What follows belongs to an exercise in optimizing a design on an open flow for small area, a short achievable clock period and few clock cycles; a production flow would make more cautious choices. At most, simulation tests tie the RTL to the original design; equivalence was not proved. Some runs may be left out. An edit can pass the tests and still lose a function that they never use. No functional check of the RTL was part of runs 2 to 5, 7 to 9, 13 and 14.

==> flow/design.v <==
module DW_div_pipe #(
    parameter a_width     = 31,
    parameter b_width     = 31,
    parameter tc_mode     = 1,
    parameter rem_mode    = 0,
    parameter num_stages  = 10,
    parameter stall_mode  = 1,
    parameter rst_mode    = 1,
    parameter op_iso_mode = 0
) (
    input                      clk,
    input                      rst_n,
    input                      en,
    input      [a_width-1:0]   a,
    input      [b_width-1:0]   b,
    output     [a_width-1:0]   quotient,
    output     [b_width-1:0]   remainder,
    output                     divide_by_0
);
localparam NS = num_stages - 1;           
localparam W  = a_width;
wire          a_neg = (tc_mode != 0) & a[a_width-1];
wire          b_neg = (tc_mode != 0) & b[b_width-1];
wire [W-1:0]       a_mag = a_neg ? (~a + 1'b1) : a;
wire [b_width-1:0] b_mag = b_neg ? (~b + 1'b1) : b;
reg [b_width:0]   r_q [0:NS-1];
reg [W-1:0]       d_q [0:NS-1];
reg [b_width-1:0] m_q [0:NS-1];
reg               n_q [0:NS-1];
genvar k;
generate
    for (k = 0; k < NS; k = k + 1) begin : g_stage
        localparam integer LO = (k * W) / NS;
        localparam integer HI = ((k + 1) * W) / NS;
        wire [b_width:0]   r_in = (k == 0) ? {(b_width+1){1'b0}} : r_q[(k == 0) ? 0 : k-1];
        wire [W-1:0]       d_in = (k == 0) ? a_mag : d_q[(k == 0) ? 0 : k-1];
        wire [b_width-1:0] m_in = (k == 0) ? b_mag : m_q[(k == 0) ? 0 : k-1];
        wire               n_in = (k == 0) ? (a_neg ^ b_neg) : n_q[(k == 0) ? 0 : k-1];
        reg  [b_width:0]   r_c;
        reg  [W-1:0]       d_c;
        integer j;
        always @(*) begin
            r_c = r_in;
            d_c = d_in;
            for (j = LO; j < HI; j = j + 1) begin
                r_c = {r_c[b_width-1:0], d_c[W-1]};
                d_c = {d_c[W-2:0], 1'b0};
                if (r_c >= {1'b0, m_in}) begin
                    r_c = r_c - {1'b0, m_in};
                    d_c[0] = 1'b1;
                end
            end
        end
        always @(posedge clk or negedge rst_n) begin
            if (!rst_n) begin
                r_q[k] <= 0;
                d_q[k] <= 0;
                m_q[k] <= 0;
                n_q[k] <= 1'b0;
            end else if (en) begin
                r_q[k] <= r_c;
                d_q[k] <= d_c;
                m_q[k] <= m_in;
                n_q[k] <= n_in;
            end
        end
    end
endgenerate
assign quotient    = n_q[NS-1] ? (~d_q[NS-1] + 1'b1) : d_q[NS-1];
assign remainder   = {b_width{1'b0}};
assign divide_by_0 = 1'b0;
endmodule
module TRIANGLE(
    clk,
    rst_n,
    in_valid,
    in_length,
    out_cos,
    out_valid,
    out_tri
);
input wire clk, rst_n, in_valid;
input wire [7:0] in_length;
output reg out_valid;
output reg [15:0] out_cos;
output reg [1:0] out_tri;
reg 	      [7:0]length[0:2];
reg		      [3:0]cnt_in;
reg			  [4:0]current_state,next_state;	
parameter IDLE = 4'b0000;
parameter COMPUTE  = 4'b0001;
parameter COMPUTE2 = 4'b0010;
parameter COMPUTE3 = 4'b0011;
parameter COMPUTE4 = 4'b0100;
parameter inst_a_width = 31;
parameter inst_b_width = 31;
parameter inst_tc_mode = 1;
parameter inst_rem_mode = 0;
parameter inst_num_stages = 10;
parameter inst_stall_mode = 1;
parameter inst_rst_mode = 1;
parameter inst_op_iso_mode = 0;
integer i;
reg			  [4:0]active ;
wire  signed  [30:0]UP[0:2];
wire          [30:0]DOWN[0:2];
reg   signed  [30:0]a[0:2];
reg		      [30:0]b[0:2];
wire  signed  [30:0]ans[0:2];
wire	[30:0]ans1[0:2];
reg     [30:0]divide[0:2] ;
wire	c[0:2];
wire    en;
reg		[7:0]cnt_2, cnt_3;
wire	[2:0]sign[0:2];
reg 	[1:0]otri;
reg     [3:0]cnt_out,cnt_out2;
assign UP[0] =   length[1]*length[1] + length[2]*length[2] - length[0]*length[0];
assign UP[1] =   length[0]*length[0] + length[2]*length[2] - length[1]*length[1];
assign UP[2] =   length[0]*length[0] + length[1]*length[1] - length[2]*length[2]; 
assign DOWN[0] = 2*length[1]*length[2];
assign DOWN[1] = 2*length[0]*length[2];
assign DOWN[2] = 2*length[0]*length[1];
DW_div_pipe #(inst_a_width , inst_b_width, inst_tc_mode , inst_rem_mode , inst_num_stages , inst_stall_mode , inst_rst_mode , inst_op_iso_mode )
	D1(.clk(clk), .rst_n(rst_n), .en(1'b1), .a(a[0]), .b(b[0]), .quotient(ans[0]), .remainder(ans1[0]), .divide_by_0(c[0]));
DW_div_pipe #(inst_a_width , inst_b_width, inst_tc_mode , inst_rem_mode , inst_num_stages , inst_stall_mode , inst_rst_mode , inst_op_iso_mode )
	D2(.clk(clk), .rst_n(rst_n), .en(1'b1), .a(a[1]), .b(b[1]), .quotient(ans[1]), .remainder(ans1[1]), .divide_by_0(c[1]));
DW_div_pipe #(inst_a_width , inst_b_width, inst_tc_mode , inst_rem_mode , inst_num_stages , inst_stall_mode , inst_rst_mode , inst_op_iso_mode )
	D3(.clk(clk), .rst_n(rst_n), .en(1'b1), .a(a[2]), .b(b[2]), .quotient(ans[2]), .remainder(ans1[2]), .divide_by_0(c[2]));
assign sign[0] = (UP[0] < 0 ) ? 3'b100 : 3'b000;
assign sign[1] = (UP[1] < 0 ) ? 3'b100 : 3'b000;
assign sign[2] = (UP[2] < 0 ) ? 3'b100 : 3'b000;
always@(*)begin
	if(UP[0]==0 || UP[1]==0 || UP[2]==0)	otri = 2'b11 ;
	else if(sign[0] == 3'b100 || sign[1] == 3'b100 || sign[2] == 3'b100) otri = 2'b01 ;
	else otri = 2'b00 ;
end
always@(*)begin
	case(current_state)
	IDLE : begin
		a[0] = 0;
		a[1] = 0;
		a[2] = 0;
	end	
	COMPUTE : begin
		a[0] = UP[0] << 13;
		a[1] = UP[1] << 13;
		a[2] = UP[2] << 13;
	end
	default : begin
		a[0] = 0;
		a[1] = 0;
		a[2] = 0;
	end
	endcase
end 
always@(*)begin
	case(current_state)
	IDLE : begin
		b[0] = 2;
		b[1] = 2;
		b[2] = 2;
	end
	COMPUTE : begin
		b[0] = DOWN[0];
		b[1] = DOWN[1];
		b[2] = DOWN[2];
	end
	COMPUTE2: begin
		b[0] = 2;
		b[1] = 2;
		b[2] = 2;
	end
	default : begin
		b[0] = 2;
		b[1] = 2;
		b[2] = 2;
	end
	endcase
end
always@(posedge clk or negedge rst_n) begin
	if(!rst_n)begin
	   	divide[0] <= 0; 
		divide[1] <= 0;
		divide[2] <= 0;
	end
	else begin
	case(current_state)
	IDLE : begin
	   	divide[0] <= 0; 
		divide[1] <= 0;
		divide[2] <= 0;
	end
	COMPUTE2 : begin
		if(cnt_2 == 2 )begin
			divide[0] <= ans[0]; 
			divide[1] <= ans[1];
			divide[2] <= ans[2];
		end
	end
	default:; 
	endcase
	end
end
always@(posedge clk or negedge rst_n) begin
	if(!rst_n)   active <= 0;
	else begin
	case(current_state)
	IDLE : active <=0 ;
	COMPUTE : active <= active + 1;
	default:; 
	endcase
	end
end
always@(posedge clk or negedge rst_n) begin
	if(!rst_n)   cnt_2 <= 0;
	else begin
	case(current_state)
	IDLE : 	   cnt_2 <=0 ;
	COMPUTE2 : cnt_2 <= cnt_2 + 1;
	default:; 
	endcase
	end
end
always@(posedge clk or negedge rst_n) begin
	if(!rst_n)   cnt_3 <= 0;
	else begin
	case(current_state)
	IDLE : 	   cnt_3 <=0 ;
	COMPUTE3 : cnt_3 <= cnt_3 + 1;
	default:; 
	endcase
	end
end
always@(posedge clk or negedge rst_n)begin
	if(!rst_n)begin
		length[0] <= 0;
		length[1] <= 0;
		length[2] <= 0;
	end
	else begin
	if(in_valid ) length[cnt_in] <= in_length;
	else begin
		length[0] <= length[0];
		length[1] <= length[1];
		length[2] <= length[2];
	end
	end
end
always@(posedge clk or negedge rst_n)begin
	if(!rst_n)begin
		cnt_in <= 0;
	end
	else begin
	if(in_valid) cnt_in <= cnt_in + 1;
	else         cnt_in <= 0 ;	
	end
end
always@(posedge clk or negedge rst_n)begin
	if(!rst_n)  current_state <= IDLE;
	else 	    current_state <= next_state;
end	
always@(*)begin
	case(current_state)
	IDLE : begin
		if(cnt_in == 3 )	next_state = COMPUTE;
		else                next_state = IDLE;
	end
	COMPUTE : begin
		if(active == 9 ) next_state = COMPUTE2 ;
		else			 next_state = COMPUTE ; 
	end
	COMPUTE2 : begin
		if(cnt_2 == 3) next_state = COMPUTE3 ;
		else 			next_state = COMPUTE2 ;
	end
	COMPUTE3 : begin
		if(cnt_out2 == 2 )next_state = IDLE;
		else 	next_state = COMPUTE3 ;
	end
	default : next_state = current_state;
	endcase
end
always@(posedge clk or negedge rst_n) begin
	if(!rst_n)   cnt_out <= 0;
	else begin
	case(current_state)
	IDLE : cnt_out <=0 ;
	COMPUTE3 : cnt_out <= cnt_out + 1;
	default:; 
	endcase
	end
end
always@(posedge clk or negedge rst_n) begin
	if(!rst_n)   cnt_out2 <= 0;
	else begin
	case(current_state)
	IDLE : cnt_out2 <=0 ;
	COMPUTE3 : cnt_out2 <= cnt_out ;
	default:; 
	endcase
	end
end
always@(posedge clk or negedge rst_n)begin
	if(!rst_n)begin
		out_valid <= 0;
	end	
	else begin
		case(current_state)
		IDLE : out_valid <= 0;
		COMPUTE3 : begin
			if(cnt_out < 3 ) out_valid <= 1;
			else 			 out_valid <= 0;
		end
		default :out_valid <= 0;
		endcase
	end
end
always@(posedge clk or negedge rst_n)begin
	if(!rst_n)begin
		out_cos   <= 0;
	end	
	else begin
		case(current_state)
		IDLE : out_cos <= 0;
		COMPUTE3 : begin
			if( cnt_out2 < 2) out_cos <= divide[cnt_out];
			else out_cos <= 0;
		end
		default : out_cos <= 0;
		endcase
	end
end
always@(posedge clk or negedge rst_n)begin
	if(!rst_n)begin
		out_tri   <= 0;
	end	
	else begin
		case(current_state)
		IDLE : out_tri <= 0;
		COMPUTE3 : begin
			if(cnt_out == 0) out_tri <= otri;
			else			 out_tri <= 0;
		end
		default : out_tri <= 0;
		endcase
	end
end
endmodule
==> flow/run.sh <==
#!/bin/bash
# synth_recipe.tcl (not shown) runs the flow's synth.tcl, then flattens the netlist and writes it again
# the make line also repeats each setting of config.mk as NAME=value (left out here)
make -C /OpenROAD-flow-scripts/flow DESIGN_CONFIG=/design/flow/config.mk WORK_HOME=/design/flow/orfs CLKGATE_MAP_FILE= SYNTH_SCRIPT=/design/flow/synth_recipe.tcl finish
==> flow/config.mk <==
export PLATFORM = sky130hd
export DESIGN_NAME = TRIANGLE
export DESIGN_NICKNAME = TRIANGLE
export VERILOG_FILES = /design/flow/design.v
export SDC_FILE = /design/flow/constraint.sdc
export NUM_CORES = 4
export LEC_CHECK = 0
export CAP_MARGIN = 20
export CORE_MARGIN = 2
export CORE_UTILIZATION = 40
export PLACE_DENSITY = 0.6
export SLEW_MARGIN = 20
==> flow/constraint.sdc <==
create_clock -name core_clock -period 20.0 [get_ports {clk}]
set_input_delay 4.0000 -clock core_clock [delete_from_list [all_inputs] [get_ports {clk}]]
set_output_delay 4.0000 -clock core_clock [all_outputs]
set_load 0.01 [all_outputs]
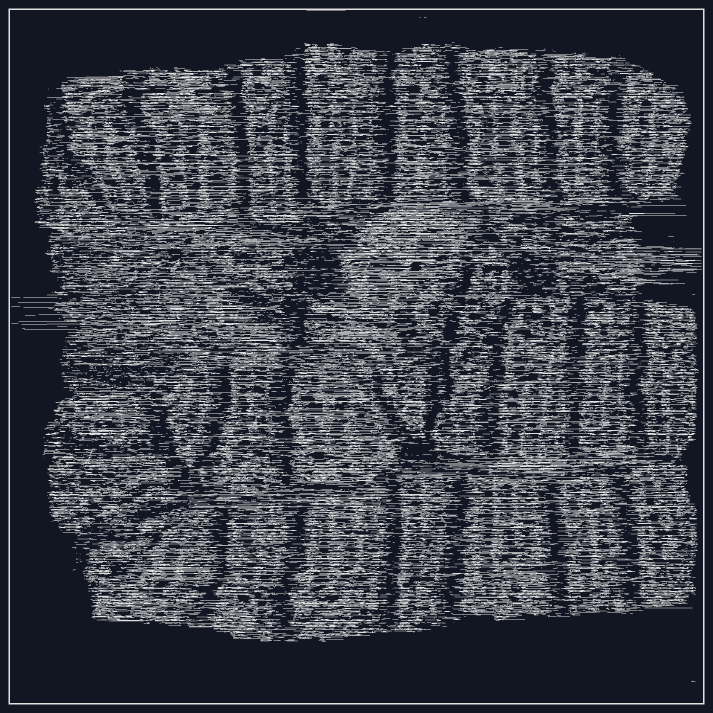
run_1/met1.png
nets with wire on the layer = 21969
share of all routed wire = 48%
longest straight run = 130 um
wire length on this layer = 216 mm
main direction = horizontal

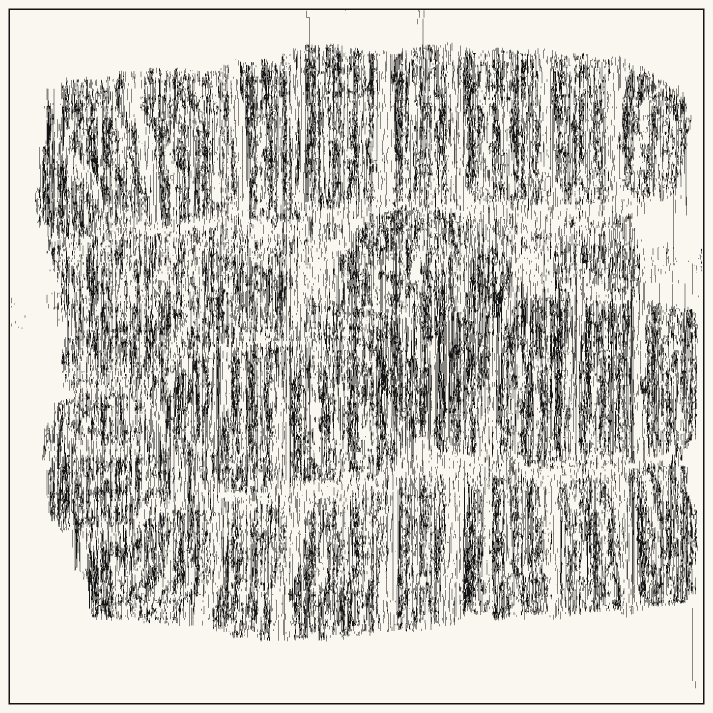
run_1/met2.png
longest straight run = 143 um
share of all routed wire = 46%
nets with wire on the layer = 18938

==> metrics.csv, run 1 <==
metric,value,unit
largest_cell_class,multi-input combinational cells,
multi_input_area_share,67.3,%
grt.met1_usage,28.5,%
synth.area.top_cells,"dfrtp_1 23%, ha_1 13%, xnor2_1 6.6%",
rrSetupSlack,4.61,ns
crit_path_start_kind,flop,
die_y,649,um
post_cts_buffers,0,
yosys.area_share.simple,22.4,%
antennaDiodeCount,9,
grt_use_total,20.7,%
drv_cap,0,
final_cells,26500,
r2r_start,D3.m_q[1][2],
io_pins,30,
outcome,finished clean,
layout_min_cycle_time,15.39,ns
grt_pass1_vias,141000,
startpoint,D3.m_q[1][2],
layout_common_cells,"1999 x nand2_1, 1884 x nor2_1, 1693 x ha_1",
synth_fa_ha_area_share,16.1,%
root_buffer,clkbuf_16,
utilization,43.3,%
slew_headroom,18.6,%
synth-compound-area-share,21.9,%
initial_core_util,40.2,%
finalClockSkew,0.0830,ns
min_period_over_period,77.0,%
r2r-end,D3.r_q[2][29],
max_stage_delay,0.56,ns
crit_required,20.75,ns
drc,0,
fp.dieW,649,um
synth_edf_count,0,
cts_tree,done,
n_clock_buffer,236,
dp_cells,26200,
clk_pin_slew_worst_paths,0.06,ns
postRouteAntennaNets,0,
tns,0,ns
syn_inst,21000,
cp.arrival,16.14,ns
Testbench counts for the RTL of run 1, summed over its fixed seeds: cycles 23,992.
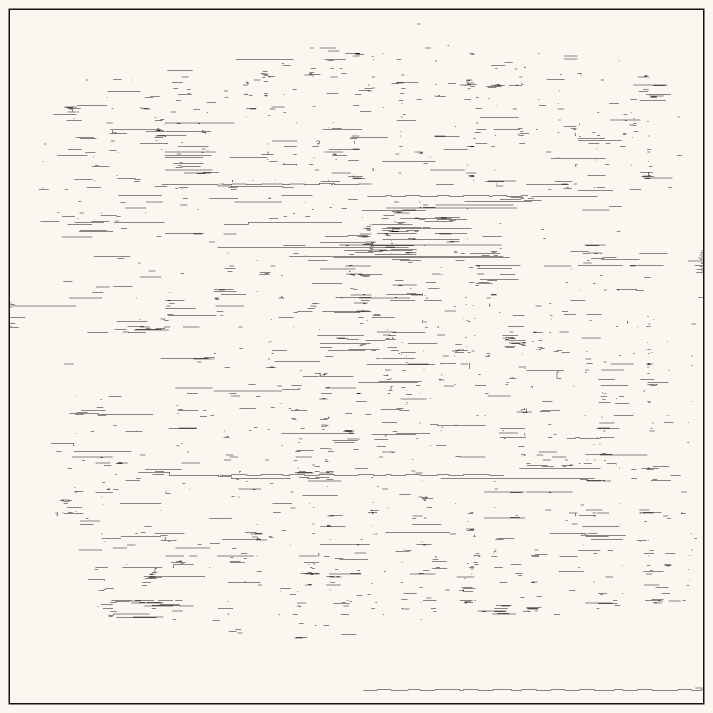
run_1/met3.png
longest straight run = 200 um
nets with wire on the layer = 1203
share of all routed wire = 3.7%
main direction = horizontal
wire length on this layer = 16600 um
Via Count: 148000
met3 Usage GRT: 1.70%

## Run 2: files that changed since run 1, shown whole
==> flow/design.v <==
module DW_div_pipe #(
    parameter a_width     = 31,
    parameter b_width     = 31,
    parameter tc_mode     = 1,
    parameter rem_mode    = 0,
    parameter num_stages  = 10,
    parameter stall_mode  = 1,
    parameter rst_mode    = 1,
    parameter op_iso_mode = 0
) (
    input                      clk,
    input                      rst_n,
    input                      en,
    input      [a_width-1:0]   a,
    input      [b_width-1:0]   b,
    output     [a_width-1:0]   quotient,
    output     [b_width-1:0]   remainder,
    output                     divide_by_0
);
localparam NS = num_stages - 1;           
localparam W  = a_width;
wire          a_neg = (tc_mode != 0) & a[a_width-1];
wire          b_neg = (tc_mode != 0) & b[b_width-1];
wire [W-1:0]       a_mag = a_neg ? (~a + 1'b1) : a;
wire [b_width-1:0] b_mag = b_neg ? (~b + 1'b1) : b;
reg [b_width:0]   r_q [0:NS-1];
reg [W-1:0]       d_q [0:NS-1];
reg [b_width-1:0] m_q [0:NS-1];
reg               n_q [0:NS-1];
genvar k;
generate
    for (k = 0; k < NS; k = k + 1) begin : g_stage
        localparam integer LO = (k * W) / NS;
        localparam integer HI = ((k + 1) * W) / NS;
        wire [b_width:0]   r_in = (k == 0) ? {(b_width+1){1'b0}} : r_q[(k == 0) ? 0 : k-1];
        wire [W-1:0]       d_in = (k == 0) ? a_mag : d_q[(k == 0) ? 0 : k-1];
        wire [b_width-1:0] m_in = (k == 0) ? b_mag : m_q[(k == 0) ? 0 : k-1];
        wire               n_in = (k == 0) ? (a_neg ^ b_neg) : n_q[(k == 0) ? 0 : k-1];
        reg  [b_width:0]   r_c;
        reg  [W-1:0]       d_c;
        integer j;
        always @(*) begin
            r_c = r_in;
            d_c = d_in;
            for (j = LO; j < HI; j = j + 1) begin
                r_c = {r_c[b_width-1:0], d_c[W-1]};
                d_c = {d_c[W-2:0], 1'b0};
                if (r_c >= {1'b0, m_in}) begin
                    r_c = r_c - {1'b0, m_in};
                    d_c[0] = 1'b1;
                end
            end
        end
        always @(posedge clk or negedge rst_n) begin
            if (!rst_n) begin
                r_q[k] <= 0;
                d_q[k] <= 0;
                m_q[k] <= 0;
                n_q[k] <= 1'b0;
            end else if (en) begin
                r_q[k] <= r_c;
                d_q[k] <= d_c;
                m_q[k] <= m_in;
                n_q[k] <= n_in;
            end
        end
    end
endgenerate
assign quotient    = n_q[NS-1] ? (~d_q[NS-1] + 1'b1) : d_q[NS-1];
assign remainder   = {b_width{1'b0}};
assign divide_by_0 = 1'b0;
endmodule
module TRIANGLE(
    input  wire        clk,
    input  wire        rst_n,
    input  wire        in_valid,
    input  wire [7:0]  in_length,
    output reg  [15:0] out_cos,
    output reg         out_valid,
    output reg  [1:0]  out_tri
);
localparam K  = 2;                        
localparam NC = (13 + K - 1) / K;         
localparam QW = 12 + 2 * K;               
localparam [4:0] ST_CMP = 5'd3;
localparam [4:0] ST_DV0 = 5'd4;
localparam [4:0] ST_L   = ST_DV0 + NC - 1;    
localparam [4:0] ST_O0  = ST_L + 5'd1;
localparam [4:0] ST_O1  = ST_L + 5'd2;
reg [4:0] st;
always @(posedge clk or negedge rst_n) begin
    if (!rst_n) st <= 5'd0;
    else if (st == 5'd0) st <= in_valid ? 5'd1 : 5'd0;
    else if (st == ST_O1) st <= 5'd0;
    else st <= st + 5'd1;
end
reg [7:0] la, lb, lc;
always @(posedge clk) begin
    if (in_valid) begin
        la <= in_length;
        lb <= la;
        lc <= lb;
    end
end
wire [15:0] sq  = la * la;
wire [15:0] mab = la * lb;
wire [15:0] mac = la * lc;
reg signed [17:0] r0, r1, r2;
reg [15:0]        p0, p1, p2;
reg [QW-1:0]      q0, q1, q2;
reg               n0, n1, n2;
wire signed [17:0] sqs = $signed({2'b0, sq});
wire               first = (st == 5'd1);
wire signed [17:0] ac0 = first ? -sqs : r0 + sqs;
wire signed [17:0] ac1 = first ?  sqs : (st == 5'd2) ? r1 - sqs : r1 + sqs;
wire signed [17:0] ac2 = first ?  sqs : (st == 5'd2) ? r2 + sqs : r2 - sqs;
function [18+QW-1:0] dstep;    
    input [17:0]   r;
    input [QW-1:0] q;
    input [15:0]   p;
    input          n;
    reg signed [18:0] t, r2x, d;
    reg [17:0]   rr;
    reg [QW-1:0] qq;
    reg          b;
    integer j;
    begin
        rr = r; qq = q;
        d = n ? $signed({2'b0, p, 1'b0}) : -$signed({2'b0, p, 1'b0});
        for (j = 0; j < K; j = j + 1) begin
            r2x = {rr, 1'b0};
            t = r2x + d;
            b = n ? (t[18] | (t == 19'sd0)) : ~t[18];
            rr = b ? t[17:0] : r2x[17:0];
            qq = {qq[QW-2:0], b};
        end
        dstep = {rr, qq};
    end
endfunction
wire [18+QW-1:0] x0 = dstep(r0, q0, p0, n0);
wire [18+QW-1:0] x1 = dstep(r1, q1, p1, n1);
wire [18+QW-1:0] x2 = dstep(r2, q2, p2, n2);
always @(posedge clk) begin
    if (st >= 5'd1 && st <= ST_CMP) begin
        r0 <= ac0; r1 <= ac1; r2 <= ac2;
    end else begin
        {r0, q0} <= x0;
        {r1, q1} <= x1;
        {r2, q2} <= x2;
    end
    if (st == 5'd2) p2 <= mab;
    if (st == ST_CMP) begin
        p0 <= mab; p1 <= mac;
        n0 <= ac0[17]; n1 <= ac1[17]; n2 <= ac2[17];
    end
    if (st == ST_DV0)
        out_tri <= (r0 == 18'sd0 || r1 == 18'sd0 || r2 == 18'sd0) ? 2'd3 :
                   (n0 | n1 | n2) ? 2'd1 : 2'd0;
end
wire [11:0] qh0 = q0[11:0];
wire        b0  = x0[K-1];        
wire [12:0] q1f = q1[11+K-:13];
wire [12:0] q2f = q2[QW-1-:13];
wire        lst = (st == ST_L);
wire        o0  = (st == ST_O0);
wire [12:0] qsel = o0 ? q1f : q2f;
wire        nsel = o0 ? n1 : n2;
wire [15:0] negx = -{3'b0, lst ? {1'b0, qh0} : qsel};
wire [15:0] c0 = n0 ? (b0 ? {3'b111, ~qh0, 1'b1} : {negx[14:0], 1'b0})
                    : {3'b000, qh0, b0};
always @(posedge clk) begin
    out_cos <= lst ? c0 : (nsel ? negx : {3'b000, qsel});
end
always @(posedge clk or negedge rst_n) begin
    if (!rst_n) out_valid <= 1'b0;
    else out_valid <= (st == ST_L) | (st == ST_O0) | (st == ST_O1);
end
endmodule
==> flow/config.mk <==
export PLATFORM = sky130hd
export DESIGN_NAME = TRIANGLE
export DESIGN_NICKNAME = TRIANGLE
export VERILOG_FILES = /design/flow/design.v
export SDC_FILE = /design/flow/constraint.sdc
export NUM_CORES = 4
export LEC_CHECK = 0
export ABC_CLOCK_PERIOD_IN_PS = 4000
export CAP_MARGIN = 20
export CORE_MARGIN = 2
export CORE_UTILIZATION = 40
export PLACE_DENSITY = 0.6
export SLEW_MARGIN = 20
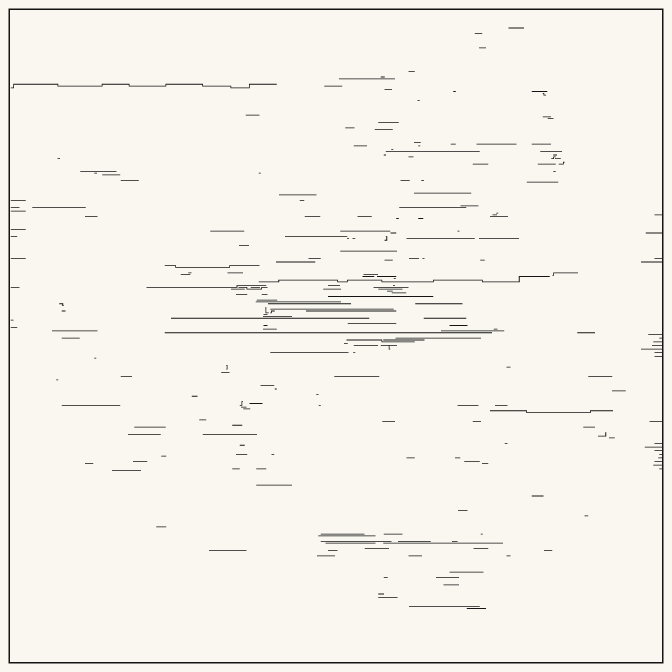
run_2/met3.png
main direction = horizontal
share of all routed wire = 3.4%
wire length on this layer = 2160 um
nets with wire on the layer = 172
final wirelength: 62.9 mm
met3 Usage GRT: 2.30%
Via Count: 19500

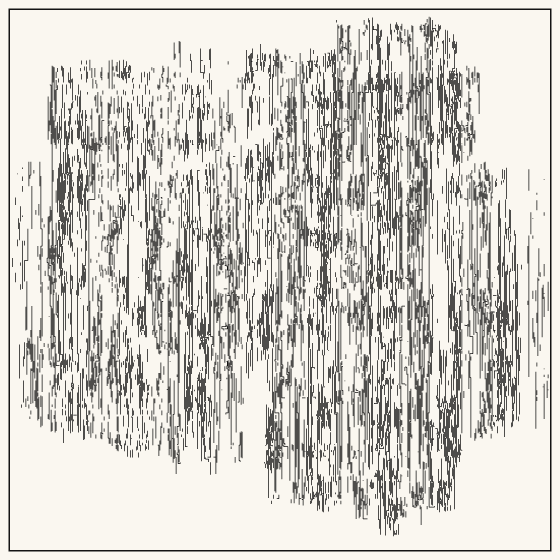
run_2/met2.png
wire length on this layer = 29.4 mm
share of all routed wire = 47%
main direction = vertical
GR Layer Usage met2: 35.4%

==> run 2 against run 1 <==
Against the previous run:
- still clean
- register-to-register slack improved by 5.1 ns
- first-iteration DRC count down 88%
- area after synthesis decreased by 86%
- maximum frequency grew 50%
- synthesized cell count decreased by 87%
- cell area decreased by 86%
- flip-flop and latch count decreased by 1319
- hold slack better by 0.14 ns
==> metrics.csv, run 2 <==
metric,value,unit
final_cells,3461,
root_buffer,clkbuf_16,
syn_inst,2703,
slew_headroom,28.2,%
drc,0,
crit_path_start_kind,flop,
postRouteAntennaNets,0,
r2r_start,n0,
synth-compound-area-share,18.8,%
crit_required,20.36,ns
utilization,43.1,%
initial_core_util,40.3,%
layout_common_cells,"259 x ha_1, 242 x inv_1, 217 x nand2_1",
yosys.area_share.simple,18.2,%
max_stage_delay,0.75,ns
drv_cap,0,
die_y,244,um
cts_tree,done,
finalClockSkew,0.0202,ns
synth_commonest_cells,"259 x ha_1, 243 x inv_1, 217 x nand2_1, 215 x nor2_1, 163 x a21oi_1",
largest_cell_class,multi-input combinational cells,
synth.area.top_cells,"edfxtp_1 15%, ha_1 14%, fa_1 9.1%",
clk_pin_slew_worst_paths,0.08,ns
io_pins,30,
r2r-end,r0[17],
fp.dieW,244,um
outcome,finished clean,
cp.arrival,10.65,ns
startpoint,n0,
rrSetupSlack,9.71,ns
tns,0,ns
synth_fa_ha_area_share,23.1,%
layout_min_cycle_time,10.29,ns
multi_input_area_share,67.6,%
min_period_over_period,51.4,%
n_clock_buffer,17,
synth_edf_count,119,
==> run 3: changes to the inputs <==
--- a/flow/config.mk
+++ b/flow/config.mk
@@ -5,7 +5,6 @@
 export SDC_FILE = /design/flow/constraint.sdc
 export NUM_CORES = 4
 export LEC_CHECK = 0
-export ABC_CLOCK_PERIOD_IN_PS = 4000
 export CAP_MARGIN = 20
 export CORE_MARGIN = 2
 export CORE_UTILIZATION = 40
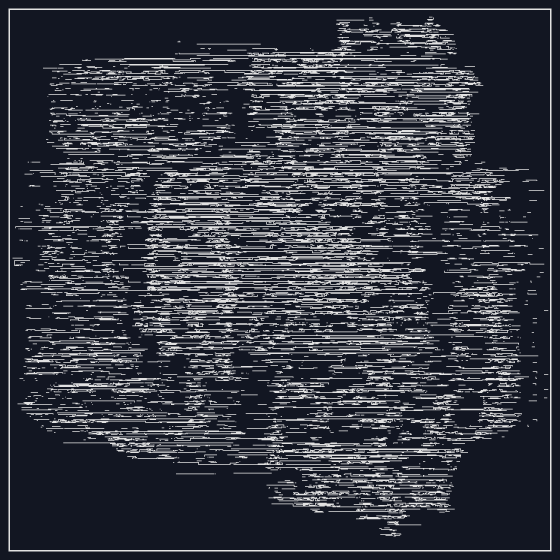
run_3/met1.png
share of all routed wire = 47%
nets with wire on the layer = 2909
grt met1 use: 28.4%

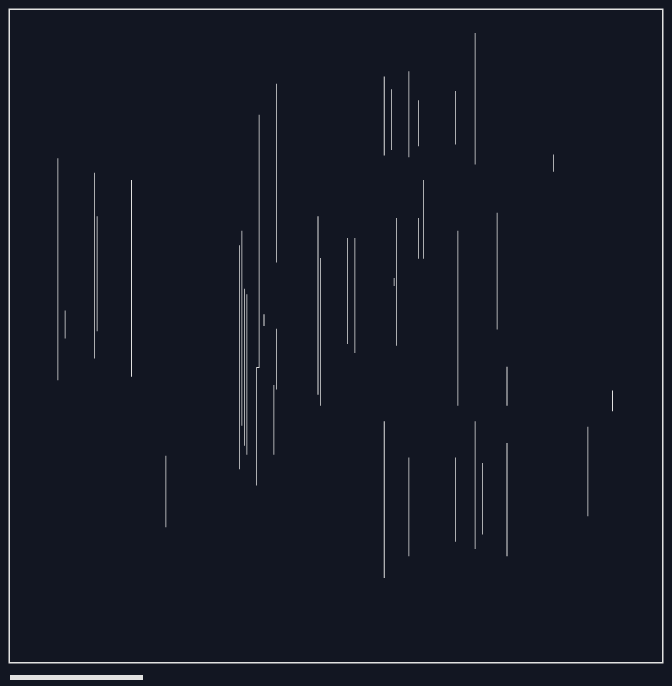
run_3/met4.png
Bar = 50 um.
share of all routed wire = 2.7%
nets with wire on the layer = 39
main direction = vertical

==> run 3 against run 2 <==
Against the previous run:
- still clean on timing, DRC and antenna
- first-iteration DRC count unchanged
- core utilization did not move
- via count is the same
- largest cell class unchanged
- count of clock-buffer cells in the layout unchanged
- cell area did not move
==> metrics.csv, run 3 <==
metric,value,unit
outcome,finished clean,
utilization,43.1,%
setup_viol,0,
dp_cells,3429,
gr-total-overflow,0,
gr-max-usage-layer,met2,
final_cells,3461,
r2r-end,r0[17],
layout_common_cells,"259 x ha_1, 242 x inv_1, 217 x nand2_1",
global_route.usage.met3,2.30,%
root_buffer,clkbuf_16,
wl_met2,29.4,mm
postRouteAntennaNets,0,
netlist.area_leader.share,15.5,%
first_pass_iters,6,
synth_area,23100,um2
min_from,q2[2],
grt_pass1_vias,18900,
drc,0,
vias,19500,
max_stage_delay,0.75,ns
syn_inst,2703,
crit_required,20.36,ns
syn2layout_area_growth,7.05,%
avgSynthCellArea,8.55,um2
htree_levels,4,
drv_cap,0,
multi_input_area_share,67.6,%
yosys.area_share.simple,18.2,%
r2r_start,n0,
io_pins,30,
rrSetupSlack,9.71,ns
tns,0,ns
drive_gt1_share,4.75,%
fin_ws,9.71,ns
cp.arrival,10.65,ns
worstPathBufferInverterCount,4,
n_clock_buffer,17,
startpoint,n0,
nFillCells,5657,
initial_core_util,40.3,%
synth_edf_count,119,
whs_path_depth,0,
synth-xor-area-share,8.47,%
cts_tree,done,
antennaDiodeCount,0,
grt_use_total,21.1,%
hold_violations,0,
finalClockSkew,0.0202,ns
reg2reg_depth,29,
async_reset_ff_share,3.08,%
largest_cell_class,multi-input combinational cells,
cp-end-kind,flop,
slew_headroom,28.2,%
post_cts_buffers,0,
synth.area.top_cells,"edfxtp_1 15%, ha_1 14%, fa_1 9.1%",
clk_latency,0.48,ns
die_y,244,um
min_period_over_period,51.4,%
fp.dieW,244,um
crit_path_start_kind,flop,
final-nonclk-buf-share,1.75,%
hold_class,reg2reg,
layout_min_cycle_time,10.29,ns
synth-compound-area-share,18.8,%
cpMaxStageDelayCell,o211ai_2,
synth_commonest_cells,"259 x ha_1, 243 x inv_1, 217 x nand2_1, 215 x nor2_1, 163 x a21oi_1",
drt-total-wl,62.9,mm
gr-usage-met2,35.4,%
clk_pin_slew_worst_paths,0.08,ns
synth_fa_ha_area_share,23.1,%
==> run 4: a larger rewrite; changed files in full <==
==> flow/design.v <==
module DW_div_pipe #(
    parameter a_width     = 31,
    parameter b_width     = 31,
    parameter tc_mode     = 1,
    parameter rem_mode    = 0,
    parameter num_stages  = 10,
    parameter stall_mode  = 1,
    parameter rst_mode    = 1,
    parameter op_iso_mode = 0
) (
    input                      clk,
    input                      rst_n,
    input                      en,
    input      [a_width-1:0]   a,
    input      [b_width-1:0]   b,
    output     [a_width-1:0]   quotient,
    output     [b_width-1:0]   remainder,
    output                     divide_by_0
);
localparam NS = num_stages - 1;           
localparam W  = a_width;
wire          a_neg = (tc_mode != 0) & a[a_width-1];
wire          b_neg = (tc_mode != 0) & b[b_width-1];
wire [W-1:0]       a_mag = a_neg ? (~a + 1'b1) : a;
wire [b_width-1:0] b_mag = b_neg ? (~b + 1'b1) : b;
reg [b_width:0]   r_q [0:NS-1];
reg [W-1:0]       d_q [0:NS-1];
reg [b_width-1:0] m_q [0:NS-1];
reg               n_q [0:NS-1];
genvar k;
generate
    for (k = 0; k < NS; k = k + 1) begin : g_stage
        localparam integer LO = (k * W) / NS;
        localparam integer HI = ((k + 1) * W) / NS;
        wire [b_width:0]   r_in = (k == 0) ? {(b_width+1){1'b0}} : r_q[(k == 0) ? 0 : k-1];
        wire [W-1:0]       d_in = (k == 0) ? a_mag : d_q[(k == 0) ? 0 : k-1];
        wire [b_width-1:0] m_in = (k == 0) ? b_mag : m_q[(k == 0) ? 0 : k-1];
        wire               n_in = (k == 0) ? (a_neg ^ b_neg) : n_q[(k == 0) ? 0 : k-1];
        reg  [b_width:0]   r_c;
        reg  [W-1:0]       d_c;
        integer j;
        always @(*) begin
            r_c = r_in;
            d_c = d_in;
            for (j = LO; j < HI; j = j + 1) begin
                r_c = {r_c[b_width-1:0], d_c[W-1]};
                d_c = {d_c[W-2:0], 1'b0};
                if (r_c >= {1'b0, m_in}) begin
                    r_c = r_c - {1'b0, m_in};
                    d_c[0] = 1'b1;
                end
            end
        end
        always @(posedge clk or negedge rst_n) begin
            if (!rst_n) begin
                r_q[k] <= 0;
                d_q[k] <= 0;
                m_q[k] <= 0;
                n_q[k] <= 1'b0;
            end else if (en) begin
                r_q[k] <= r_c;
                d_q[k] <= d_c;
                m_q[k] <= m_in;
                n_q[k] <= n_in;
            end
        end
    end
endgenerate
assign quotient    = n_q[NS-1] ? (~d_q[NS-1] + 1'b1) : d_q[NS-1];
assign remainder   = {b_width{1'b0}};
assign divide_by_0 = 1'b0;
endmodule
module TRIANGLE(
    input  wire        clk,
    input  wire        rst_n,
    input  wire        in_valid,
    input  wire [7:0]  in_length,
    output reg  [15:0] out_cos,
    output reg         out_valid,
    output reg  [1:0]  out_tri
);
localparam [4:0] ST_A1 = 5'd2;     
localparam [4:0] ST_A2 = 5'd3;     
localparam [4:0] ST_A3 = 5'd4;     
localparam [4:0] ST_D0 = 5'd5;     
localparam [4:0] ST_L  = 5'd17;    
localparam [4:0] ST_O0 = 5'd18;
localparam [4:0] ST_O1 = 5'd19;
reg [4:0] st;
always @(posedge clk or negedge rst_n) begin
    if (!rst_n) st <= 5'd0;
    else if (st == 5'd0) st <= in_valid ? 5'd1 : 5'd0;
    else if (st == ST_O1) st <= 5'd0;
    else st <= st + 5'd1;
end
reg [7:0] la, lb, lc;
always @(posedge clk) begin
    la <= in_length;
    lb <= la;
    lc <= lb;
end
reg f_a1, f_a2, f_a3, f_acc;
always @(posedge clk) begin
    f_a1  <= (st == ST_A1 - 5'd1);
    f_a2  <= (st == ST_A2 - 5'd1);
    f_a3  <= (st == ST_A3 - 5'd1);
    f_acc <= (st >= ST_A1 - 5'd1) && (st <= ST_A3 - 5'd1);
end
reg [15:0] s;
always @(posedge clk) s <= la * la;
wire [7:0]  mx = f_a3 ? lb : la;
wire [7:0]  my = f_a1 ? lb : lc;
wire [15:0] m  = mx * my;
reg [15:0] p0, p1, p2;
always @(posedge clk) begin
    if (f_a1) p2 <= m;
    if (f_a2) p1 <= m;
    if (f_a3) p0 <= m;
end
wire acc  = f_acc;
wire init = f_a1;
function [17+1+1:0] lane;    
    input [17:0] r;
    input [15:0] p;
    input        n;
    input        sub;
    input        acc;
    input        init;
    reg [18:0] a, bx, c, t;
    reg        ci, z, b;
    begin
        if (acc) begin
            a  = init ? 19'd0 : {r[17], r};
            bx = sub ? ~{3'b000, s} : {3'b000, s};
            ci = sub;
        end else begin
            a  = {r, 1'b0};
            bx = n ? {2'b00, p, 1'b0} : ~{2'b00, p, 1'b0};
            ci = ~n;
        end
        t = a + bx + {18'd0, ci};
        c = {a[17:0] | bx[17:0], ci};
        z = &(~(a ^ bx ^ c));
        b = n ? (t[18] | z) : ~t[18];
        lane = {(acc | b) ? t[17:0] : a[17:0], b, t[18]};
    end
endfunction
reg signed [17:0] r0, r1, r2;
reg [12:0]        q0, q1, q2;
reg               n0, n1, n2;
wire [19:0] x0 = lane(r0, p0, n0, f_a1, acc, init);
wire [19:0] x1 = lane(r1, p1, n1, f_a2, acc, init);
wire [19:0] x2 = lane(r2, p2, n2, f_a3, acc, init);
always @(posedge clk) begin
    r0 <= x0[19:2]; r1 <= x1[19:2]; r2 <= x2[19:2];
    q0 <= {q0[11:0], x0[1]};
    q1 <= {q1[11:0], x1[1]};
    q2 <= {q2[11:0], x2[1]};
    if (f_a3) begin
        n0 <= x0[0]; n1 <= x1[0]; n2 <= x2[0];
    end
    if (st == ST_D0)
        out_tri <= (r0 == 18'sd0 || r1 == 18'sd0 || r2 == 18'sd0) ? 2'd3 :
                   (n0 | n1 | n2) ? 2'd1 : 2'd0;
end
reg q2x;
always @(posedge clk) q2x <= q2[12];
wire [11:0] qh0 = q0[11:0];
wire        b0  = x0[1];
wire        lst = (st == ST_L);
wire        o0  = (st == ST_O0);
wire [12:0] qsel = o0 ? q1 : {q2x, q2[12:1]};
wire        nsel = o0 ? n1 : n2;
wire [15:0] negx = -{3'b0, lst ? {1'b0, qh0} : qsel};
wire [15:0] c0 = n0 ? (b0 ? {3'b111, ~qh0, 1'b1} : {negx[14:0], 1'b0})
                    : {3'b000, qh0, b0};
always @(posedge clk) begin
    out_cos <= lst ? c0 : (nsel ? negx : {3'b000, qsel});
end
always @(posedge clk or negedge rst_n) begin
    if (!rst_n) out_valid <= 1'b0;
    else out_valid <= lst | o0 | (st == ST_O1);
end
endmodule
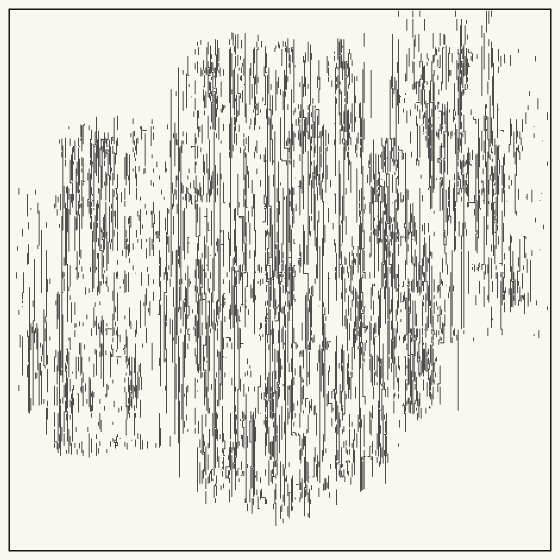
run_4/met2.png
longest straight run = 80.6 um
share of all routed wire = 47%
main direction = vertical

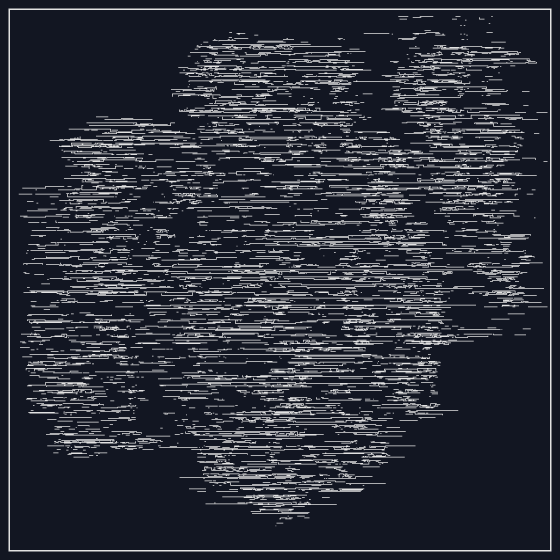
run_4/met1.png
longest straight run = 107 um
share of all routed wire = 47%
wire length on this layer = 18100 um
nets with wire on the layer = 1938
grt met1 use: 24.3%
Via Count: 12300
final wirelength: 38.3 mm

==> run 4 against run 3 <==
Against the previous run:
- via count decreased by 37%
- final cell count shrank 31%
- hold slack lost 0.098 ns
- routed wire length is 39% lower
- sequential share of layout area grew 5.2 points
- maximum frequency grew 69%
- first-iteration DRC count is 44% lower
- synthesized cell count decreased by 32%
- worst setup slack better by 4.2 ns
- core utilization increased by 0.99 points
- critical endpoint is now p2[13]
==> metrics.csv, run 4 <==
metric,value,unit
outcome,finished clean,
cp.arrival,6.44,ns
synth-compound-area-share,14.8,%
final-nonclk-buf-share,2.11,%
cts_tree,done,
slew_headroom,34.6,%
clk_pin_slew_worst_paths,0.06,ns
io_pins,30,
tns,0,ns
clk_latency,0.57,ns
hold_class,reg2reg,
post_cts_buffers,0,
drive_gt1_share,5.59,%
multi_input_area_share,58.8,%
initial_core_util,40.2,%
async_reset_ff_share,2.86,%
drv_cap,0,
synth-xor-area-share,12.2,%
synth_edf_count,53,
syn_inst,1848,
reg2reg_depth,19,
yosys.area_share.simple,12.6,%
die_y,209,um
grt_pass1_vias,12300,
whs_path_depth,0,
first_pass_iters,5,
postRouteAntennaNets,0,
gr-usage-met2,30.4,%
syn2layout_area_growth,9.66,%
synth.area.top_cells,"dfxtp_1 18%, ha_1 13%, edfxtp_1 9.5%",
hold_violations,0,
r2r_start,f_a3,
min_from,q2[0],
crit_required,20.34,ns
setup_viol,0,
==> run 5: changes to the inputs <==
--- a/flow/design.v
+++ b/flow/design.v
@@ -93,12 +93,6 @@
     else if (st == ST_O1) st <= 5'd0;
     else st <= st + 5'd1;
 end
-reg [7:0] la, lb, lc;
-always @(posedge clk) begin
-    la <= in_length;
-    lb <= la;
-    lc <= lb;
-end
 reg f_a1, f_a2, f_a3, f_acc;
 always @(posedge clk) begin
     f_a1  <= (st == ST_A1 - 5'd1);
@@ -106,16 +100,20 @@
     f_a3  <= (st == ST_A3 - 5'd1);
     f_acc <= (st >= ST_A1 - 5'd1) && (st <= ST_A3 - 5'd1);
 end
+reg [7:0] la, lb, lc;
+always @(posedge clk) begin
+    la <= f_a2 ? la : in_length;
+    lb <= f_a2 ? lc : la;
+    lc <= lb;
+end
 reg [15:0] s;
 always @(posedge clk) s <= la * la;
-wire [7:0]  mx = f_a3 ? lb : la;
-wire [7:0]  my = f_a1 ? lb : lc;
-wire [15:0] m  = mx * my;
+wire [15:0] m = la * lb;
 reg [15:0] p0, p1, p2;
 always @(posedge clk) begin
     if (f_a1) p2 <= m;
-    if (f_a2) p1 <= m;
-    if (f_a3) p0 <= m;
+    if (f_a2) p0 <= m;
+    if (f_a3) p1 <= m;
 end
 wire acc  = f_acc;
 wire init = f_a1;
--- a/flow/config.mk
+++ b/flow/config.mk
@@ -5,6 +5,7 @@
 export SDC_FILE = /design/flow/constraint.sdc
 export NUM_CORES = 4
 export LEC_CHECK = 0
+export ABC_AREA = 1
 export CAP_MARGIN = 20
 export CORE_MARGIN = 2
 export CORE_UTILIZATION = 40
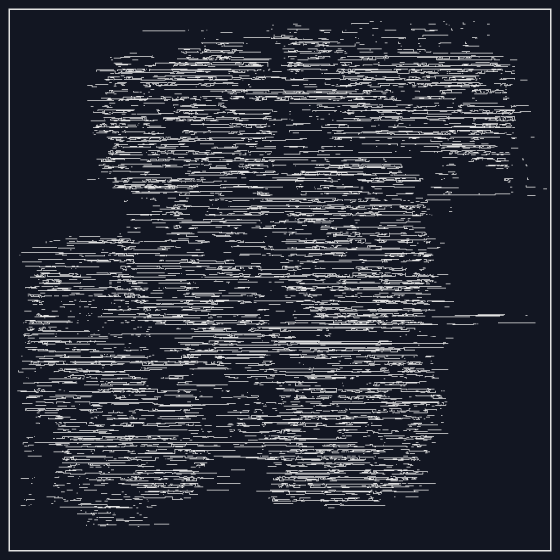
run_5/met1.png
share of all routed wire = 47%
main direction = horizontal
grt met1 use: 24.5%
Via Count: 14500
final wirelength: 43.1 mm

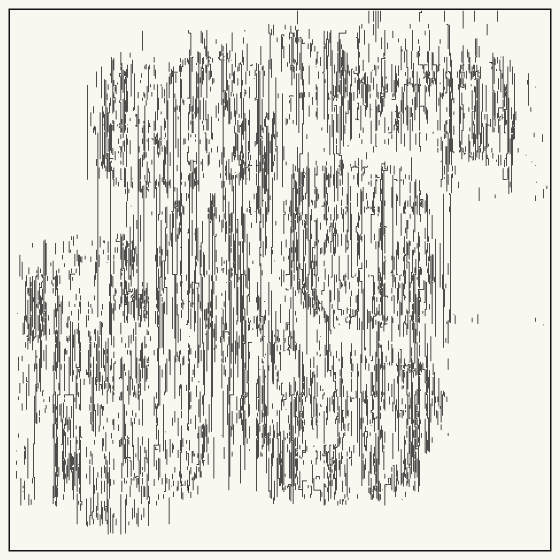
run_5/met2.png
nets with wire on the layer = 2010
main direction = vertical
longest straight run = 86.0 um
share of all routed wire = 46%
GR Layer Usage met2: 31.6%

==> run 5 against run 4 <==
Against the previous run:
- worst setup slack gained 0.70 ns
- clock skew shrank 0.022 ns
- register-to-register slack gained 1.3 ns
- via count grew 18%
- maximum frequency grew 13%
- critical endpoint is now out_valid
- cell area grew 5.8%
- still clean on timing, DRC and antenna
==> metrics.csv, run 5 <==
metric,value,unit
yosys.area_share.simple,21.6,%
layout_common_cells,"537 x nand2_1, 438 x inv_1, 176 x ha_1",
multi_input_area_share,56.3,%
grt_pass1_vias,14300,
hold_violations,0,
crit_chain,clkdlybuf4s50_1,
n_clock_buffer,38,
gr-total-overflow,0,
first_pass_iters,5,
worstPathBufferInverterCount,1,
global_route.usage.met3,2.48,%
crit_required,16.00,ns
max_stage_delay,0.53,ns
post_cts_buffers,0,
largest_cell_class,multi-input combinational cells,
finalClockSkew,0.0180,ns
tns,0,ns
drv_cap,0,
postLayoutCellArea,19500,um2
ys.flop_type,dfxtp_1,
rrSetupSlack,15.22,ns
top_regs,"r0: 18 flops, r1: 18 flops, r2: 18 flops",
min_from,q2[0],
startpoint,out_valid,
initial_core_util,40.7,%
clk_latency,0.56,ns
antennaDiodeCount,0,
whs_path_depth,0,
min_period_over_period,27.0,%
crit_path_start_kind,flop,
yosys.area.top_type,dfxtp_1,
synth_fa_ha_area_share,19.7,%
whs,0.324,ns
whs_endpoint,q2[1],
synth.area.top_cells,"dfxtp_1 16%, ha_1 12%, nand2_1 11%",
gr-max-usage-layer,met2,
fp.dieW,216,um
final_cells,2954,
dp_slack,15.16,ns
synthMuxAreaShare,0,%
cp.arrival,1.41,ns
r2r_start,la[4],
synth-xor-area-share,9.96,%
final-nonclk-buf-share,1.80,%
die_y,216,um
clk_pin_slew_worst_paths,0.06,ns
fin_ws,14.59,ns
avgSynthCellArea,7.57,um2
cp-end-kind,primary output,
synth_area,18000,um2
critPathTopFamily,buffers and inverters,
io_pins,30,
wl_met2,19.8,mm
worst_pin_slew,1.14,ns
cts-hold-fix-buffers,0,
synth_commonest_cells,"537 x nand2_1, 438 x inv_1, 176 x ha_1, 144 x dfxtp_1, 130 x xnor2_1",
wl_met3,1.78,mm
place.gp.congestion,0.870,
hold_class,reg2reg,
cp_num_cells,1,
cpMaxStageDelayCell,clkdlybuf4s50_1,
r2r-end,p1[14],
utilization,43.9,%
grt_use_total,18.7,%
synth_top_family_by_area,simple AND/OR/NAND/NOR gates,
async_reset_ff_share,2.84,%
htree_levels,1,
netlist.area_leader.share,16.0,%
synth_edf_count,61,
nFillCells,4478,
synth-compound-area-share,9.50,%
root_buffer,clkbuf_16,
postRouteAntennaNets,0,
syn_inst,2381,
reg2reg_depth,17,
slew_headroom,23.5,%
drc,0,
wl_per_cell,14.6,um
drive_gt1_share,6.10,%
dp_cells,2905,
drv_slew,0,
setup_viol,0,
syn2layout_area_growth,7.93,%
outcome,finished clean,
cts_tree,done,
dr.first_iter.drc_count,889,
layout_min_cycle_time,5.41,ns
==> run 6: changes to the inputs <==
--- a/flow/design.v
+++ b/flow/design.v
@@ -106,8 +106,20 @@
     lb <= f_a2 ? lc : la;
     lc <= lb;
 end
+function [15:0] square8;
+    input [7:0] a;
+    reg [15:0] acc;
+    integer i;
+    begin
+        acc = 16'd0;
+        for (i = 0; i < 8; i = i + 1)
+            acc = acc + (({8'd0, (a >> (i + 1)) & {8{a[i]}}} << (2 * i + 2))
+                         | ({15'd0, a[i]} << (2 * i)));
+        square8 = acc;
+    end
+endfunction
 reg [15:0] s;
-always @(posedge clk) s <= la * la;
+always @(posedge clk) s <= square8(la);
 wire [15:0] m = la * lb;
 reg [15:0] p0, p1, p2;
 always @(posedge clk) begin
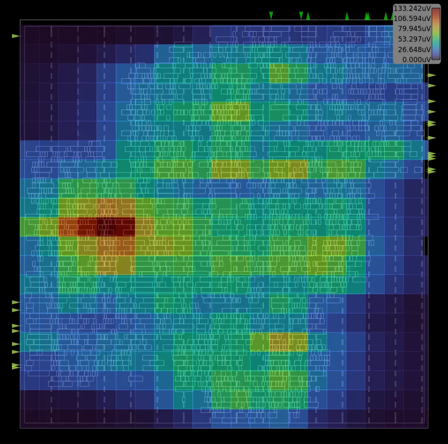
run_6/final_ir_drop.png

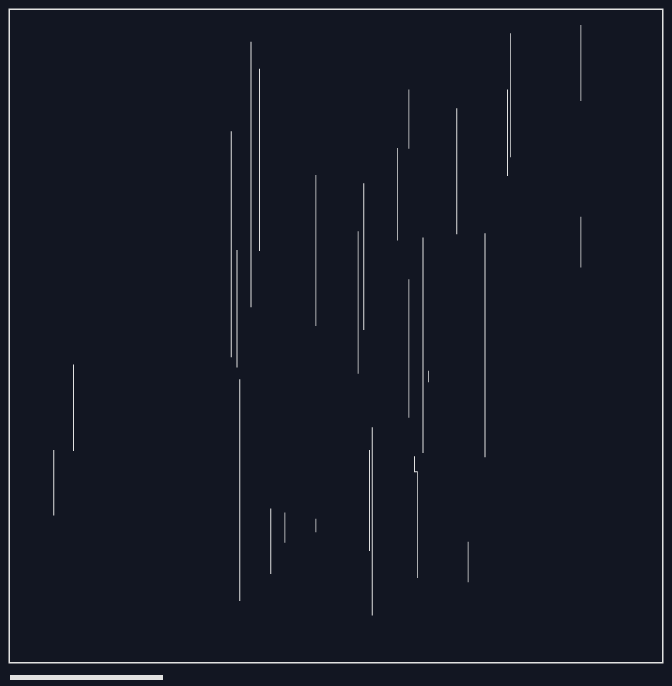
run_6/met4.png
Bar = 50 um.
wire length on this layer = 1090 um
longest straight run = 86.4 um
share of all routed wire = 2.6%
main direction = vertical

==> run 6 against run 5 <==
Against the previous run:
- maximum frequency is 2.2% lower
- hold slack better by 0.023 ns
- critical path depth increased by 17
- core utilization down 0.057 points
- global-route usage rose by 0.26 points
- sequential share of layout area is 0.75 points higher
- routed wire length shrank 1.5%
- first-iteration DRC count grew 7.3%
- critical path type is now reg2reg
==> metrics.csv, run 6 <==
metric,value,unit
synth_fa_ha_area_share,18.6,%
outcome,finished clean,
ys_types,57,
clk_pin_slew_worst_paths,0.07,ns
setup_viol,0,
cpMaxStageDelayCell,clkinv_2,
drv_slew,0,
synth.area.top_cells,"dfxtp_1 17%, ha_1 12%, nand2_1 11%",
grt_max_degree,80,
place.gp.congestion,0.908,
fp.dieW,213,um
min_from,q2[4],
worst_pin_slew,1.03,ns
ys.flop_type,dfxtp_1,
fin_ws,14.47,ns
drive_gt1_share,5.93,%
synth_commonest_cells,"534 x nand2_1, 405 x inv_1, 174 x ha_1, 144 x dfxtp_1, 121 x xnor2_1",
global_route.usage.met3,2.34,%
whs,0.347,ns
cp.arrival,6.02,ns
rrSetupSlack,14.47,ns
final-nonclk-buf-share,1.89,%
antenna_found_initial,1,
top_regs,"r0: 18 flops, r1: 18 flops, r2: 18 flops",
wl_met3,1.86,mm
synth_edf_count,61,
min_period_over_period,27.6,%
max_stage_delay,0.86,ns
gr-max-usage-layer,met2,
synth-xor-area-share,10.1,%
n_clock_buffer,38,
whs_path_depth,0,
slew_headroom,30.9,%
cp_num_cells,18,
htree_levels,1,
root_buffer,clkbuf_16,
largest_cell_class,multi-input combinational cells,
clk_latency,0.56,ns
critPathTopFamily,buffers and inverters,
cp-end-kind,flop,
initial_core_util,40.5,%
whs_endpoint,q2[5],
r2r_start,f_acc,
grt_pass1_vias,13700,
startpoint,f_acc,
yosys.area.top_type,dfxtp_1,
finalClockSkew,0.0232,ns
wl_met2,20.1,mm
syn_inst,2298,
crit_path_start_kind,flop,
dp_cells,2815,
final-clk-cell-share,4.79,%
die_y,213,um
syn2layout_area_growth,8.33,%
grt.met1_usage,24.8,%
yosys.area_share.simple,21.7,%
multi_input_comb_area,10500,um2
netlist.area_leader.share,16.5,%
synth_area,17400,um2
dr.first_iter.drc_count,954,
multi_input_area_share,55.3,%
cts_tree,done,
synthMuxAreaShare,0.0574,%
cts-hold-fix-buffers,0,
r2r-end,r2[5],
drc,0,
avgSynthCellArea,7.59,um2
drv_cap,0,
synth_top_family_by_area,simple AND/OR/NAND/NOR gates,
async_reset_ff_share,2.84,%
grt_use_total,19.0,%
wl_per_cell,14.8,um
postRouteAntennaNets,0,
utilization,43.8,%
gr-usage-met2,33.0,%
drt-total-wl,42.5,mm
crit_required,20.49,ns
cts_buffers,26,
crit_chain,buf_4 > clkinv_2 > nor2_1 > inv_2 > buf_4 > nor2_1 > fa_1 > inv_1 > fa_1 > inv_1 > nand3b_1 > nand2_1 > nand2_1 > nand3_1 > nand3_2 > nand3_4 > nand2_1 > nand2_1,
synth-compound-area-share,9.52,%
gr-total-overflow,0,
final_cells,2863,
postLayoutCellArea,18900,um2
antennaDiodeCount,0,
dp_slack,14.56,ns
hold_violations,0,
post_cts_buffers,0,
first_pass_iters,7,
vias,14100,
reg2reg_depth,18,
layout_min_cycle_time,5.53,ns
worstPathBufferInverterCount,6,
Testbench counts for the RTL of run 6, summed over its fixed seeds: cycles 23,032.
==> run 7: changes to the inputs <==
--- a/flow/design.v
+++ b/flow/design.v
@@ -136,7 +136,7 @@
     input        sub;
     input        acc;
     input        init;
-    reg [18:0] a, bx, c, t;
+    reg [18:0] a, bx, t;
     reg        ci, z, b;
     begin
         if (acc) begin
@@ -149,8 +149,7 @@
             ci = ~n;
         end
         t = a + bx + {18'd0, ci};
-        c = {a[17:0] | bx[17:0], ci};
-        z = &(~(a ^ bx ^ c));
+        z = (t == 19'd0);
         b = n ? (t[18] | z) : ~t[18];
         lane = {(acc | b) ? t[17:0] : a[17:0], b, t[18]};
     end
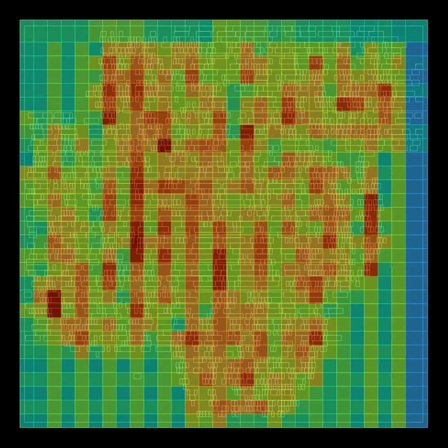
run_7/final_congestion.png
met3 Usage GRT: 2.09%
gr usage total: 20.0%
grt met1 use: 27.2%

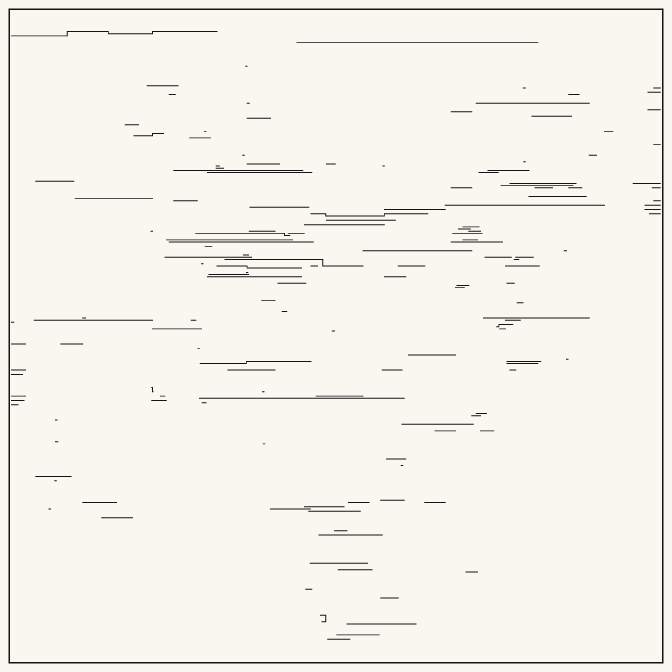
run_7/met3.png
wire length on this layer = 1670 um
nets with wire on the layer = 112

==> run 7 against run 6 <==
Against the previous run:
- non-clock buffer count decreased by 2
- still clean on timing, DRC and antenna
- maximum frequency grew 1.6%
- hold slack got worse by 0.020 ns
- critical path depth is 17 lower
- core utilization increased by 0.38 points
- first-iteration DRC count increased by 6.4%
- count of clock-buffer cells in the layout shrank 4
==> metrics.csv, run 7 <==
metric,value,unit
fin_ws,14.56,ns
initial_core_util,40.5,%
r2r_start,f_acc,
yosys.area_share.simple,25.7,%
postRouteAntennaNets,0,
hold_class,reg2reg,
cp-end-kind,primary output,
async_reset_ff_share,2.84,%
clk_pin_slew_worst_paths,0.06,ns
layout_min_cycle_time,5.44,ns
worstPathBufferInverterCount,1,
antenna_found_initial,0,
multi_input_area_share,53.4,%
whs_endpoint,q2[1],
min_period_over_period,27.2,%
crit_path_start_kind,flop,
hold_violations,0,
place.gp.congestion,0.904,
syn2layout_area_growth,9.26,%
synth_fa_ha_area_share,16.0,%
synth_edf_count,61,
tns,0,ns
whs_path_depth,0,
drive_gt1_share,3.68,%
netlist.area_leader.share,18.0,%
final-clk-cell-share,4.72,%
crit_chain,clkdlybuf4s50_1,
antennaDiodeCount,0,
dr.first_iter.drc_count,1015,
vias,13900,
syn_inst,2256,
synth-compound-area-share,10.5,%
rrSetupSlack,14.59,ns
min_from,q2[0],
grt_max_degree,75,
synthMuxAreaShare,0.0624,%
cp.arrival,1.44,ns
multi_input_comb_area,9370,um2
outcome,finished clean,
root_buffer,clkbuf_16,
io_pins,30,
wl_per_cell,14.7,um
setup_viol,0,
worst_pin_slew,1.11,ns
finalClockSkew,0.0333,ns
dp_slack,14.71,ns
layout_common_cells,"641 x nand2_1, 382 x inv_1, 148 x nand3_1",
gr-max-usage-layer,met2,
gr-total-overflow,0,
cts-hold-fix-buffers,0,
first_pass_iters,6,
postLayoutCellArea,17500,um2
cts_tree,done,
==> run 8: changes to the inputs <==
--- a/flow/design.v
+++ b/flow/design.v
@@ -93,12 +93,18 @@
     else if (st == ST_O1) st <= 5'd0;
     else st <= st + 5'd1;
 end
-reg f_a1, f_a2, f_a3, f_acc;
+reg f_a1, f_a2, f_a3;
+reg [2:0] f_acc, f_ini;
 always @(posedge clk) begin
     f_a1  <= (st == ST_A1 - 5'd1);
     f_a2  <= (st == ST_A2 - 5'd1);
     f_a3  <= (st == ST_A3 - 5'd1);
-    f_acc <= (st >= ST_A1 - 5'd1) && (st <= ST_A3 - 5'd1);
+    f_acc[0] <= (st >= ST_A1 - 5'd1) && (st <= ST_A3 - 5'd1);
+    f_acc[1] <= (st == 5'd1) || (st == 5'd2) || (st == 5'd3);
+    f_acc[2] <= (st[4:2] == 3'd0) && (st[1:0] != 2'd0);
+    f_ini[0] <= (st == 5'd1);
+    f_ini[1] <= (st[4:1] == 4'd0) && st[0];
+    f_ini[2] <= ~(|st[4:1]) & st[0];
 end
 reg [7:0] la, lb, lc;
 always @(posedge clk) begin
@@ -127,8 +133,6 @@
     if (f_a2) p0 <= m;
     if (f_a3) p1 <= m;
 end
-wire acc  = f_acc;
-wire init = f_a1;
 function [17+1+1:0] lane;    
     input [17:0] r;
     input [15:0] p;
@@ -137,7 +141,7 @@
     input        acc;
     input        init;
     reg [18:0] a, bx, t;
-    reg        ci, z, b;
+    reg        ci, z, b, c0;
     begin
         if (acc) begin
             a  = init ? 19'd0 : {r[17], r};
@@ -148,7 +152,7 @@
             bx = n ? {2'b00, p, 1'b0} : ~{2'b00, p, 1'b0};
             ci = ~n;
         end
-        t = a + bx + {18'd0, ci};
+        {t, c0} = {a, 1'b1} + {bx, ci};    
         z = (t == 19'd0);
         b = n ? (t[18] | z) : ~t[18];
         lane = {(acc | b) ? t[17:0] : a[17:0], b, t[18]};
@@ -157,9 +161,9 @@
 reg signed [17:0] r0, r1, r2;
 reg [12:0]        q0, q1, q2;
 reg               n0, n1, n2;
-wire [19:0] x0 = lane(r0, p0, n0, f_a1, acc, init);
-wire [19:0] x1 = lane(r1, p1, n1, f_a2, acc, init);
-wire [19:0] x2 = lane(r2, p2, n2, f_a3, acc, init);
+wire [19:0] x0 = lane(r0, p0, n0, f_a1, f_acc[0], f_ini[0]);
+wire [19:0] x1 = lane(r1, p1, n1, f_a2, f_acc[1], f_ini[1]);
+wire [19:0] x2 = lane(r2, p2, n2, f_a3, f_acc[2], f_ini[2]);
 always @(posedge clk) begin
     r0 <= x0[19:2]; r1 <= x1[19:2]; r2 <= x2[19:2];
     q0 <= {q0[11:0], x0[1]};
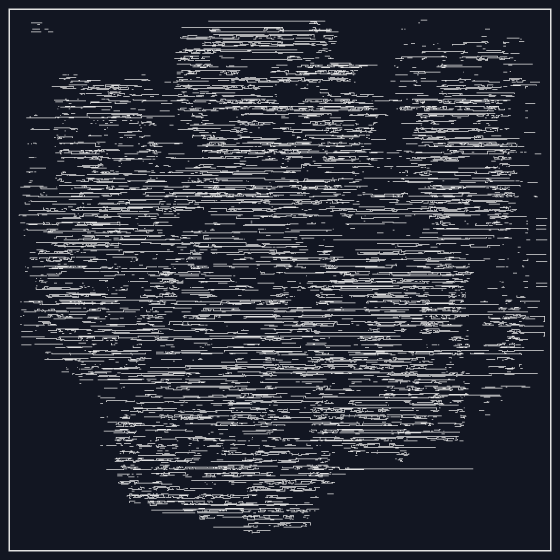
run_8/met1.png
nets with wire on the layer = 2293
main direction = horizontal
share of all routed wire = 45%

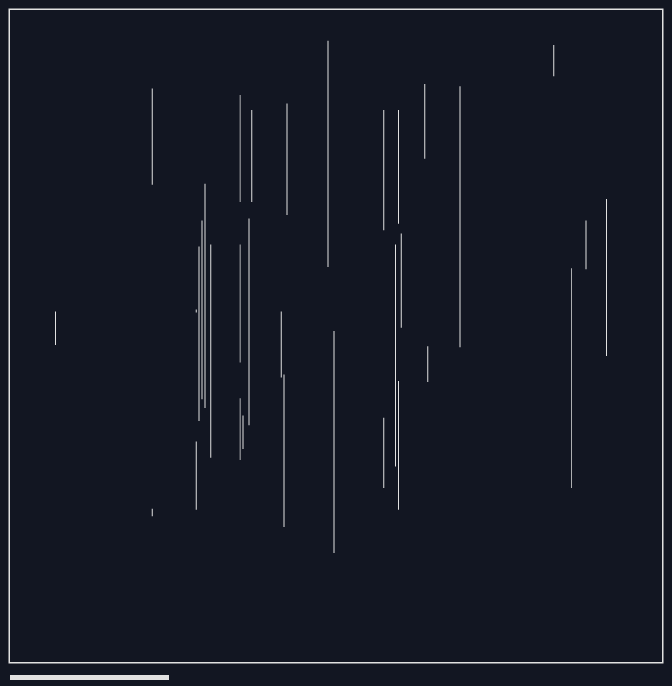
run_8/met4.png
Bar = 50 um.
share of all routed wire = 2.9%
longest straight run = 81.6 um
main direction = vertical
nets with wire on the layer = 24
wire length on this layer = 1240 um
Via Count: 14100
final wirelength: 43.3 mm

==> run 8 against run 7 <==
Against the previous run:
- via count grew 1.5%
- still clean
- critical path type unchanged
==> metrics.csv, run 8 <==
metric,value,unit
outcome,finished clean,
fin_ws,14.58,ns
multi_input_comb_area,9330,um2
first_pass_iters,6,
crit_required,16.00,ns
wl_met3,2.08,mm
setup_viol,0,
drv_cap,0,
gr-total-overflow,0,
place.gp.congestion,0.901,
startpoint,out_cos[4],
avgSynthCellArea,7.21,um2
nFillCells,4050,
global_route.usage.met3,2.99,%
dp_cells,2711,
whs_endpoint,q2[1],
cts_buffers,26,
final_cells,2759,
wl_met2,20.4,mm
min_from,q2[0],
cpMaxStageDelayCell,clkdlybuf4s50_1,
r2r_start,f_ini[0],
critPathTopFamily,buffers and inverters,
hold_class,reg2reg,
rrSetupSlack,14.64,ns
postRouteAntennaNets,0,
syn_inst,2232,
n_clock_buffer,32,
utilization,44.3,%
min_period_over_period,27.1,%
cts-hold-fix-buffers,0,
final-clk-cell-share,5.18,%
multi_input_area_share,53.0,%
grt_pass1_vias,13700,
cp_num_cells,1,
final-nonclk-buf-share,1.82,%
ys_types,55,
initial_core_util,40.5,%
layout_common_cells,"599 x nand2_1, 381 x inv_1, 146 x dfxtp_1",
io_pins,30,
cts_tree,done,
r2r-end,r0[2],
synth-xor-area-share,5.05,%
largest_cell_class,multi-input combinational cells,
grt_max_degree,51,
finalClockSkew,0.0198,ns
wl_per_cell,15.7,um
synth-compound-area-share,11.7,%
yosys.area.top_type,dfxtp_1,
grt.met1_usage,26.8,%
gr-usage-met2,36.2,%
top_regs,"r0: 18 flops, r1: 18 flops, r2: 18 flops",
postLayoutCellArea,17600,um2
whs_path_depth,0,
max_stage_delay,0.54,ns
tns,0,ns
slew_headroom,27.6,%
yosys.area_share.simple,25.4,%
root_buffer,clkbuf_16,
synth_edf_count,61,
crit_path_start_kind,flop,
grt_use_total,20.8,%
crit_chain,clkdlybuf4s50_1,
clk_pin_slew_worst_paths,0.06,ns
synthMuxAreaShare,0.0622,%
cp.arrival,1.42,ns
ys.flop_type,dfxtp_1,
syn2layout_area_growth,9.33,%
cp-end-kind,primary output,
layout_min_cycle_time,5.42,ns
antenna_found_initial,0,
htree_levels,1,
post_cts_buffers,0,
synth_fa_ha_area_share,15.8,%
drv_slew,0,
worstPathBufferInverterCount,1,
drive_gt1_share,4.43,%
rsz0062_at_grt,false,
worst_pin_slew,1.09,ns
die_y,205,um
clk_latency,0.55,ns
netlist.area_leader.share,18.3,%
drc,0,
hold_violations,0,
==> run 9: changes to the inputs <==
--- a/flow/config.mk
+++ b/flow/config.mk
@@ -9,5 +9,6 @@
 export CAP_MARGIN = 20
 export CORE_MARGIN = 2
 export CORE_UTILIZATION = 40
+export GPL_TIMING_DRIVEN = 0
 export PLACE_DENSITY = 0.6
 export SLEW_MARGIN = 20
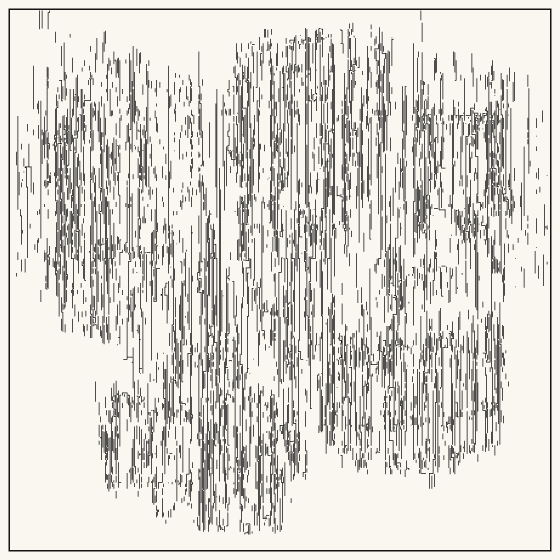
run_9/met2.png
longest straight run = 74.5 um
main direction = vertical
share of all routed wire = 47%
wire length on this layer = 20.6 mm

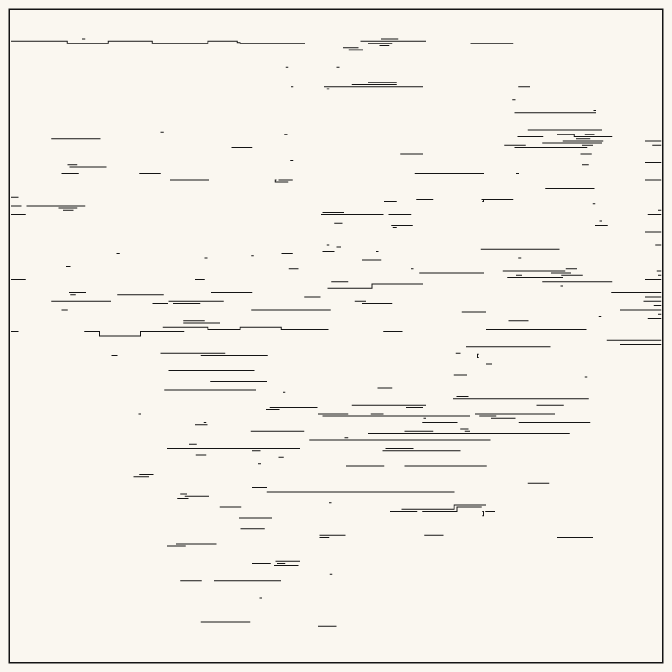
run_9/met3.png
main direction = horizontal
wire length on this layer = 2100 um
nets with wire on the layer = 158
longest straight run = 63.0 um

==> run 9 against run 8 <==
Against the previous run:
- via count increased by 2.0%
- count of clock-buffer cells in the layout is the same
- core utilization grew 0.74 points
- critical path type is now reg2reg
- largest cell class unchanged
==> metrics.csv, run 9 <==
metric,value,unit
rsz0062_at_grt,false,
dp_cells,2786,
vias,14400,
nFillCells,4019,
root_buffer,clkbuf_16,
final-clk-cell-share,4.73,%
multi_input_area_share,52.1,%
wl_met3,2.10,mm
clk_latency,0.54,ns
fp.dieW,205,um
die_y,205,um
n_clock_buffer,32,
dr.first_iter.drc_count,1025,
cp-end-kind,flop,
gr-usage-met2,35.8,%
tns,0,ns
cts-hold-fix-buffers,0,
layout_common_cells,"599 x nand2_1, 381 x inv_1, 147 x dfxtp_1",
ys_types,55,
drv_slew,0,
crit_required,20.23,ns
port_buffers,29,
min_period_over_period,29.1,%
postLayoutCellArea,17900,um2
final-nonclk-buf-share,3.80,%
clk_pin_slew_worst_paths,0.06,ns
grt_max_degree,21,
ys.flop_type,dfxtp_1,
grt_use_total,21.0,%
critPathTopFamily,adder cells,
layout_min_cycle_time,5.82,ns
syn_inst,2232,
cpMaxStageDelayCell,xor2_1,
wl_per_cell,15.4,um
setup_viol,0,
yosys.area.top_type,dfxtp_1,
r2r-end,p1[15],
finalClockSkew,0.0120,ns
synth.area.top_cells,"dfxtp_1 18%, nand2_1 14%, edfxtp_1 11%",
whs_endpoint,q2[1],
synthMuxAreaShare,0.0622,%
whs,0.333,ns
syn2layout_area_growth,11.1,%
async_reset_ff_share,2.80,%
synth-warning-count,1,
cts_tree,done,
place.gp.congestion,0.913,
whs_path_depth,0,
r2r_start,la[6],
htree_levels,1,
worstPathBufferInverterCount,5,
drt-total-wl,43.7,mm
io_pins,30,
outcome,finished clean,
grt_pass1_vias,13900,
utilization,45.0,%
synth_commonest_cells,"599 x nand2_1, 381 x inv_1, 147 x dfxtp_1, 135 x nand3_1, 130 x nor2_1",
synth_top_family_by_area,simple AND/OR/NAND/NOR gates,
yosys.area_share.simple,25.4,%
drive_gt1_share,4.77,%
avgSynthCellArea,7.21,um2
gr-max-usage-layer,met2,
startpoint,la[6],
slew_headroom,31.8,%
hold_violations,0,
drv_cap,0,
first_pass_iters,5,
synth_edf_count,61,
dp_slack,14.15,ns
initial_core_util,40.5,%
max_stage_delay,0.57,ns
gr-total-overflow,0,
antenna_found_initial,0,
grt.met1_usage,27.0,%
fin_ws,14.18,ns
wl_met2,20.6,mm
largest_cell_class,multi-input combinational cells,
reg2reg_depth,19,
hpwl,34.8,mm
cp.arrival,6.05,ns
antennaDiodeCount,0,
final_cells,2831,
post-synth-top-count-cell,nand2_1,
buffers,108,
min_from,q2[0],
netlist.area_leader.share,18.3,%
multi_input_comb_area,9330,um2
cts_buffers,25,
top_regs,"r0: 18 flops, r1: 18 flops, r2: 18 flops",
cp_num_cells,19,
synth_area,16100,um2
synth-compound-area-share,11.7,%
post_cts_buffers,0,
crit_chain,clkbuf_1 > clkbuf_1 > nand2_1 > fa_1 > fa_1 > inv_1 > fa_1 > inv_1 > fa_1 > inv_1 > ha_1 > nand4_1 > o221ai_1 > nand3_1 > nand2_1 > a21oi_1 > nor2_1 > nor2_1 > xor2_1,
==> run 10: changes to the inputs <==
--- a/flow/design.v
+++ b/flow/design.v
@@ -133,7 +133,14 @@
     if (f_a2) p0 <= m;
     if (f_a3) p1 <= m;
 end
-function [17+1+1:0] lane;    
+function qbit;
+    input [18:0] r;
+    input        n;
+    begin
+        qbit = n ? (r[18] | (r == 19'd0)) : ~r[18];
+    end
+endfunction
+function [18:0] lane;    
     input [17:0] r;
     input [15:0] p;
     input        n;
@@ -141,7 +148,7 @@
     input        acc;
     input        init;
     reg [18:0] a, bx, t;
-    reg        ci, z, b, c0;
+    reg        ci, ad, c0;
     begin
         if (acc) begin
             a  = init ? 19'd0 : {r[17], r};
@@ -149,40 +156,42 @@
             ci = sub;
         end else begin
             a  = {r, 1'b0};
-            bx = n ? {2'b00, p, 1'b0} : ~{2'b00, p, 1'b0};
-            ci = ~n;
+            ad = ~(qbit({r[17], r}, n) ^ n);
+            bx = ad ? {2'b00, p, 1'b0} : ~{2'b00, p, 1'b0};
+            ci = ~ad;
         end
         {t, c0} = {a, 1'b1} + {bx, ci};    
-        z = (t == 19'd0);
-        b = n ? (t[18] | z) : ~t[18];
-        lane = {(acc | b) ? t[17:0] : a[17:0], b, t[18]};
+        lane = t;
     end
 endfunction
 reg signed [17:0] r0, r1, r2;
-reg [12:0]        q0, q1, q2;
+reg [10:0]        q0;
+reg [11:0]        q1;
+reg [12:0]        q2;
 reg               n0, n1, n2;
-wire [19:0] x0 = lane(r0, p0, n0, f_a1, f_acc[0], f_ini[0]);
-wire [19:0] x1 = lane(r1, p1, n1, f_a2, f_acc[1], f_ini[1]);
-wire [19:0] x2 = lane(r2, p2, n2, f_a3, f_acc[2], f_ini[2]);
-always @(posedge clk) begin
-    r0 <= x0[19:2]; r1 <= x1[19:2]; r2 <= x2[19:2];
-    q0 <= {q0[11:0], x0[1]};
-    q1 <= {q1[11:0], x1[1]};
-    q2 <= {q2[11:0], x2[1]};
+wire [18:0] x0 = lane(r0, p0, n0, f_a1, f_acc[0], f_ini[0]);
+wire [18:0] x1 = lane(r1, p1, n1, f_a2, f_acc[1], f_ini[1]);
+wire [18:0] x2 = lane(r2, p2, n2, f_a3, f_acc[2], f_ini[2]);
+wire qb0 = qbit({r0[17], r0}, n0);
+wire qb1 = qbit({r1[17], r1}, n1);
+wire qb2 = qbit({r2[17], r2}, n2);
+always @(posedge clk) begin
+    r0 <= x0[17:0]; r1 <= x1[17:0]; r2 <= x2[17:0];
+    q0 <= {q0[9:0], qb0};
+    q1 <= {q1[10:0], qb1};
+    q2 <= {q2[11:0], qb2};
     if (f_a3) begin
-        n0 <= x0[0]; n1 <= x1[0]; n2 <= x2[0];
+        n0 <= x0[18]; n1 <= x1[18]; n2 <= x2[18];
     end
     if (st == ST_D0)
         out_tri <= (r0 == 18'sd0 || r1 == 18'sd0 || r2 == 18'sd0) ? 2'd3 :
                    (n0 | n1 | n2) ? 2'd1 : 2'd0;
 end
-reg q2x;
-always @(posedge clk) q2x <= q2[12];
-wire [11:0] qh0 = q0[11:0];
-wire        b0  = x0[1];
+wire [11:0] qh0 = {q0, qb0};
+wire        b0  = qbit(x0, n0);
 wire        lst = (st == ST_L);
 wire        o0  = (st == ST_O0);
-wire [12:0] qsel = o0 ? q1 : {q2x, q2[12:1]};
+wire [12:0] qsel = o0 ? {q1, qb1} : q2;
 wire        nsel = o0 ? n1 : n2;
 wire [15:0] negx = -{3'b0, lst ? {1'b0, qh0} : qsel};
 wire [15:0] c0 = n0 ? (b0 ? {3'b111, ~qh0, 1'b1} : {negx[14:0], 1'b0})
--- a/flow/config.mk
+++ b/flow/config.mk
@@ -6,9 +6,8 @@
 export NUM_CORES = 4
 export LEC_CHECK = 0
 export ABC_AREA = 1
-export CAP_MARGIN = 20
+export CAP_MARGIN = 60
 export CORE_MARGIN = 2
 export CORE_UTILIZATION = 40
-export GPL_TIMING_DRIVEN = 0
 export PLACE_DENSITY = 0.6
-export SLEW_MARGIN = 20
+export SLEW_MARGIN = 60
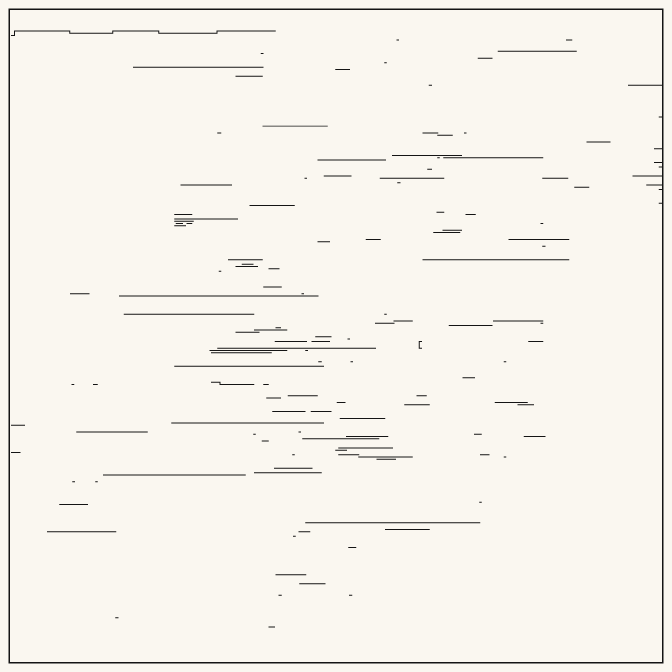
run_10/met3.png
longest straight run = 59.6 um
wire length on this layer = 1300 um

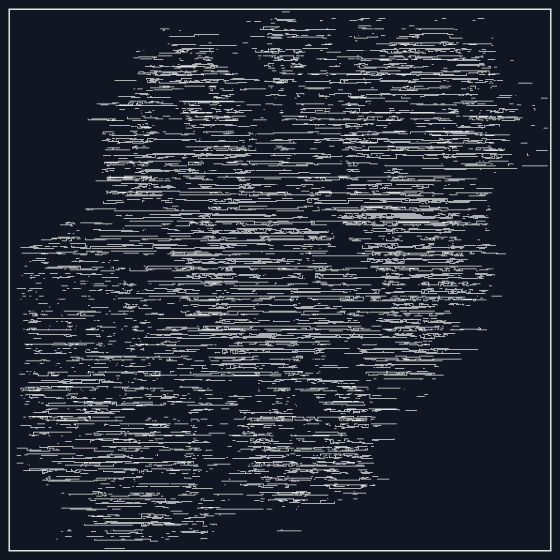
run_10/met1.png
longest straight run = 46.9 um
main direction = horizontal
share of all routed wire = 46%
wire length on this layer = 16600 um
final wirelength: 36.4 mm
grt met1 use: 25.2%
Via Count: 12200

==> run 10 against run 9 <==
Against the previous run:
- non-clock buffer count fell by 59
- hold slack improved by 0.014 ns
- core utilization fell by 0.077 points
- clock skew rose by 0.0035 ns
- worst setup slack improved by 0.38 ns
- critical path depth fell by 18
- flip-flop and latch count fell by 3
- still clean
- final cell count fell by 15%
- first-iteration DRC count fell by 21%
==> metrics.csv, run 10 <==
metric,value,unit
cp_num_cells,1,
setup_viol,0,
largest_cell_class,multi-input combinational cells,
worst_pin_slew,0.535,ns
synth-compound-area-share,14.3,%
synth_area,14700,um2
final-nonclk-buf-share,2.86,%
crit_required,16.00,ns
synth.area.top_cells,"dfxtp_1 20%, edfxtp_1 12%, ha_1 11%",
cts_tree,done,
yosys.area_share.simple,18.6,%
crit_chain,clkdlybuf4s50_1,
avgSynthCellArea,7.66,um2
yosys.area.top_type,dfxtp_1,
drc,0,
grt_use_total,19.5,%
postLayoutCellArea,16400,um2
final-clk-cell-share,5.51,%
crit_path_start_kind,flop,
initial_core_util,40.3,%
wl_met2,17.1,mm
startpoint,out_cos[1],
async_reset_ff_share,2.84,%
r2r-end,p2[15],
synth_edf_count,61,
hpwl,28.0,mm
min_period_over_period,27.2,%
dp_slack,15.03,ns
outcome,finished clean,
finalClockSkew,0.0155,ns
layout_common_cells,"395 x nand2_1, 335 x inv_1, 166 x o21ai_0",
synth_commonest_cells,"399 x nand2_1, 338 x inv_1, 167 x o21ai_0, 144 x dfxtp_1, 126 x ha_1",
post_cts_buffers,0,
multi_input_comb_area,8250,um2
htree_levels,1,
top_regs,"r0: 18 flops, r1: 18 flops, r2: 18 flops",
global_route.usage.met3,2.29,%
n_clock_buffer,35,
synth_fa_ha_area_share,17.5,%
tns,0,ns
antenna_found_initial,0,
syn2layout_area_growth,11.5,%
Testbench counts for the RTL of run 10, summed over its fixed seeds: cycles 23,032.
==> run 11: changes to the inputs <==
--- a/flow/config.mk
+++ b/flow/config.mk
@@ -6,8 +6,8 @@
 export NUM_CORES = 4
 export LEC_CHECK = 0
 export ABC_AREA = 1
-export CAP_MARGIN = 60
+export CAP_MARGIN = 20
 export CORE_MARGIN = 2
 export CORE_UTILIZATION = 40
 export PLACE_DENSITY = 0.6
-export SLEW_MARGIN = 60
+export SLEW_MARGIN = 20
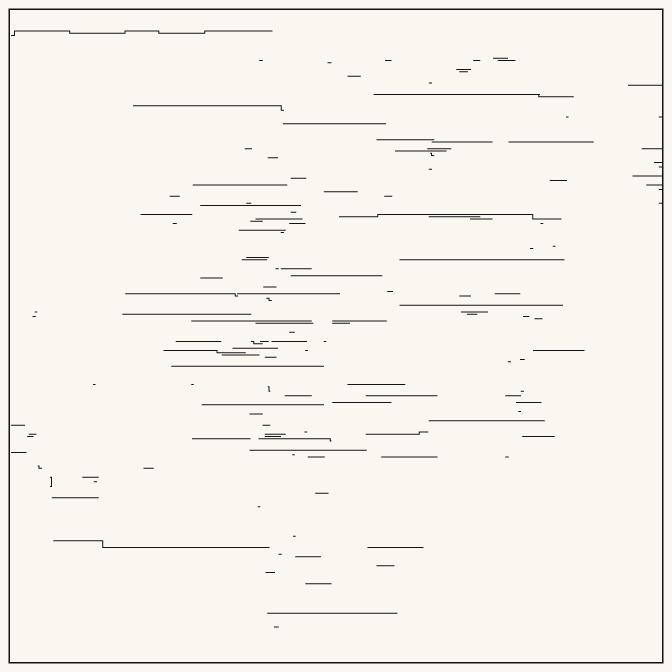
run_11/met3.png
nets with wire on the layer = 98
longest straight run = 49.9 um
wire length on this layer = 1590 um
share of all routed wire = 4.4%

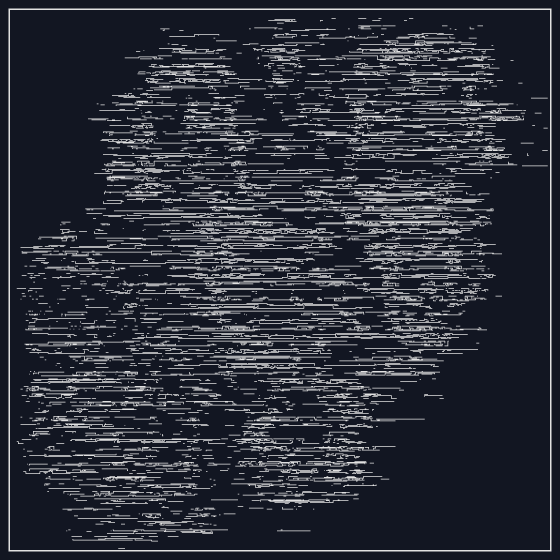
run_11/met1.png
share of all routed wire = 45%
main direction = horizontal

==> run 11 against run 10 <==
Against the previous run:
- still clean
- hold slack lost 0.0039 ns
- non-clock buffer count is 14 lower
- clock skew rose by 0.018 ns
- via count decreased by 0.30%
- largest cell class unchanged
==> metrics.csv, run 11 <==
metric,value,unit
outcome,finished clean,
syn2layout_area_growth,9.59,%
synth_edf_count,61,
fp.dieW,196,um
global_route.usage.met3,2.48,%
crit_chain,clkdlybuf4s50_1,
critPathTopFamily,buffers and inverters,
dr.first_iter.drc_count,765,
cp-end-kind,primary output,
io_pins,30,
gr-total-overflow,0,
buffers,35,
drt-total-wl,36.4,mm
synth-xor-area-share,5.54,%
crit_path_start_kind,flop,
synth_fa_ha_area_share,17.5,%
post-synth-top-count-cell,nand2_1,
post_cts_buffers,0,
final_cells,2401,
place.gp.congestion,0.896,
rsz0062_at_grt,false,
dp_cells,2353,
cts_buffers,26,
netlist.area_leader.share,19.6,%
clk_pin_slew_worst_paths,0.06,ns
fin_ws,14.57,ns
finalClockSkew,0.0330,ns
max_stage_delay,0.54,ns
syn_inst,1918,
r2r_start,la[5],
wl_met3,1.59,mm
async_reset_ff_share,2.84,%
synthMuxAreaShare,0,%
port_buffers,29,
antenna_found_initial,0,
initial_core_util,40.3,%
postLayoutCellArea,16100,um2
hpwl,27.7,mm
setup_viol,0,
drv_cap,0,
gr-usage-met2,33.1,%
yosys.area.top_type,dfxtp_1,
startpoint,out_cos[1],
worst_pin_slew,1.01,ns
synth-compound-area-share,14.3,%
drv_slew,0,
layout_common_cells,"399 x nand2_1, 337 x inv_1, 167 x o21ai_0",
cp_num_cells,1,
synth_commonest_cells,"399 x nand2_1, 338 x inv_1, 167 x o21ai_0, 144 x dfxtp_1, 126 x ha_1",
grt.met1_usage,25.1,%
grt_max_degree,42,
hold_class,reg2reg,
multi_input_area_share,51.1,%
postRouteAntennaNets,0,
grt_pass1_vias,11900,
cts-hold-fix-buffers,0,
die_y,196,um
htree_levels,1,
hold_violations,0,
tns,0,ns
multi_input_comb_area,8230,um2
ys.flop_type,dfxtp_1,
wl_met2,17.2,mm
synth-warning-count,1,
whs_endpoint,q1[8],
nFillCells,3703,
crit_required,16.00,ns
vias,12100,
yosys.area_share.simple,18.6,%
whs,0.343,ns
clk_latency,0.55,ns
min_from,q1[7],
layout_min_cycle_time,5.43,ns
utilization,44.2,%
synth.area.top_cells,"dfxtp_1 20%, edfxtp_1 12%, ha_1 11%",
==> run 12: changes to the inputs <==
==> flow/flow/run.sh (new file) <==
#!/bin/bash
# Own layout flow: the standard flow unchanged, except that the port
# buffers that buffer_ports inserts during placement are buf_2 cells rather
# than the delay buffer it picks by default.
set -euo pipefail
export BUFFER_PORTS_ARGS="-buffer_cell sky130_fd_sc_hd__buf_2"
bash standard.sh > standard_flow.log 2>&1
==> flow/standard.sh (new file) <==
#!/bin/bash
# synth_recipe.tcl (not shown) runs the flow's synth.tcl, then flattens the netlist and writes it again
# the make line also repeats each setting of config.mk as NAME=value (left out here)
make -C /OpenROAD-flow-scripts/flow DESIGN_CONFIG=/design/flow/config.mk WORK_HOME=/design/flow/orfs CLKGATE_MAP_FILE= SYNTH_SCRIPT=/design/flow/synth_recipe.tcl "${@:-finish}"
removed: flow/run.sh
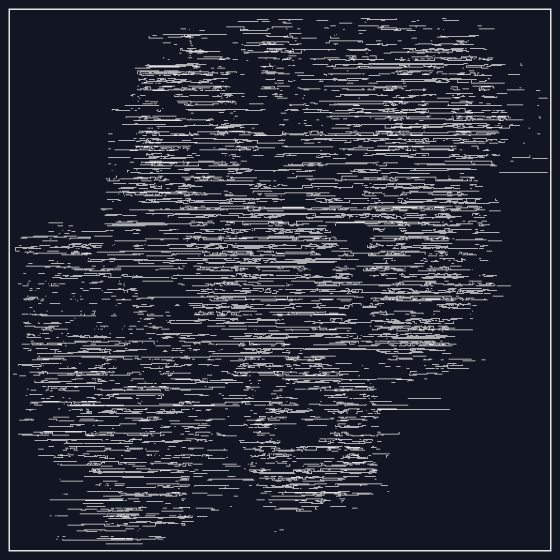
run_12/met1.png
main direction = horizontal
wire length on this layer = 16300 um
grt met1 use: 25.2%
final wirelength: 35.8 mm
Via Count: 12200

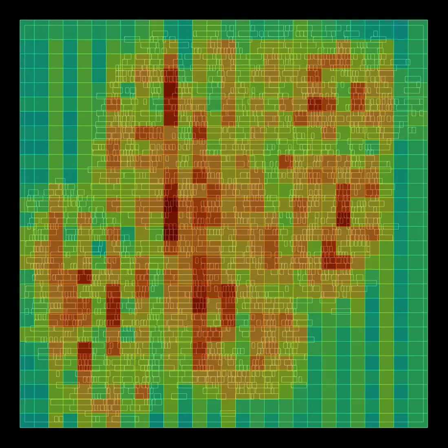
run_12/final_congestion.png
gr usage total: 19.2%
wire length per cell: 14.9 um
GR Layer Usage met2: 33.2%

==> run 12 against run 11 <==
Against the previous run:
- still clean
- sequential share of layout area increased by 0.11 points
- cell area is 0.37% lower
- via count is 0.16% higher
- maximum frequency up 7.1%
- worst setup slack gained 0.36 ns
- critical path type is now reg2reg
- largest cell class unchanged
- highest routed layer unchanged
==> metrics.csv, run 12 <==
metric,value,unit
ys.flop_type,dfxtp_1,
cp-end-kind,flop,
whs,0.346,ns
synth_commonest_cells,"399 x nand2_1, 338 x inv_1, 167 x o21ai_0, 144 x dfxtp_1, 126 x ha_1",
tns,0,ns
rsz0062_at_grt,false,
setup_viol,0,
netlist.area_leader.share,19.6,%
cp.arrival,5.42,ns
max_stage_delay,0.82,ns
gr-max-usage-layer,met2,
slew_headroom,29.6,%
root_buffer,clkbuf_16,
async_reset_ff_share,2.84,%
drv_slew,0,
drv_cap,0,
global_route.usage.met3,2.13,%
postRouteAntennaNets,0,
ys_types,55,
port_buffers,29,
dr.first_iter.drc_count,796,
min_period_over_period,25.3,%
synth-warning-count,1,
clk_pin_slew_worst_paths,0.06,ns
multi_input_comb_area,8230,um2
yosys.area.top_type,dfxtp_1,
multi_input_area_share,51.3,%
dp_cells,2353,
hold_class,reg2reg,
layout_min_cycle_time,5.07,ns
syn_inst,1918,
n_clock_buffer,34,
crit_chain,nand2_1 > fa_1 > fa_1 > inv_1 > fa_1 > inv_1 > fa_1 > inv_1 > ha_1 > nand2_1 > o21ai_0 > nand2_1 > nand2_1 > a21oi_1 > o21ai_0 > a21oi_1 > nor2_1 > nor2_1 > xor2_1,
synth_area,14700,um2
synth_top_family_by_area,simple AND/OR/NAND/NOR gates,
cts_buffers,26,
die_y,196,um
largest_cell_class,multi-input combinational cells,
min_from,q1[10],
final-clk-cell-share,5.40,%
top_regs,"r0: 18 flops, r1: 18 flops, r2: 18 flops",
whs_path_depth,0,
cts_tree,done,
fin_ws,14.93,ns
gr-total-overflow,0,
cts-hold-fix-buffers,0,
layout_common_cells,"399 x nand2_1, 338 x inv_1, 167 x o21ai_0",
synth-compound-area-share,14.3,%
r2r-end,p1[14],
hold_violations,0,
synth_edf_count,61,
worstPathBufferInverterCount,3,
final_cells,2401,
clk_latency,0.56,ns
post_cts_buffers,0,
drc,0,
finalClockSkew,0.0284,ns
yosys.area_share.simple,18.6,%
antennaDiodeCount,0,
reg2reg_depth,19,
grt_pass1_vias,12000,
synth-xor-area-share,5.54,%
r2r_start,la[4],
synthMuxAreaShare,0,%
grt_max_degree,42,
wl_met3,1.60,mm
worst_pin_slew,1.06,ns
synth_fa_ha_area_share,17.5,%
buffers,35,
top_layer,met4,
cpMaxStageDelayCell,edfxtp_1,
wl_met2,16.9,mm
synth.area.top_cells,"dfxtp_1 20%, edfxtp_1 12%, ha_1 11%",
cp_num_cells,19,
antenna_found_initial,0,
nFillCells,3626,
drive_gt1_share,6.21,%
post-synth-top-count-cell,nand2_1,
crit_required,20.35,ns
startpoint,la[4],
crit_path_start_kind,flop,
whs_endpoint,q1[11],
critPathTopFamily,adder cells,
initial_core_util,40.3,%
outcome,finished clean,
postLayoutCellArea,16000,um2
dp_slack,14.91,ns
rrSetupSlack,14.93,ns
first_pass_iters,6,
utilization,44.0,%
place.gp.congestion,0.929,
avgSynthCellArea,7.66,um2
==> run 13: changes to the inputs <==
--- a/flow/design.v
+++ b/flow/design.v
@@ -75,7 +75,7 @@
     input  wire        rst_n,
     input  wire        in_valid,
     input  wire [7:0]  in_length,
-    output reg  [15:0] out_cos,
+    output wire [15:0] out_cos,
     output reg         out_valid,
     output reg  [1:0]  out_tri
 );
@@ -106,8 +106,9 @@
     f_ini[1] <= (st[4:1] == 4'd0) && st[0];
     f_ini[2] <= ~(|st[4:1]) & st[0];
 end
-reg [7:0] la, lb, lc;
-always @(posedge clk) begin
+reg [7:0] la, lb, lc, ls;
+always @(posedge clk) begin
+    ls <= in_length;
     la <= f_a2 ? la : in_length;
     lb <= f_a2 ? lc : la;
     lc <= lb;
@@ -125,7 +126,7 @@
     end
 endfunction
 reg [15:0] s;
-always @(posedge clk) s <= square8(la);
+always @(posedge clk) s <= square8(ls);
 wire [15:0] m = la * lb;
 reg [15:0] p0, p1, p2;
 always @(posedge clk) begin
@@ -196,9 +197,11 @@
 wire [15:0] negx = -{3'b0, lst ? {1'b0, qh0} : qsel};
 wire [15:0] c0 = n0 ? (b0 ? {3'b111, ~qh0, 1'b1} : {negx[14:0], 1'b0})
                     : {3'b000, qh0, b0};
-always @(posedge clk) begin
-    out_cos <= lst ? c0 : (nsel ? negx : {3'b000, qsel});
-end
+reg [13:0] oc;
+always @(posedge clk) begin
+    oc <= lst ? c0[13:0] : (nsel ? negx[13:0] : {1'b0, qsel});
+end
+assign out_cos = {oc[13], oc[13], oc};
 always @(posedge clk or negedge rst_n) begin
     if (!rst_n) out_valid <= 1'b0;
     else out_valid <= lst | o0 | (st == ST_O1);
--- a/flow/config.mk
+++ b/flow/config.mk
@@ -9,5 +9,7 @@
 export CAP_MARGIN = 20
 export CORE_MARGIN = 2
 export CORE_UTILIZATION = 40
+export CTS_CLUSTER_DIAMETER = 100
+export CTS_CLUSTER_SIZE = 24
 export PLACE_DENSITY = 0.6
 export SLEW_MARGIN = 20
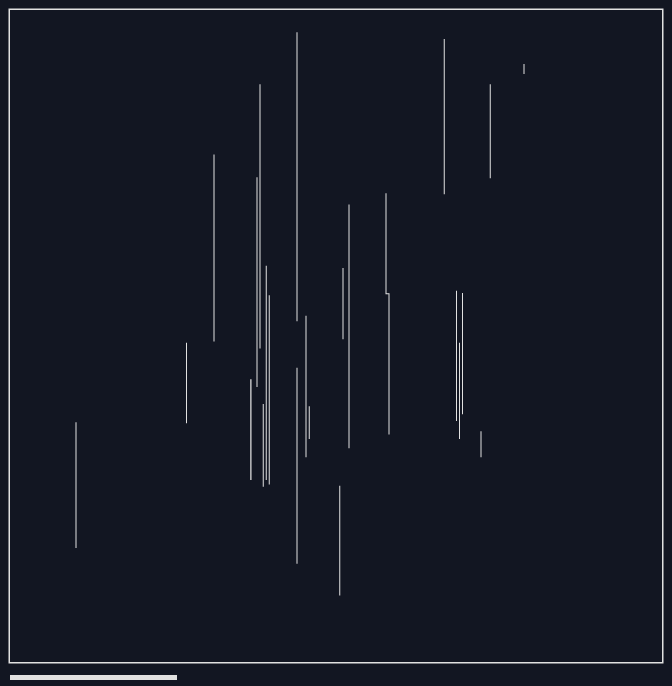
run_13/met4.png
Bar = 50 um.
main direction = vertical
share of all routed wire = 2.9%
longest straight run = 86.4 um
final wirelength: 34.6 mm
Via Count: 12000

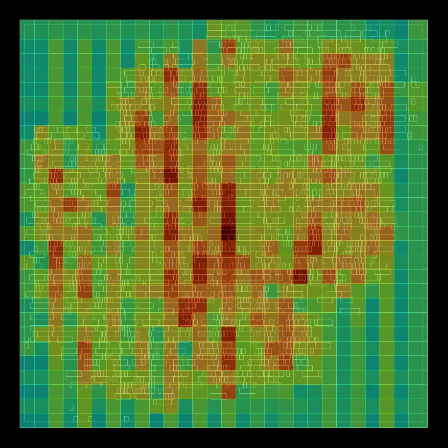
run_13/final_congestion.png
met3 Usage GRT: 1.76%
GR Layer Usage met2: 31.8%
wire length per cell: 14.7 um
gr usage total: 18.4%

==> run 13 against run 12 <==
Against the previous run:
- hold slack gained 0.0071 ns
- via count shrank 1.5%
- area after synthesis shrank 0.20%
- sequential share of layout area grew 1.6 points
- critical path depth grew 7
- highest routed layer unchanged
- critical path type unchanged
- die area shrank 0.19%
- still clean on timing, DRC and antenna
- worst setup slack lost 0.055 ns
- maximum frequency shrank 1.1%
==> metrics.csv, run 13 <==
metric,value,unit
ys_types,50,
critPathTopFamily,simple AND/OR/NAND/NOR gates,
yosys.area_share.simple,17.9,%
place.gp.congestion,0.882,
fin_ws,14.88,ns
synth_edf_count,61,
post-synth-top-count-cell,nand2_1,
postRouteAntennaNets,0,
final-clk-cell-share,2.99,%
synth-compound-area-share,13.9,%
gr-max-usage-layer,met2,
layout_min_cycle_time,5.12,ns
cts_buffers,14,
async_reset_ff_share,2.76,%
startpoint,n0,
die_y,195,um
drv_cap,0,
synth_area,14700,um2
gr-total-overflow,0,
htree_levels,1,
rsz0062_at_grt,false,
slew_headroom,29.4,%
initial_core_util,40.4,%
synth_fa_ha_area_share,17.6,%
synth-warning-count,1,
clk_latency,0.50,ns
antenna_found_initial,0,
r2r_start,n0,
cpMaxStageDelayCell,edfxtp_1,
synth-xor-area-share,5.73,%
r2r-end,oc[2],
top_layer,met4,
outcome,finished clean,
hold_class,reg2reg,
final_cells,2359,
grt_max_degree,40,
syn_inst,1901,
drc,0,
whs_path_depth,0,
rrSetupSlack,14.88,ns
wl_met3,1.54,mm
synth.area.top_cells,"dfxtp_1 20%, edfxtp_1 12%, ha_1 11%",
dp_cells,2335,
cp-end-kind,flop,
avgSynthCellArea,7.72,um2
tns,0,ns
dr.first_iter.drc_count,889,
grt.met1_usage,24.4,%
cp.arrival,5.52,ns
fp.dieW,195,um
max_stage_delay,0.81,ns
antennaDiodeCount,0,
buffers,34,
reg2reg_depth,26,
min_from,q1[3],
root_buffer,clkbuf_16,
final-nonclk-buf-share,1.17,%
wl_met2,16.2,mm
min_period_over_period,25.6,%
syn2layout_area_growth,6.54,%
==> run 14: changes to the inputs <==
--- a/flow/config.mk
+++ b/flow/config.mk
@@ -8,8 +8,8 @@
 export ABC_AREA = 1
 export CAP_MARGIN = 20
 export CORE_MARGIN = 2
-export CORE_UTILIZATION = 40
+export CORE_UTILIZATION = 65
 export CTS_CLUSTER_DIAMETER = 100
 export CTS_CLUSTER_SIZE = 24
-export PLACE_DENSITY = 0.6
+export PLACE_DENSITY = 0.75
 export SLEW_MARGIN = 20
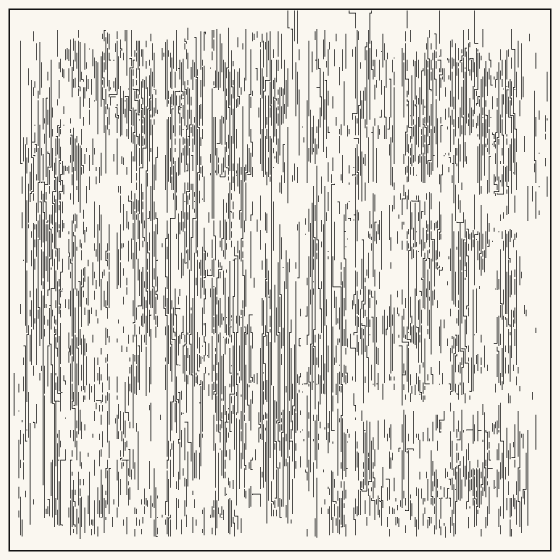
run_14/met2.png
share of all routed wire = 46%
longest straight run = 70.4 um
nets with wire on the layer = 1633
wire length on this layer = 16000 um
main direction = vertical
GR Layer Usage met2: 49.3%
final wirelength: 34.9 mm
Via Count: 12100

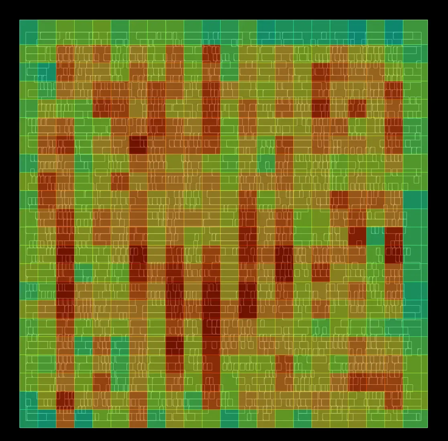
run_14/final_congestion.png
gr busiest metal: met2
post-layout util: 69.6%
grt met1 use: 40.1%
wire length per cell: 16.1 um

==> run 14 against run 13 <==
Against the previous run:
- final cell count is 8.1% lower
- critical path depth is 25 lower
- routed wire length is 0.92% higher
- global-route usage is 11 points higher
- flip-flop and latch count stayed put
- maximum frequency is 1.3% higher
- first-iteration DRC count is 3.0% lower
- hold slack worse by 0.0025 ns
- still clean
==> metrics.csv, run 14 <==
metric,value,unit
dp_cells,2147,
min_from,q1[5],
hold_class,reg2reg,
die_y,154,um
multi_input_comb_area,8090,um2
finalClockSkew,0.0108,ns
crit_path_start_kind,flop,
cts_tree,done,
hpwl,26.8,mm
hold_violations,0,
reg2reg_depth,24,
layout_common_cells,"396 x nand2_1, 336 x inv_1, 150 x dfxtp_1",
critPathTopFamily,flip-flops,
synth-warning-count,1,
antennaDiodeCount,0,
outcome,finished clean,
rrSetupSlack,15.00,ns
worstPathBufferInverterCount,1,
global_route.usage.met3,3.31,%
crit_chain,buf_2,
max_stage_delay,0.42,ns
grt_max_degree,39,
synth-compound-area-share,13.9,%
dr.first_iter.drc_count,862,
yosys.area_share.simple,17.9,%
top_layer,met5,
min_period_over_period,25.3,%
netlist.area_leader.share,20.5,%
syn_inst,1901,
avgSynthCellArea,7.72,um2
drc,0,
io_pins,30,
synth_edf_count,61,
tns,0,ns
post_cts_buffers,0,
r2r_start,f_acc[0],
clk_latency,0.48,ns
drv_cap,0,
initial_core_util,66.8,%
clk_pin_slew_worst_paths,0.09,ns
top_regs,"r0: 18 flops, r1: 18 flops, r2: 18 flops",
synthMuxAreaShare,0,%
async_reset_ff_share,2.76,%
multi_input_area_share,52.9,%
setup_viol,0,
synth_commonest_cells,"396 x nand2_1, 337 x inv_1, 150 x dfxtp_1, 135 x o21ai_0, 126 x ha_1",
synth.area.top_cells,"dfxtp_1 20%, edfxtp_1 12%, ha_1 11%",
whs,0.351,ns
port_buffers,29,
nFillCells,1896,
slew_headroom,42.5,%
==> run 15: changes to the inputs <==
--- a/flow/design.v
+++ b/flow/design.v
@@ -129,10 +129,11 @@
 always @(posedge clk) s <= square8(ls);
 wire [15:0] m = la * lb;
 reg [15:0] p0, p1, p2;
-always @(posedge clk) begin
-    if (f_a1) p2 <= m;
-    if (f_a2) p0 <= m;
-    if (f_a3) p1 <= m;
+wire f_ld = f_a1 | f_a2 | f_a3;
+always @(posedge clk) begin
+    p0 <= p2;
+    p1 <= p0;
+    p2 <= f_ld ? m : p1;
 end
 function qbit;
     input [18:0] r;
@@ -166,34 +167,32 @@
     end
 endfunction
 reg signed [17:0] r0, r1, r2;
-reg [10:0]        q0;
-reg [11:0]        q1;
-reg [12:0]        q2;
+reg [12:0]        q0, q1, q2;
 reg               n0, n1, n2;
-wire [18:0] x0 = lane(r0, p0, n0, f_a1, f_acc[0], f_ini[0]);
-wire [18:0] x1 = lane(r1, p1, n1, f_a2, f_acc[1], f_ini[1]);
-wire [18:0] x2 = lane(r2, p2, n2, f_a3, f_acc[2], f_ini[2]);
+wire [18:0] x0 = lane(r0, p0, n0, 1'b1, f_acc[0], f_ini[0]);
+wire [18:0] x1 = lane(r1, p1, n1, 1'b0, f_acc[1], f_ini[1]);
+wire [18:0] x2 = lane(r2, p2, n2, 1'b0, f_acc[2], f_ini[2]);
 wire qb0 = qbit({r0[17], r0}, n0);
 wire qb1 = qbit({r1[17], r1}, n1);
 wire qb2 = qbit({r2[17], r2}, n2);
 always @(posedge clk) begin
-    r0 <= x0[17:0]; r1 <= x1[17:0]; r2 <= x2[17:0];
-    q0 <= {q0[9:0], qb0};
-    q1 <= {q1[10:0], qb1};
-    q2 <= {q2[11:0], qb2};
-    if (f_a3) begin
-        n0 <= x0[18]; n1 <= x1[18]; n2 <= x2[18];
-    end
+    r1 <= x0[17:0]; r2 <= x1[17:0]; r0 <= x2[17:0];
+    q1 <= {q0[11:0], qb0};
+    q2 <= {q1[11:0], qb1};
+    q0 <= {q2[11:0], qb2};
+    n1 <= f_a3 ? x0[18] : n0;
+    n2 <= f_a3 ? x1[18] : n1;
+    n0 <= f_a3 ? x2[18] : n2;
     if (st == ST_D0)
         out_tri <= (r0 == 18'sd0 || r1 == 18'sd0 || r2 == 18'sd0) ? 2'd3 :
                    (n0 | n1 | n2) ? 2'd1 : 2'd0;
 end
-wire [11:0] qh0 = {q0, qb0};
+wire [11:0] qh0 = {q0[10:0], qb0};
 wire        b0  = qbit(x0, n0);
 wire        lst = (st == ST_L);
 wire        o0  = (st == ST_O0);
-wire [12:0] qsel = o0 ? {q1, qb1} : q2;
-wire        nsel = o0 ? n1 : n2;
+wire [12:0] qsel = o0 ? {q0[11:0], qb0} : q0;
+wire        nsel = n0;
 wire [15:0] negx = -{3'b0, lst ? {1'b0, qh0} : qsel};
 wire [15:0] c0 = n0 ? (b0 ? {3'b111, ~qh0, 1'b1} : {negx[14:0], 1'b0})
                     : {3'b000, qh0, b0};
--- a/flow/config.mk
+++ b/flow/config.mk
@@ -8,8 +8,8 @@
 export ABC_AREA = 1
 export CAP_MARGIN = 20
 export CORE_MARGIN = 2
-export CORE_UTILIZATION = 65
+export CORE_UTILIZATION = 75
 export CTS_CLUSTER_DIAMETER = 100
 export CTS_CLUSTER_SIZE = 24
-export PLACE_DENSITY = 0.75
+export PLACE_DENSITY = 0.85
 export SLEW_MARGIN = 20
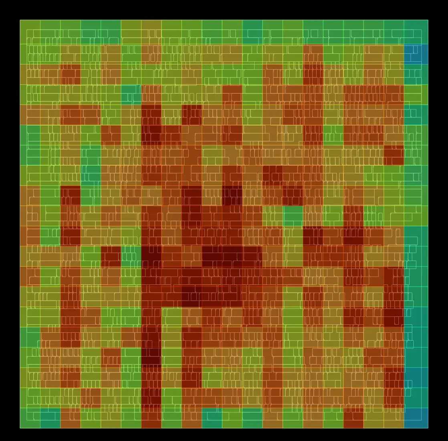
run_15/final_congestion.png
grt met1 use: 44.4%
met3 Usage GRT: 5.33%
gr usage total: 35.4%
wire length per cell: 17.0 um
post-layout util: 79.5%

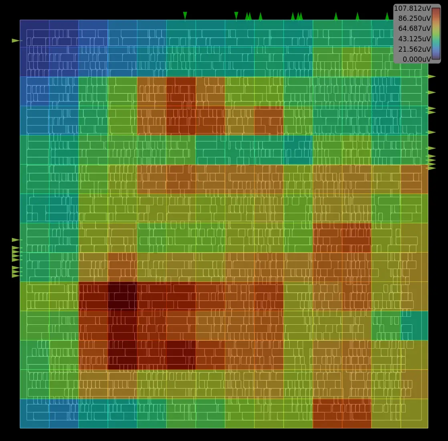
run_15/final_ir_drop.png

==> run 15 against run 14 <==
Against the previous run:
- register-to-register slack about the same
- final cell count shrank 7.9%
- highest routed layer is now met4
- flip-flop and latch count unchanged
- synthesized cell count is 6.5% lower
==> metrics.csv, run 15 <==
metric,value,unit
outcome,finished clean,
port_buffers,29,
worstPathBufferInverterCount,1,
cp-end-kind,primary output,
tns,0,ns
cts_buffers,13,
gr-usage-met2,61.1,%
r2r-end,p2[15],
final-clk-cell-share,2.61,%
place.gp.congestion,0.996,
cts_tree,done,
synth_edf_count,10,
whs_path_depth,0,
hold_class,reg2reg,
synth_area,13700,um2
slew_headroom,39.5,%
synth_fa_ha_area_share,18.6,%
first_pass_iters,6,
postLayoutCellArea,14300,um2
fp.dieW,139,um
cp_num_cells,1,
n_clock_buffer,17,
postRouteAntennaNets,0,
synth-compound-area-share,14.8,%
synth_commonest_cells,"398 x nand2_1, 281 x inv_1, 201 x dfxtp_1, 124 x ha_1, 101 x a21oi_1",
clk_latency,0.48,ns
antennaDiodeCount,0,
largest_cell_class,multi-input combinational cells,
wl_met3,2.71,mm
synth-warning-count,1,
drive_gt1_share,6.28,%
syn_inst,1778,
gr-max-usage-layer,met2,
root_buffer,clkbuf_16,
io_pins,30,
synth_top_family_by_area,simple AND/OR/NAND/NOR gates,
critPathTopFamily,flip-flops,
cts-hold-fix-buffers,0,
crit_chain,buf_2,
grt_max_degree,49,
yosys.area.top_type,dfxtp_1,
cp.arrival,1.04,ns
layout_min_cycle_time,5.04,ns
yosys.area_share.simple,19.4,%
post-synth-top-count-cell,nand2_1,
cpMaxStageDelayCell,edfxtp_1,
min_from,q2[7],
finalClockSkew,0.0162,ns
drv_cap,0,
whs_endpoint,q0[8],
drv_slew,0,
dp_slack,15.12,ns
netlist.area_leader.share,29.3,%
syn2layout_area_growth,3.98,%
multi_input_comb_area,7870,um2
rsz0062_at_grt,false,
drc,0,
htree_levels,1,
nFillCells,1277,
ys.flop_type,dfxtp_1,
setup_viol,0,
dr.first_iter.drc_count,1064,
vias,11800,
die_y,139,um
async_reset_ff_share,2.76,%
reg2reg_depth,23,
antenna_found_initial,0,
initial_core_util,76.4,%
avgSynthCellArea,7.72,um2
dp_cells,1978,
fin_ws,14.96,ns
max_stage_delay,0.40,ns
ys_types,58,
worst_pin_slew,0.907,ns
synth.area.top_cells,"dfxtp_1 29%, ha_1 11%, nand2_1 11%",
multi_input_area_share,55.1,%
min_period_over_period,25.2,%
clk_pin_slew_worst_paths,0.10,ns
Testbench counts for the RTL of run 15, summed over its fixed seeds: cycles 23,032.
==> run 16: changes to the inputs <==
--- a/flow/config.mk
+++ b/flow/config.mk
@@ -8,8 +8,8 @@
 export ABC_AREA = 1
 export CAP_MARGIN = 20
 export CORE_MARGIN = 2
-export CORE_UTILIZATION = 75
+export CORE_UTILIZATION = 65
 export CTS_CLUSTER_DIAMETER = 100
 export CTS_CLUSTER_SIZE = 24
-export PLACE_DENSITY = 0.85
+export PLACE_DENSITY = 0.75
 export SLEW_MARGIN = 20
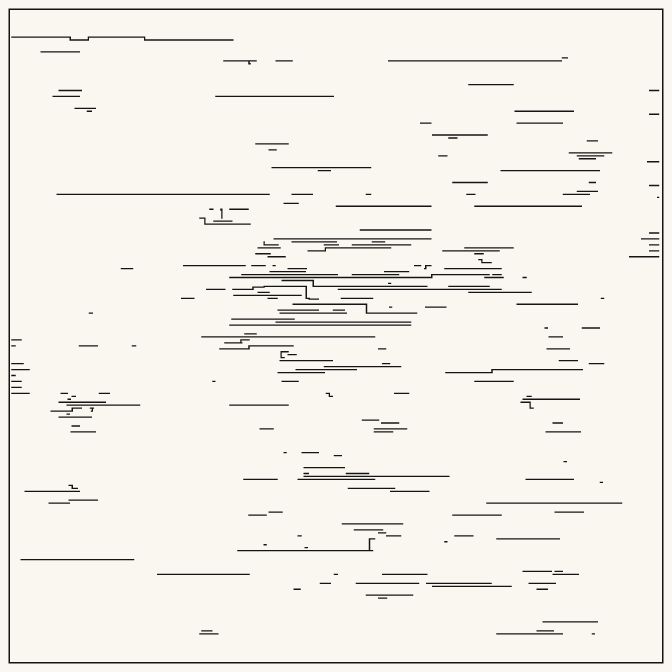
run_16/met3.png
main direction = horizontal
nets with wire on the layer = 167
share of all routed wire = 5.5%
wire length on this layer = 1870 um
Via Count: 11500
met3 Usage GRT: 3.12%

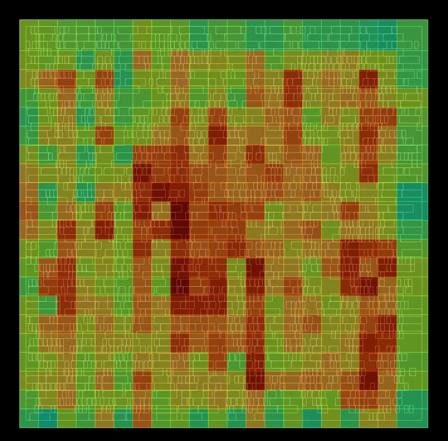
run_16/final_congestion.png
gr usage total: 30.8%
grt met1 use: 40.6%
post-layout util: 68.6%
GR Layer Usage met2: 53.2%
wire length per cell: 16.5 um

==> run 16 against run 15 <==
Against the previous run:
- final cell count increased by 2.4%
- global-route usage down 4.6 points
- critical path type unchanged
- clock skew fell by 0.0035 ns
- routed wire length down 0.47%
- maximum frequency is 1.0% higher
==> metrics.csv, run 16 <==
metric,value,unit
outcome,finished clean,
setup_viol,0,
crit_required,16.00,ns
cp_num_cells,1,
ys_types,58,
top_regs,"r0: 18 flops, r1: 18 flops, r2: 18 flops",
syn2layout_area_growth,4.38,%
worstPathBufferInverterCount,1,
slew_headroom,40.8,%
drive_gt1_share,6.33,%
clk_latency,0.48,ns
fin_ws,15.02,ns
startpoint,out_tri[0],
place.gp.congestion,0.954,
dp_cells,2024,
wl_met3,1.87,mm
avgSynthCellArea,7.72,um2
critPathTopFamily,flip-flops,
tns,0,ns
hpwl,27.2,mm
finalClockSkew,0.0127,ns
crit_chain,buf_2,
fp.dieW,149,um
synth-warning-count,1,
final-nonclk-buf-share,1.17,%
r2r-end,oc[1],
synth_area,13700,um2
grt_pass1_vias,10700,
async_reset_ff_share,2.76,%
htree_levels,1,
top_layer,met4,
cp-end-kind,primary output,
synth-compound-area-share,14.8,%
nFillCells,1781,
drv_slew,0,
yosys.area_share.simple,19.4,%
rrSetupSlack,15.06,ns
cts_buffers,13,
multi_input_comb_area,7870,um2
crit_path_start_kind,flop,
reg2reg_depth,27,
root_buffer,clkbuf_16,
max_stage_delay,0.37,ns
min_from,q1[5],
postLayoutCellArea,14300,um2
wl_met2,16.0,mm
synthMuxAreaShare,0,%
hold_violations,0,
clk_pin_slew_worst_paths,0.09,ns
n_clock_buffer,17,
synth_commonest_cells,"398 x nand2_1, 281 x inv_1, 201 x dfxtp_1, 124 x ha_1, 101 x a21oi_1",
dp_slack,15.07,ns
min_period_over_period,24.9,%
post-synth-top-count-cell,nand2_1,

==> notes/layouts.md <==
Pictures saved along the way, in no particular order.

Static IR drop.
shot_01.png
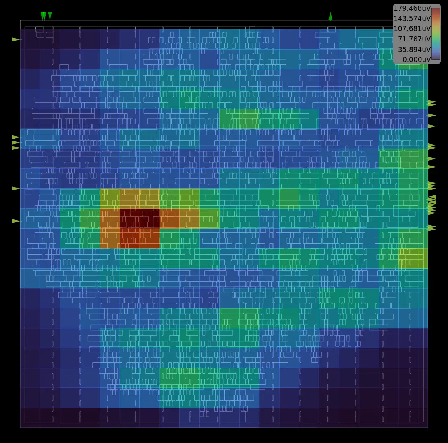
shot_02.png
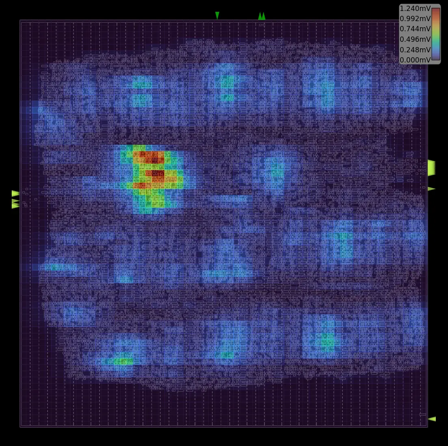
shot_03.png
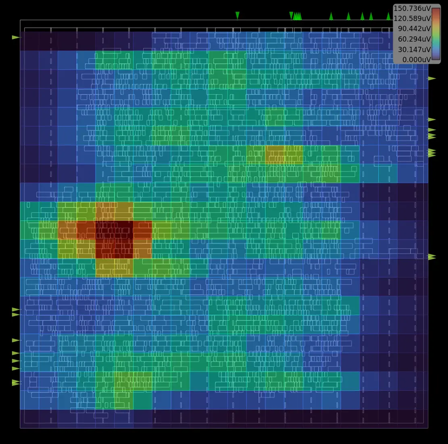
shot_04.png
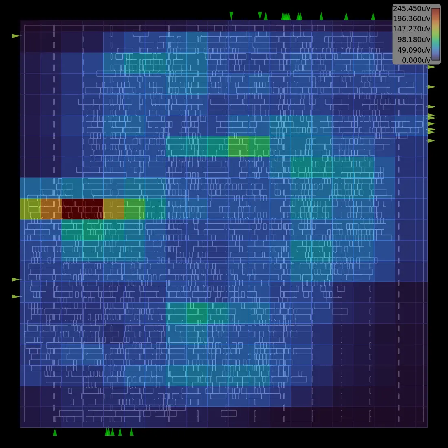
shot_05.png
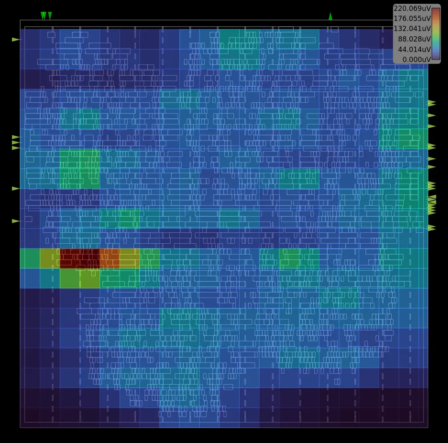
shot_06.png
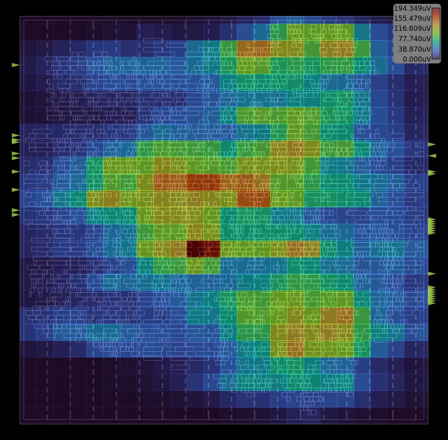
| from | picture |
|---|---|
| run 9 | shot_05.png |
| run 11 | shot_04.png |
| run 5 | shot_03.png |
| run 1 | shot_02.png |
| run 3 | shot_06.png |
| run 8 | shot_01.png |


==> gallery <==
The metal 3 layer.
picture 1
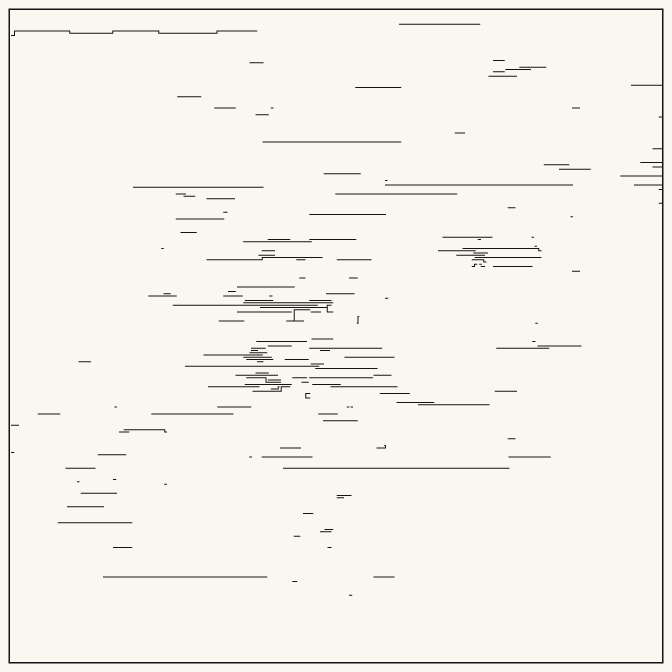
picture 2
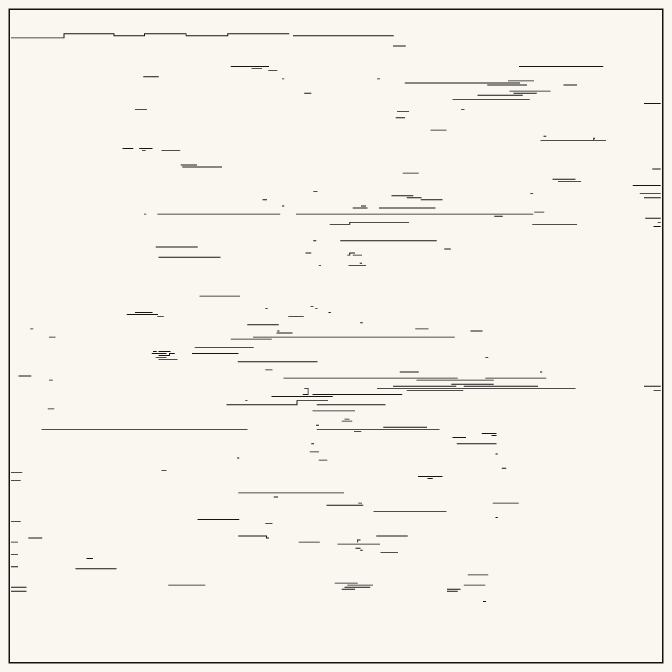
picture 3
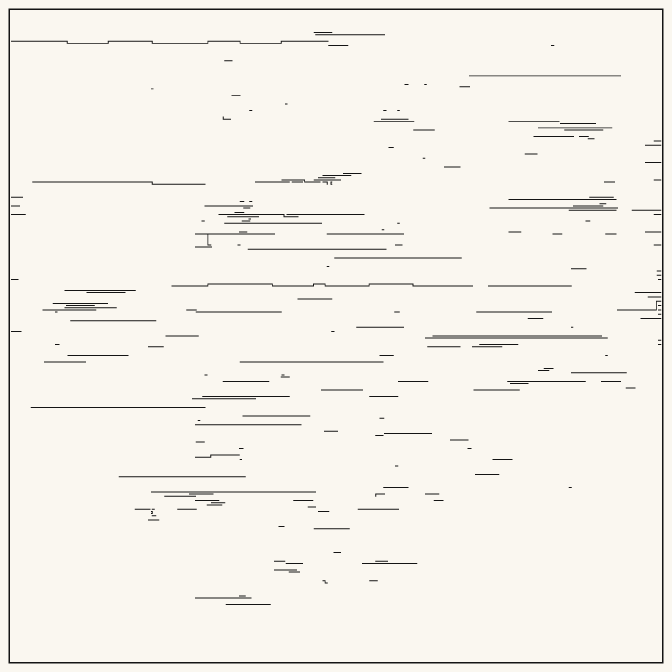
picture 4
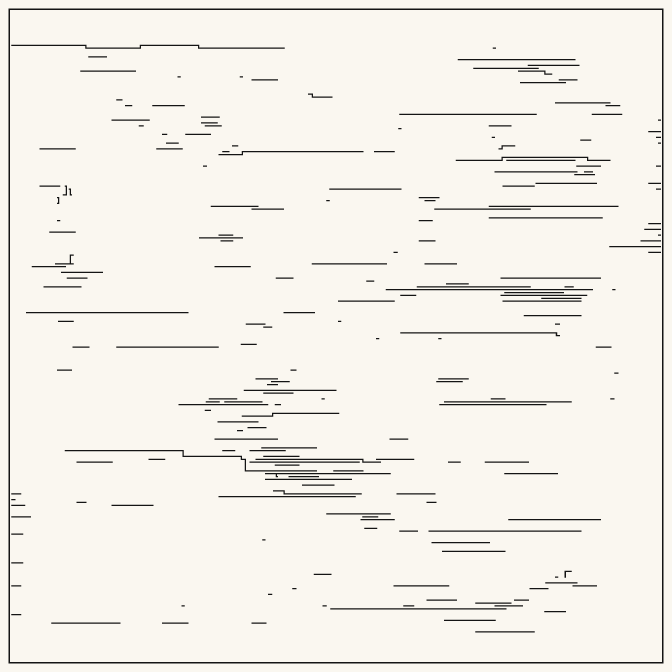
picture 5
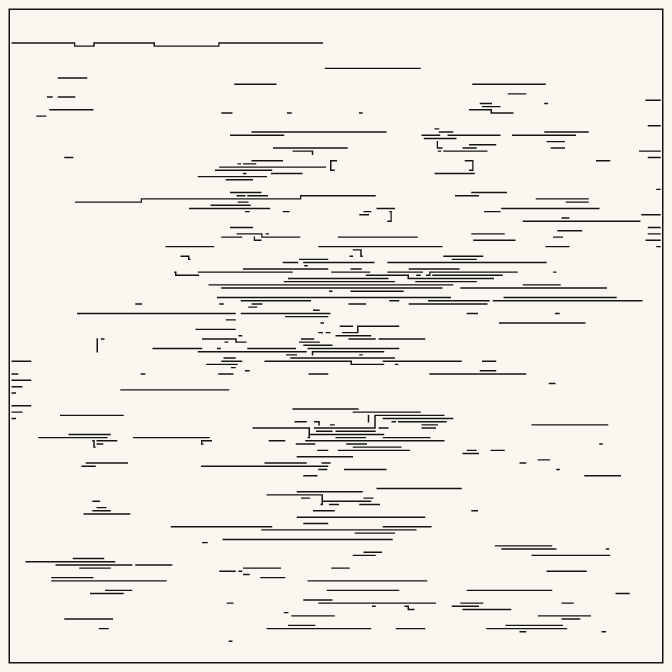
Run 14 is picture 4.
Run 8 is picture 3.
Run 12 is picture 1.
Run 15 is picture 5.
Run 5 is picture 2.

Key to picture 3:
main direction = horizontal
share of all routed wire = 4.8%
wire length on this layer = 2080 um
longest straight run = 57.0 um

[afterwards: timing with drivers on the ports]
No port has a modelled driver above. Below, the same layouts with a new extraction and two added sets of constraints.
Step 1: set_driving_cell puts a clkbuf_16 on clk and a buf_2 on each other input, an assumption about the parent block.
Step 2 moves the port delays by t, midway between the first and last clock arrival at a register: inputs arrive t later, outputs are due t later. That takes back most of the time a late clock gives input paths.
Three values: ideal, step 1, step 2; two values: the first two.
| run | shift t [ns] | setup slack, ns | hold slack, ns | latest minus earliest clock arrival (ns) | worst register clock-pin slew, ns |
|---|---|---|---|---|---|
| run 1 | 0.986 | 4.605 / 4.605 / 4.605 | 0.293 / 0.293 / 0.293 | 0.097 / 0.097 | 0.08 / 0.08 |
| run 2 | 0.522 | 9.713 / 9.713 / 9.713 | 0.430 / 0.430 / 0.430 | 0.020 / 0.021 | 0.09 / 0.09 |
| run 3 | 0.522 | 9.713 / 9.713 / 9.713 | 0.430 / 0.430 / 0.430 | 0.020 / 0.021 | 0.09 / 0.09 |
| run 4 | 0.604 | 13.895 / 13.895 / 13.895 | 0.332 / 0.332 / 0.332 | 0.041 / 0.040 | 0.06 / 0.06 |
| run 5 | 0.605 | 14.595 / 14.542 / 15.147 | 0.324 / 0.324 / 0.324 | 0.023 / 0.024 | 0.07 / 0.07 |
| run 6 | 0.598 | 14.471 / 14.471 / 14.471 | 0.347 / 0.347 / 0.347 | 0.024 / 0.024 | 0.07 / 0.07 |
| run 7 | 0.581 | 14.557 / 14.507 / 14.590 | 0.327 / 0.327 / 0.327 | 0.034 / 0.034 | 0.06 / 0.06 |
| run 8 | 0.597 | 14.581 / 14.527 / 14.643 | 0.327 / 0.327 / 0.327 | 0.021 / 0.021 | 0.06 / 0.06 |
| run 9 | 0.579 | 14.181 / 14.181 / 14.181 | 0.333 / 0.333 / 0.333 | 0.015 / 0.015 | 0.06 / 0.06 |
| run 10 | 0.591 | 14.562 / 14.513 / 15.006 | 0.347 / 0.347 / 0.347 | 0.017 / 0.017 | 0.07 / 0.07 |
| run 11 | 0.585 | 14.571 / 14.520 / 14.924 | 0.343 / 0.343 / 0.343 | 0.034 / 0.034 | 0.06 / 0.06 |
| run 12 | 0.593 | 14.930 / 14.899 / 14.930 | 0.346 / 0.346 / 0.346 | 0.029 / 0.028 | 0.06 / 0.06 |
| run 13 | 0.539 | 14.875 / 14.875 / 14.875 | 0.353 / 0.353 / 0.353 | 0.027 / 0.028 | 0.10 / 0.10 |
| run 14 | 0.524 | 14.942 / 14.894 / 15.000 | 0.351 / 0.351 / 0.351 | 0.011 / 0.011 | 0.10 / 0.10 |
| run 15 | 0.520 | 14.965 / 14.919 / 15.003 | 0.333 / 0.333 / 0.333 | 0.020 / 0.020 | 0.10 / 0.10 |
| run 16 | 0.522 | 15.015 / 14.967 / 15.060 | 0.333 / 0.333 / 0.333 | 0.013 / 0.013 | 0.10 / 0.10 |
After both steps every run listed still meets setup and hold.
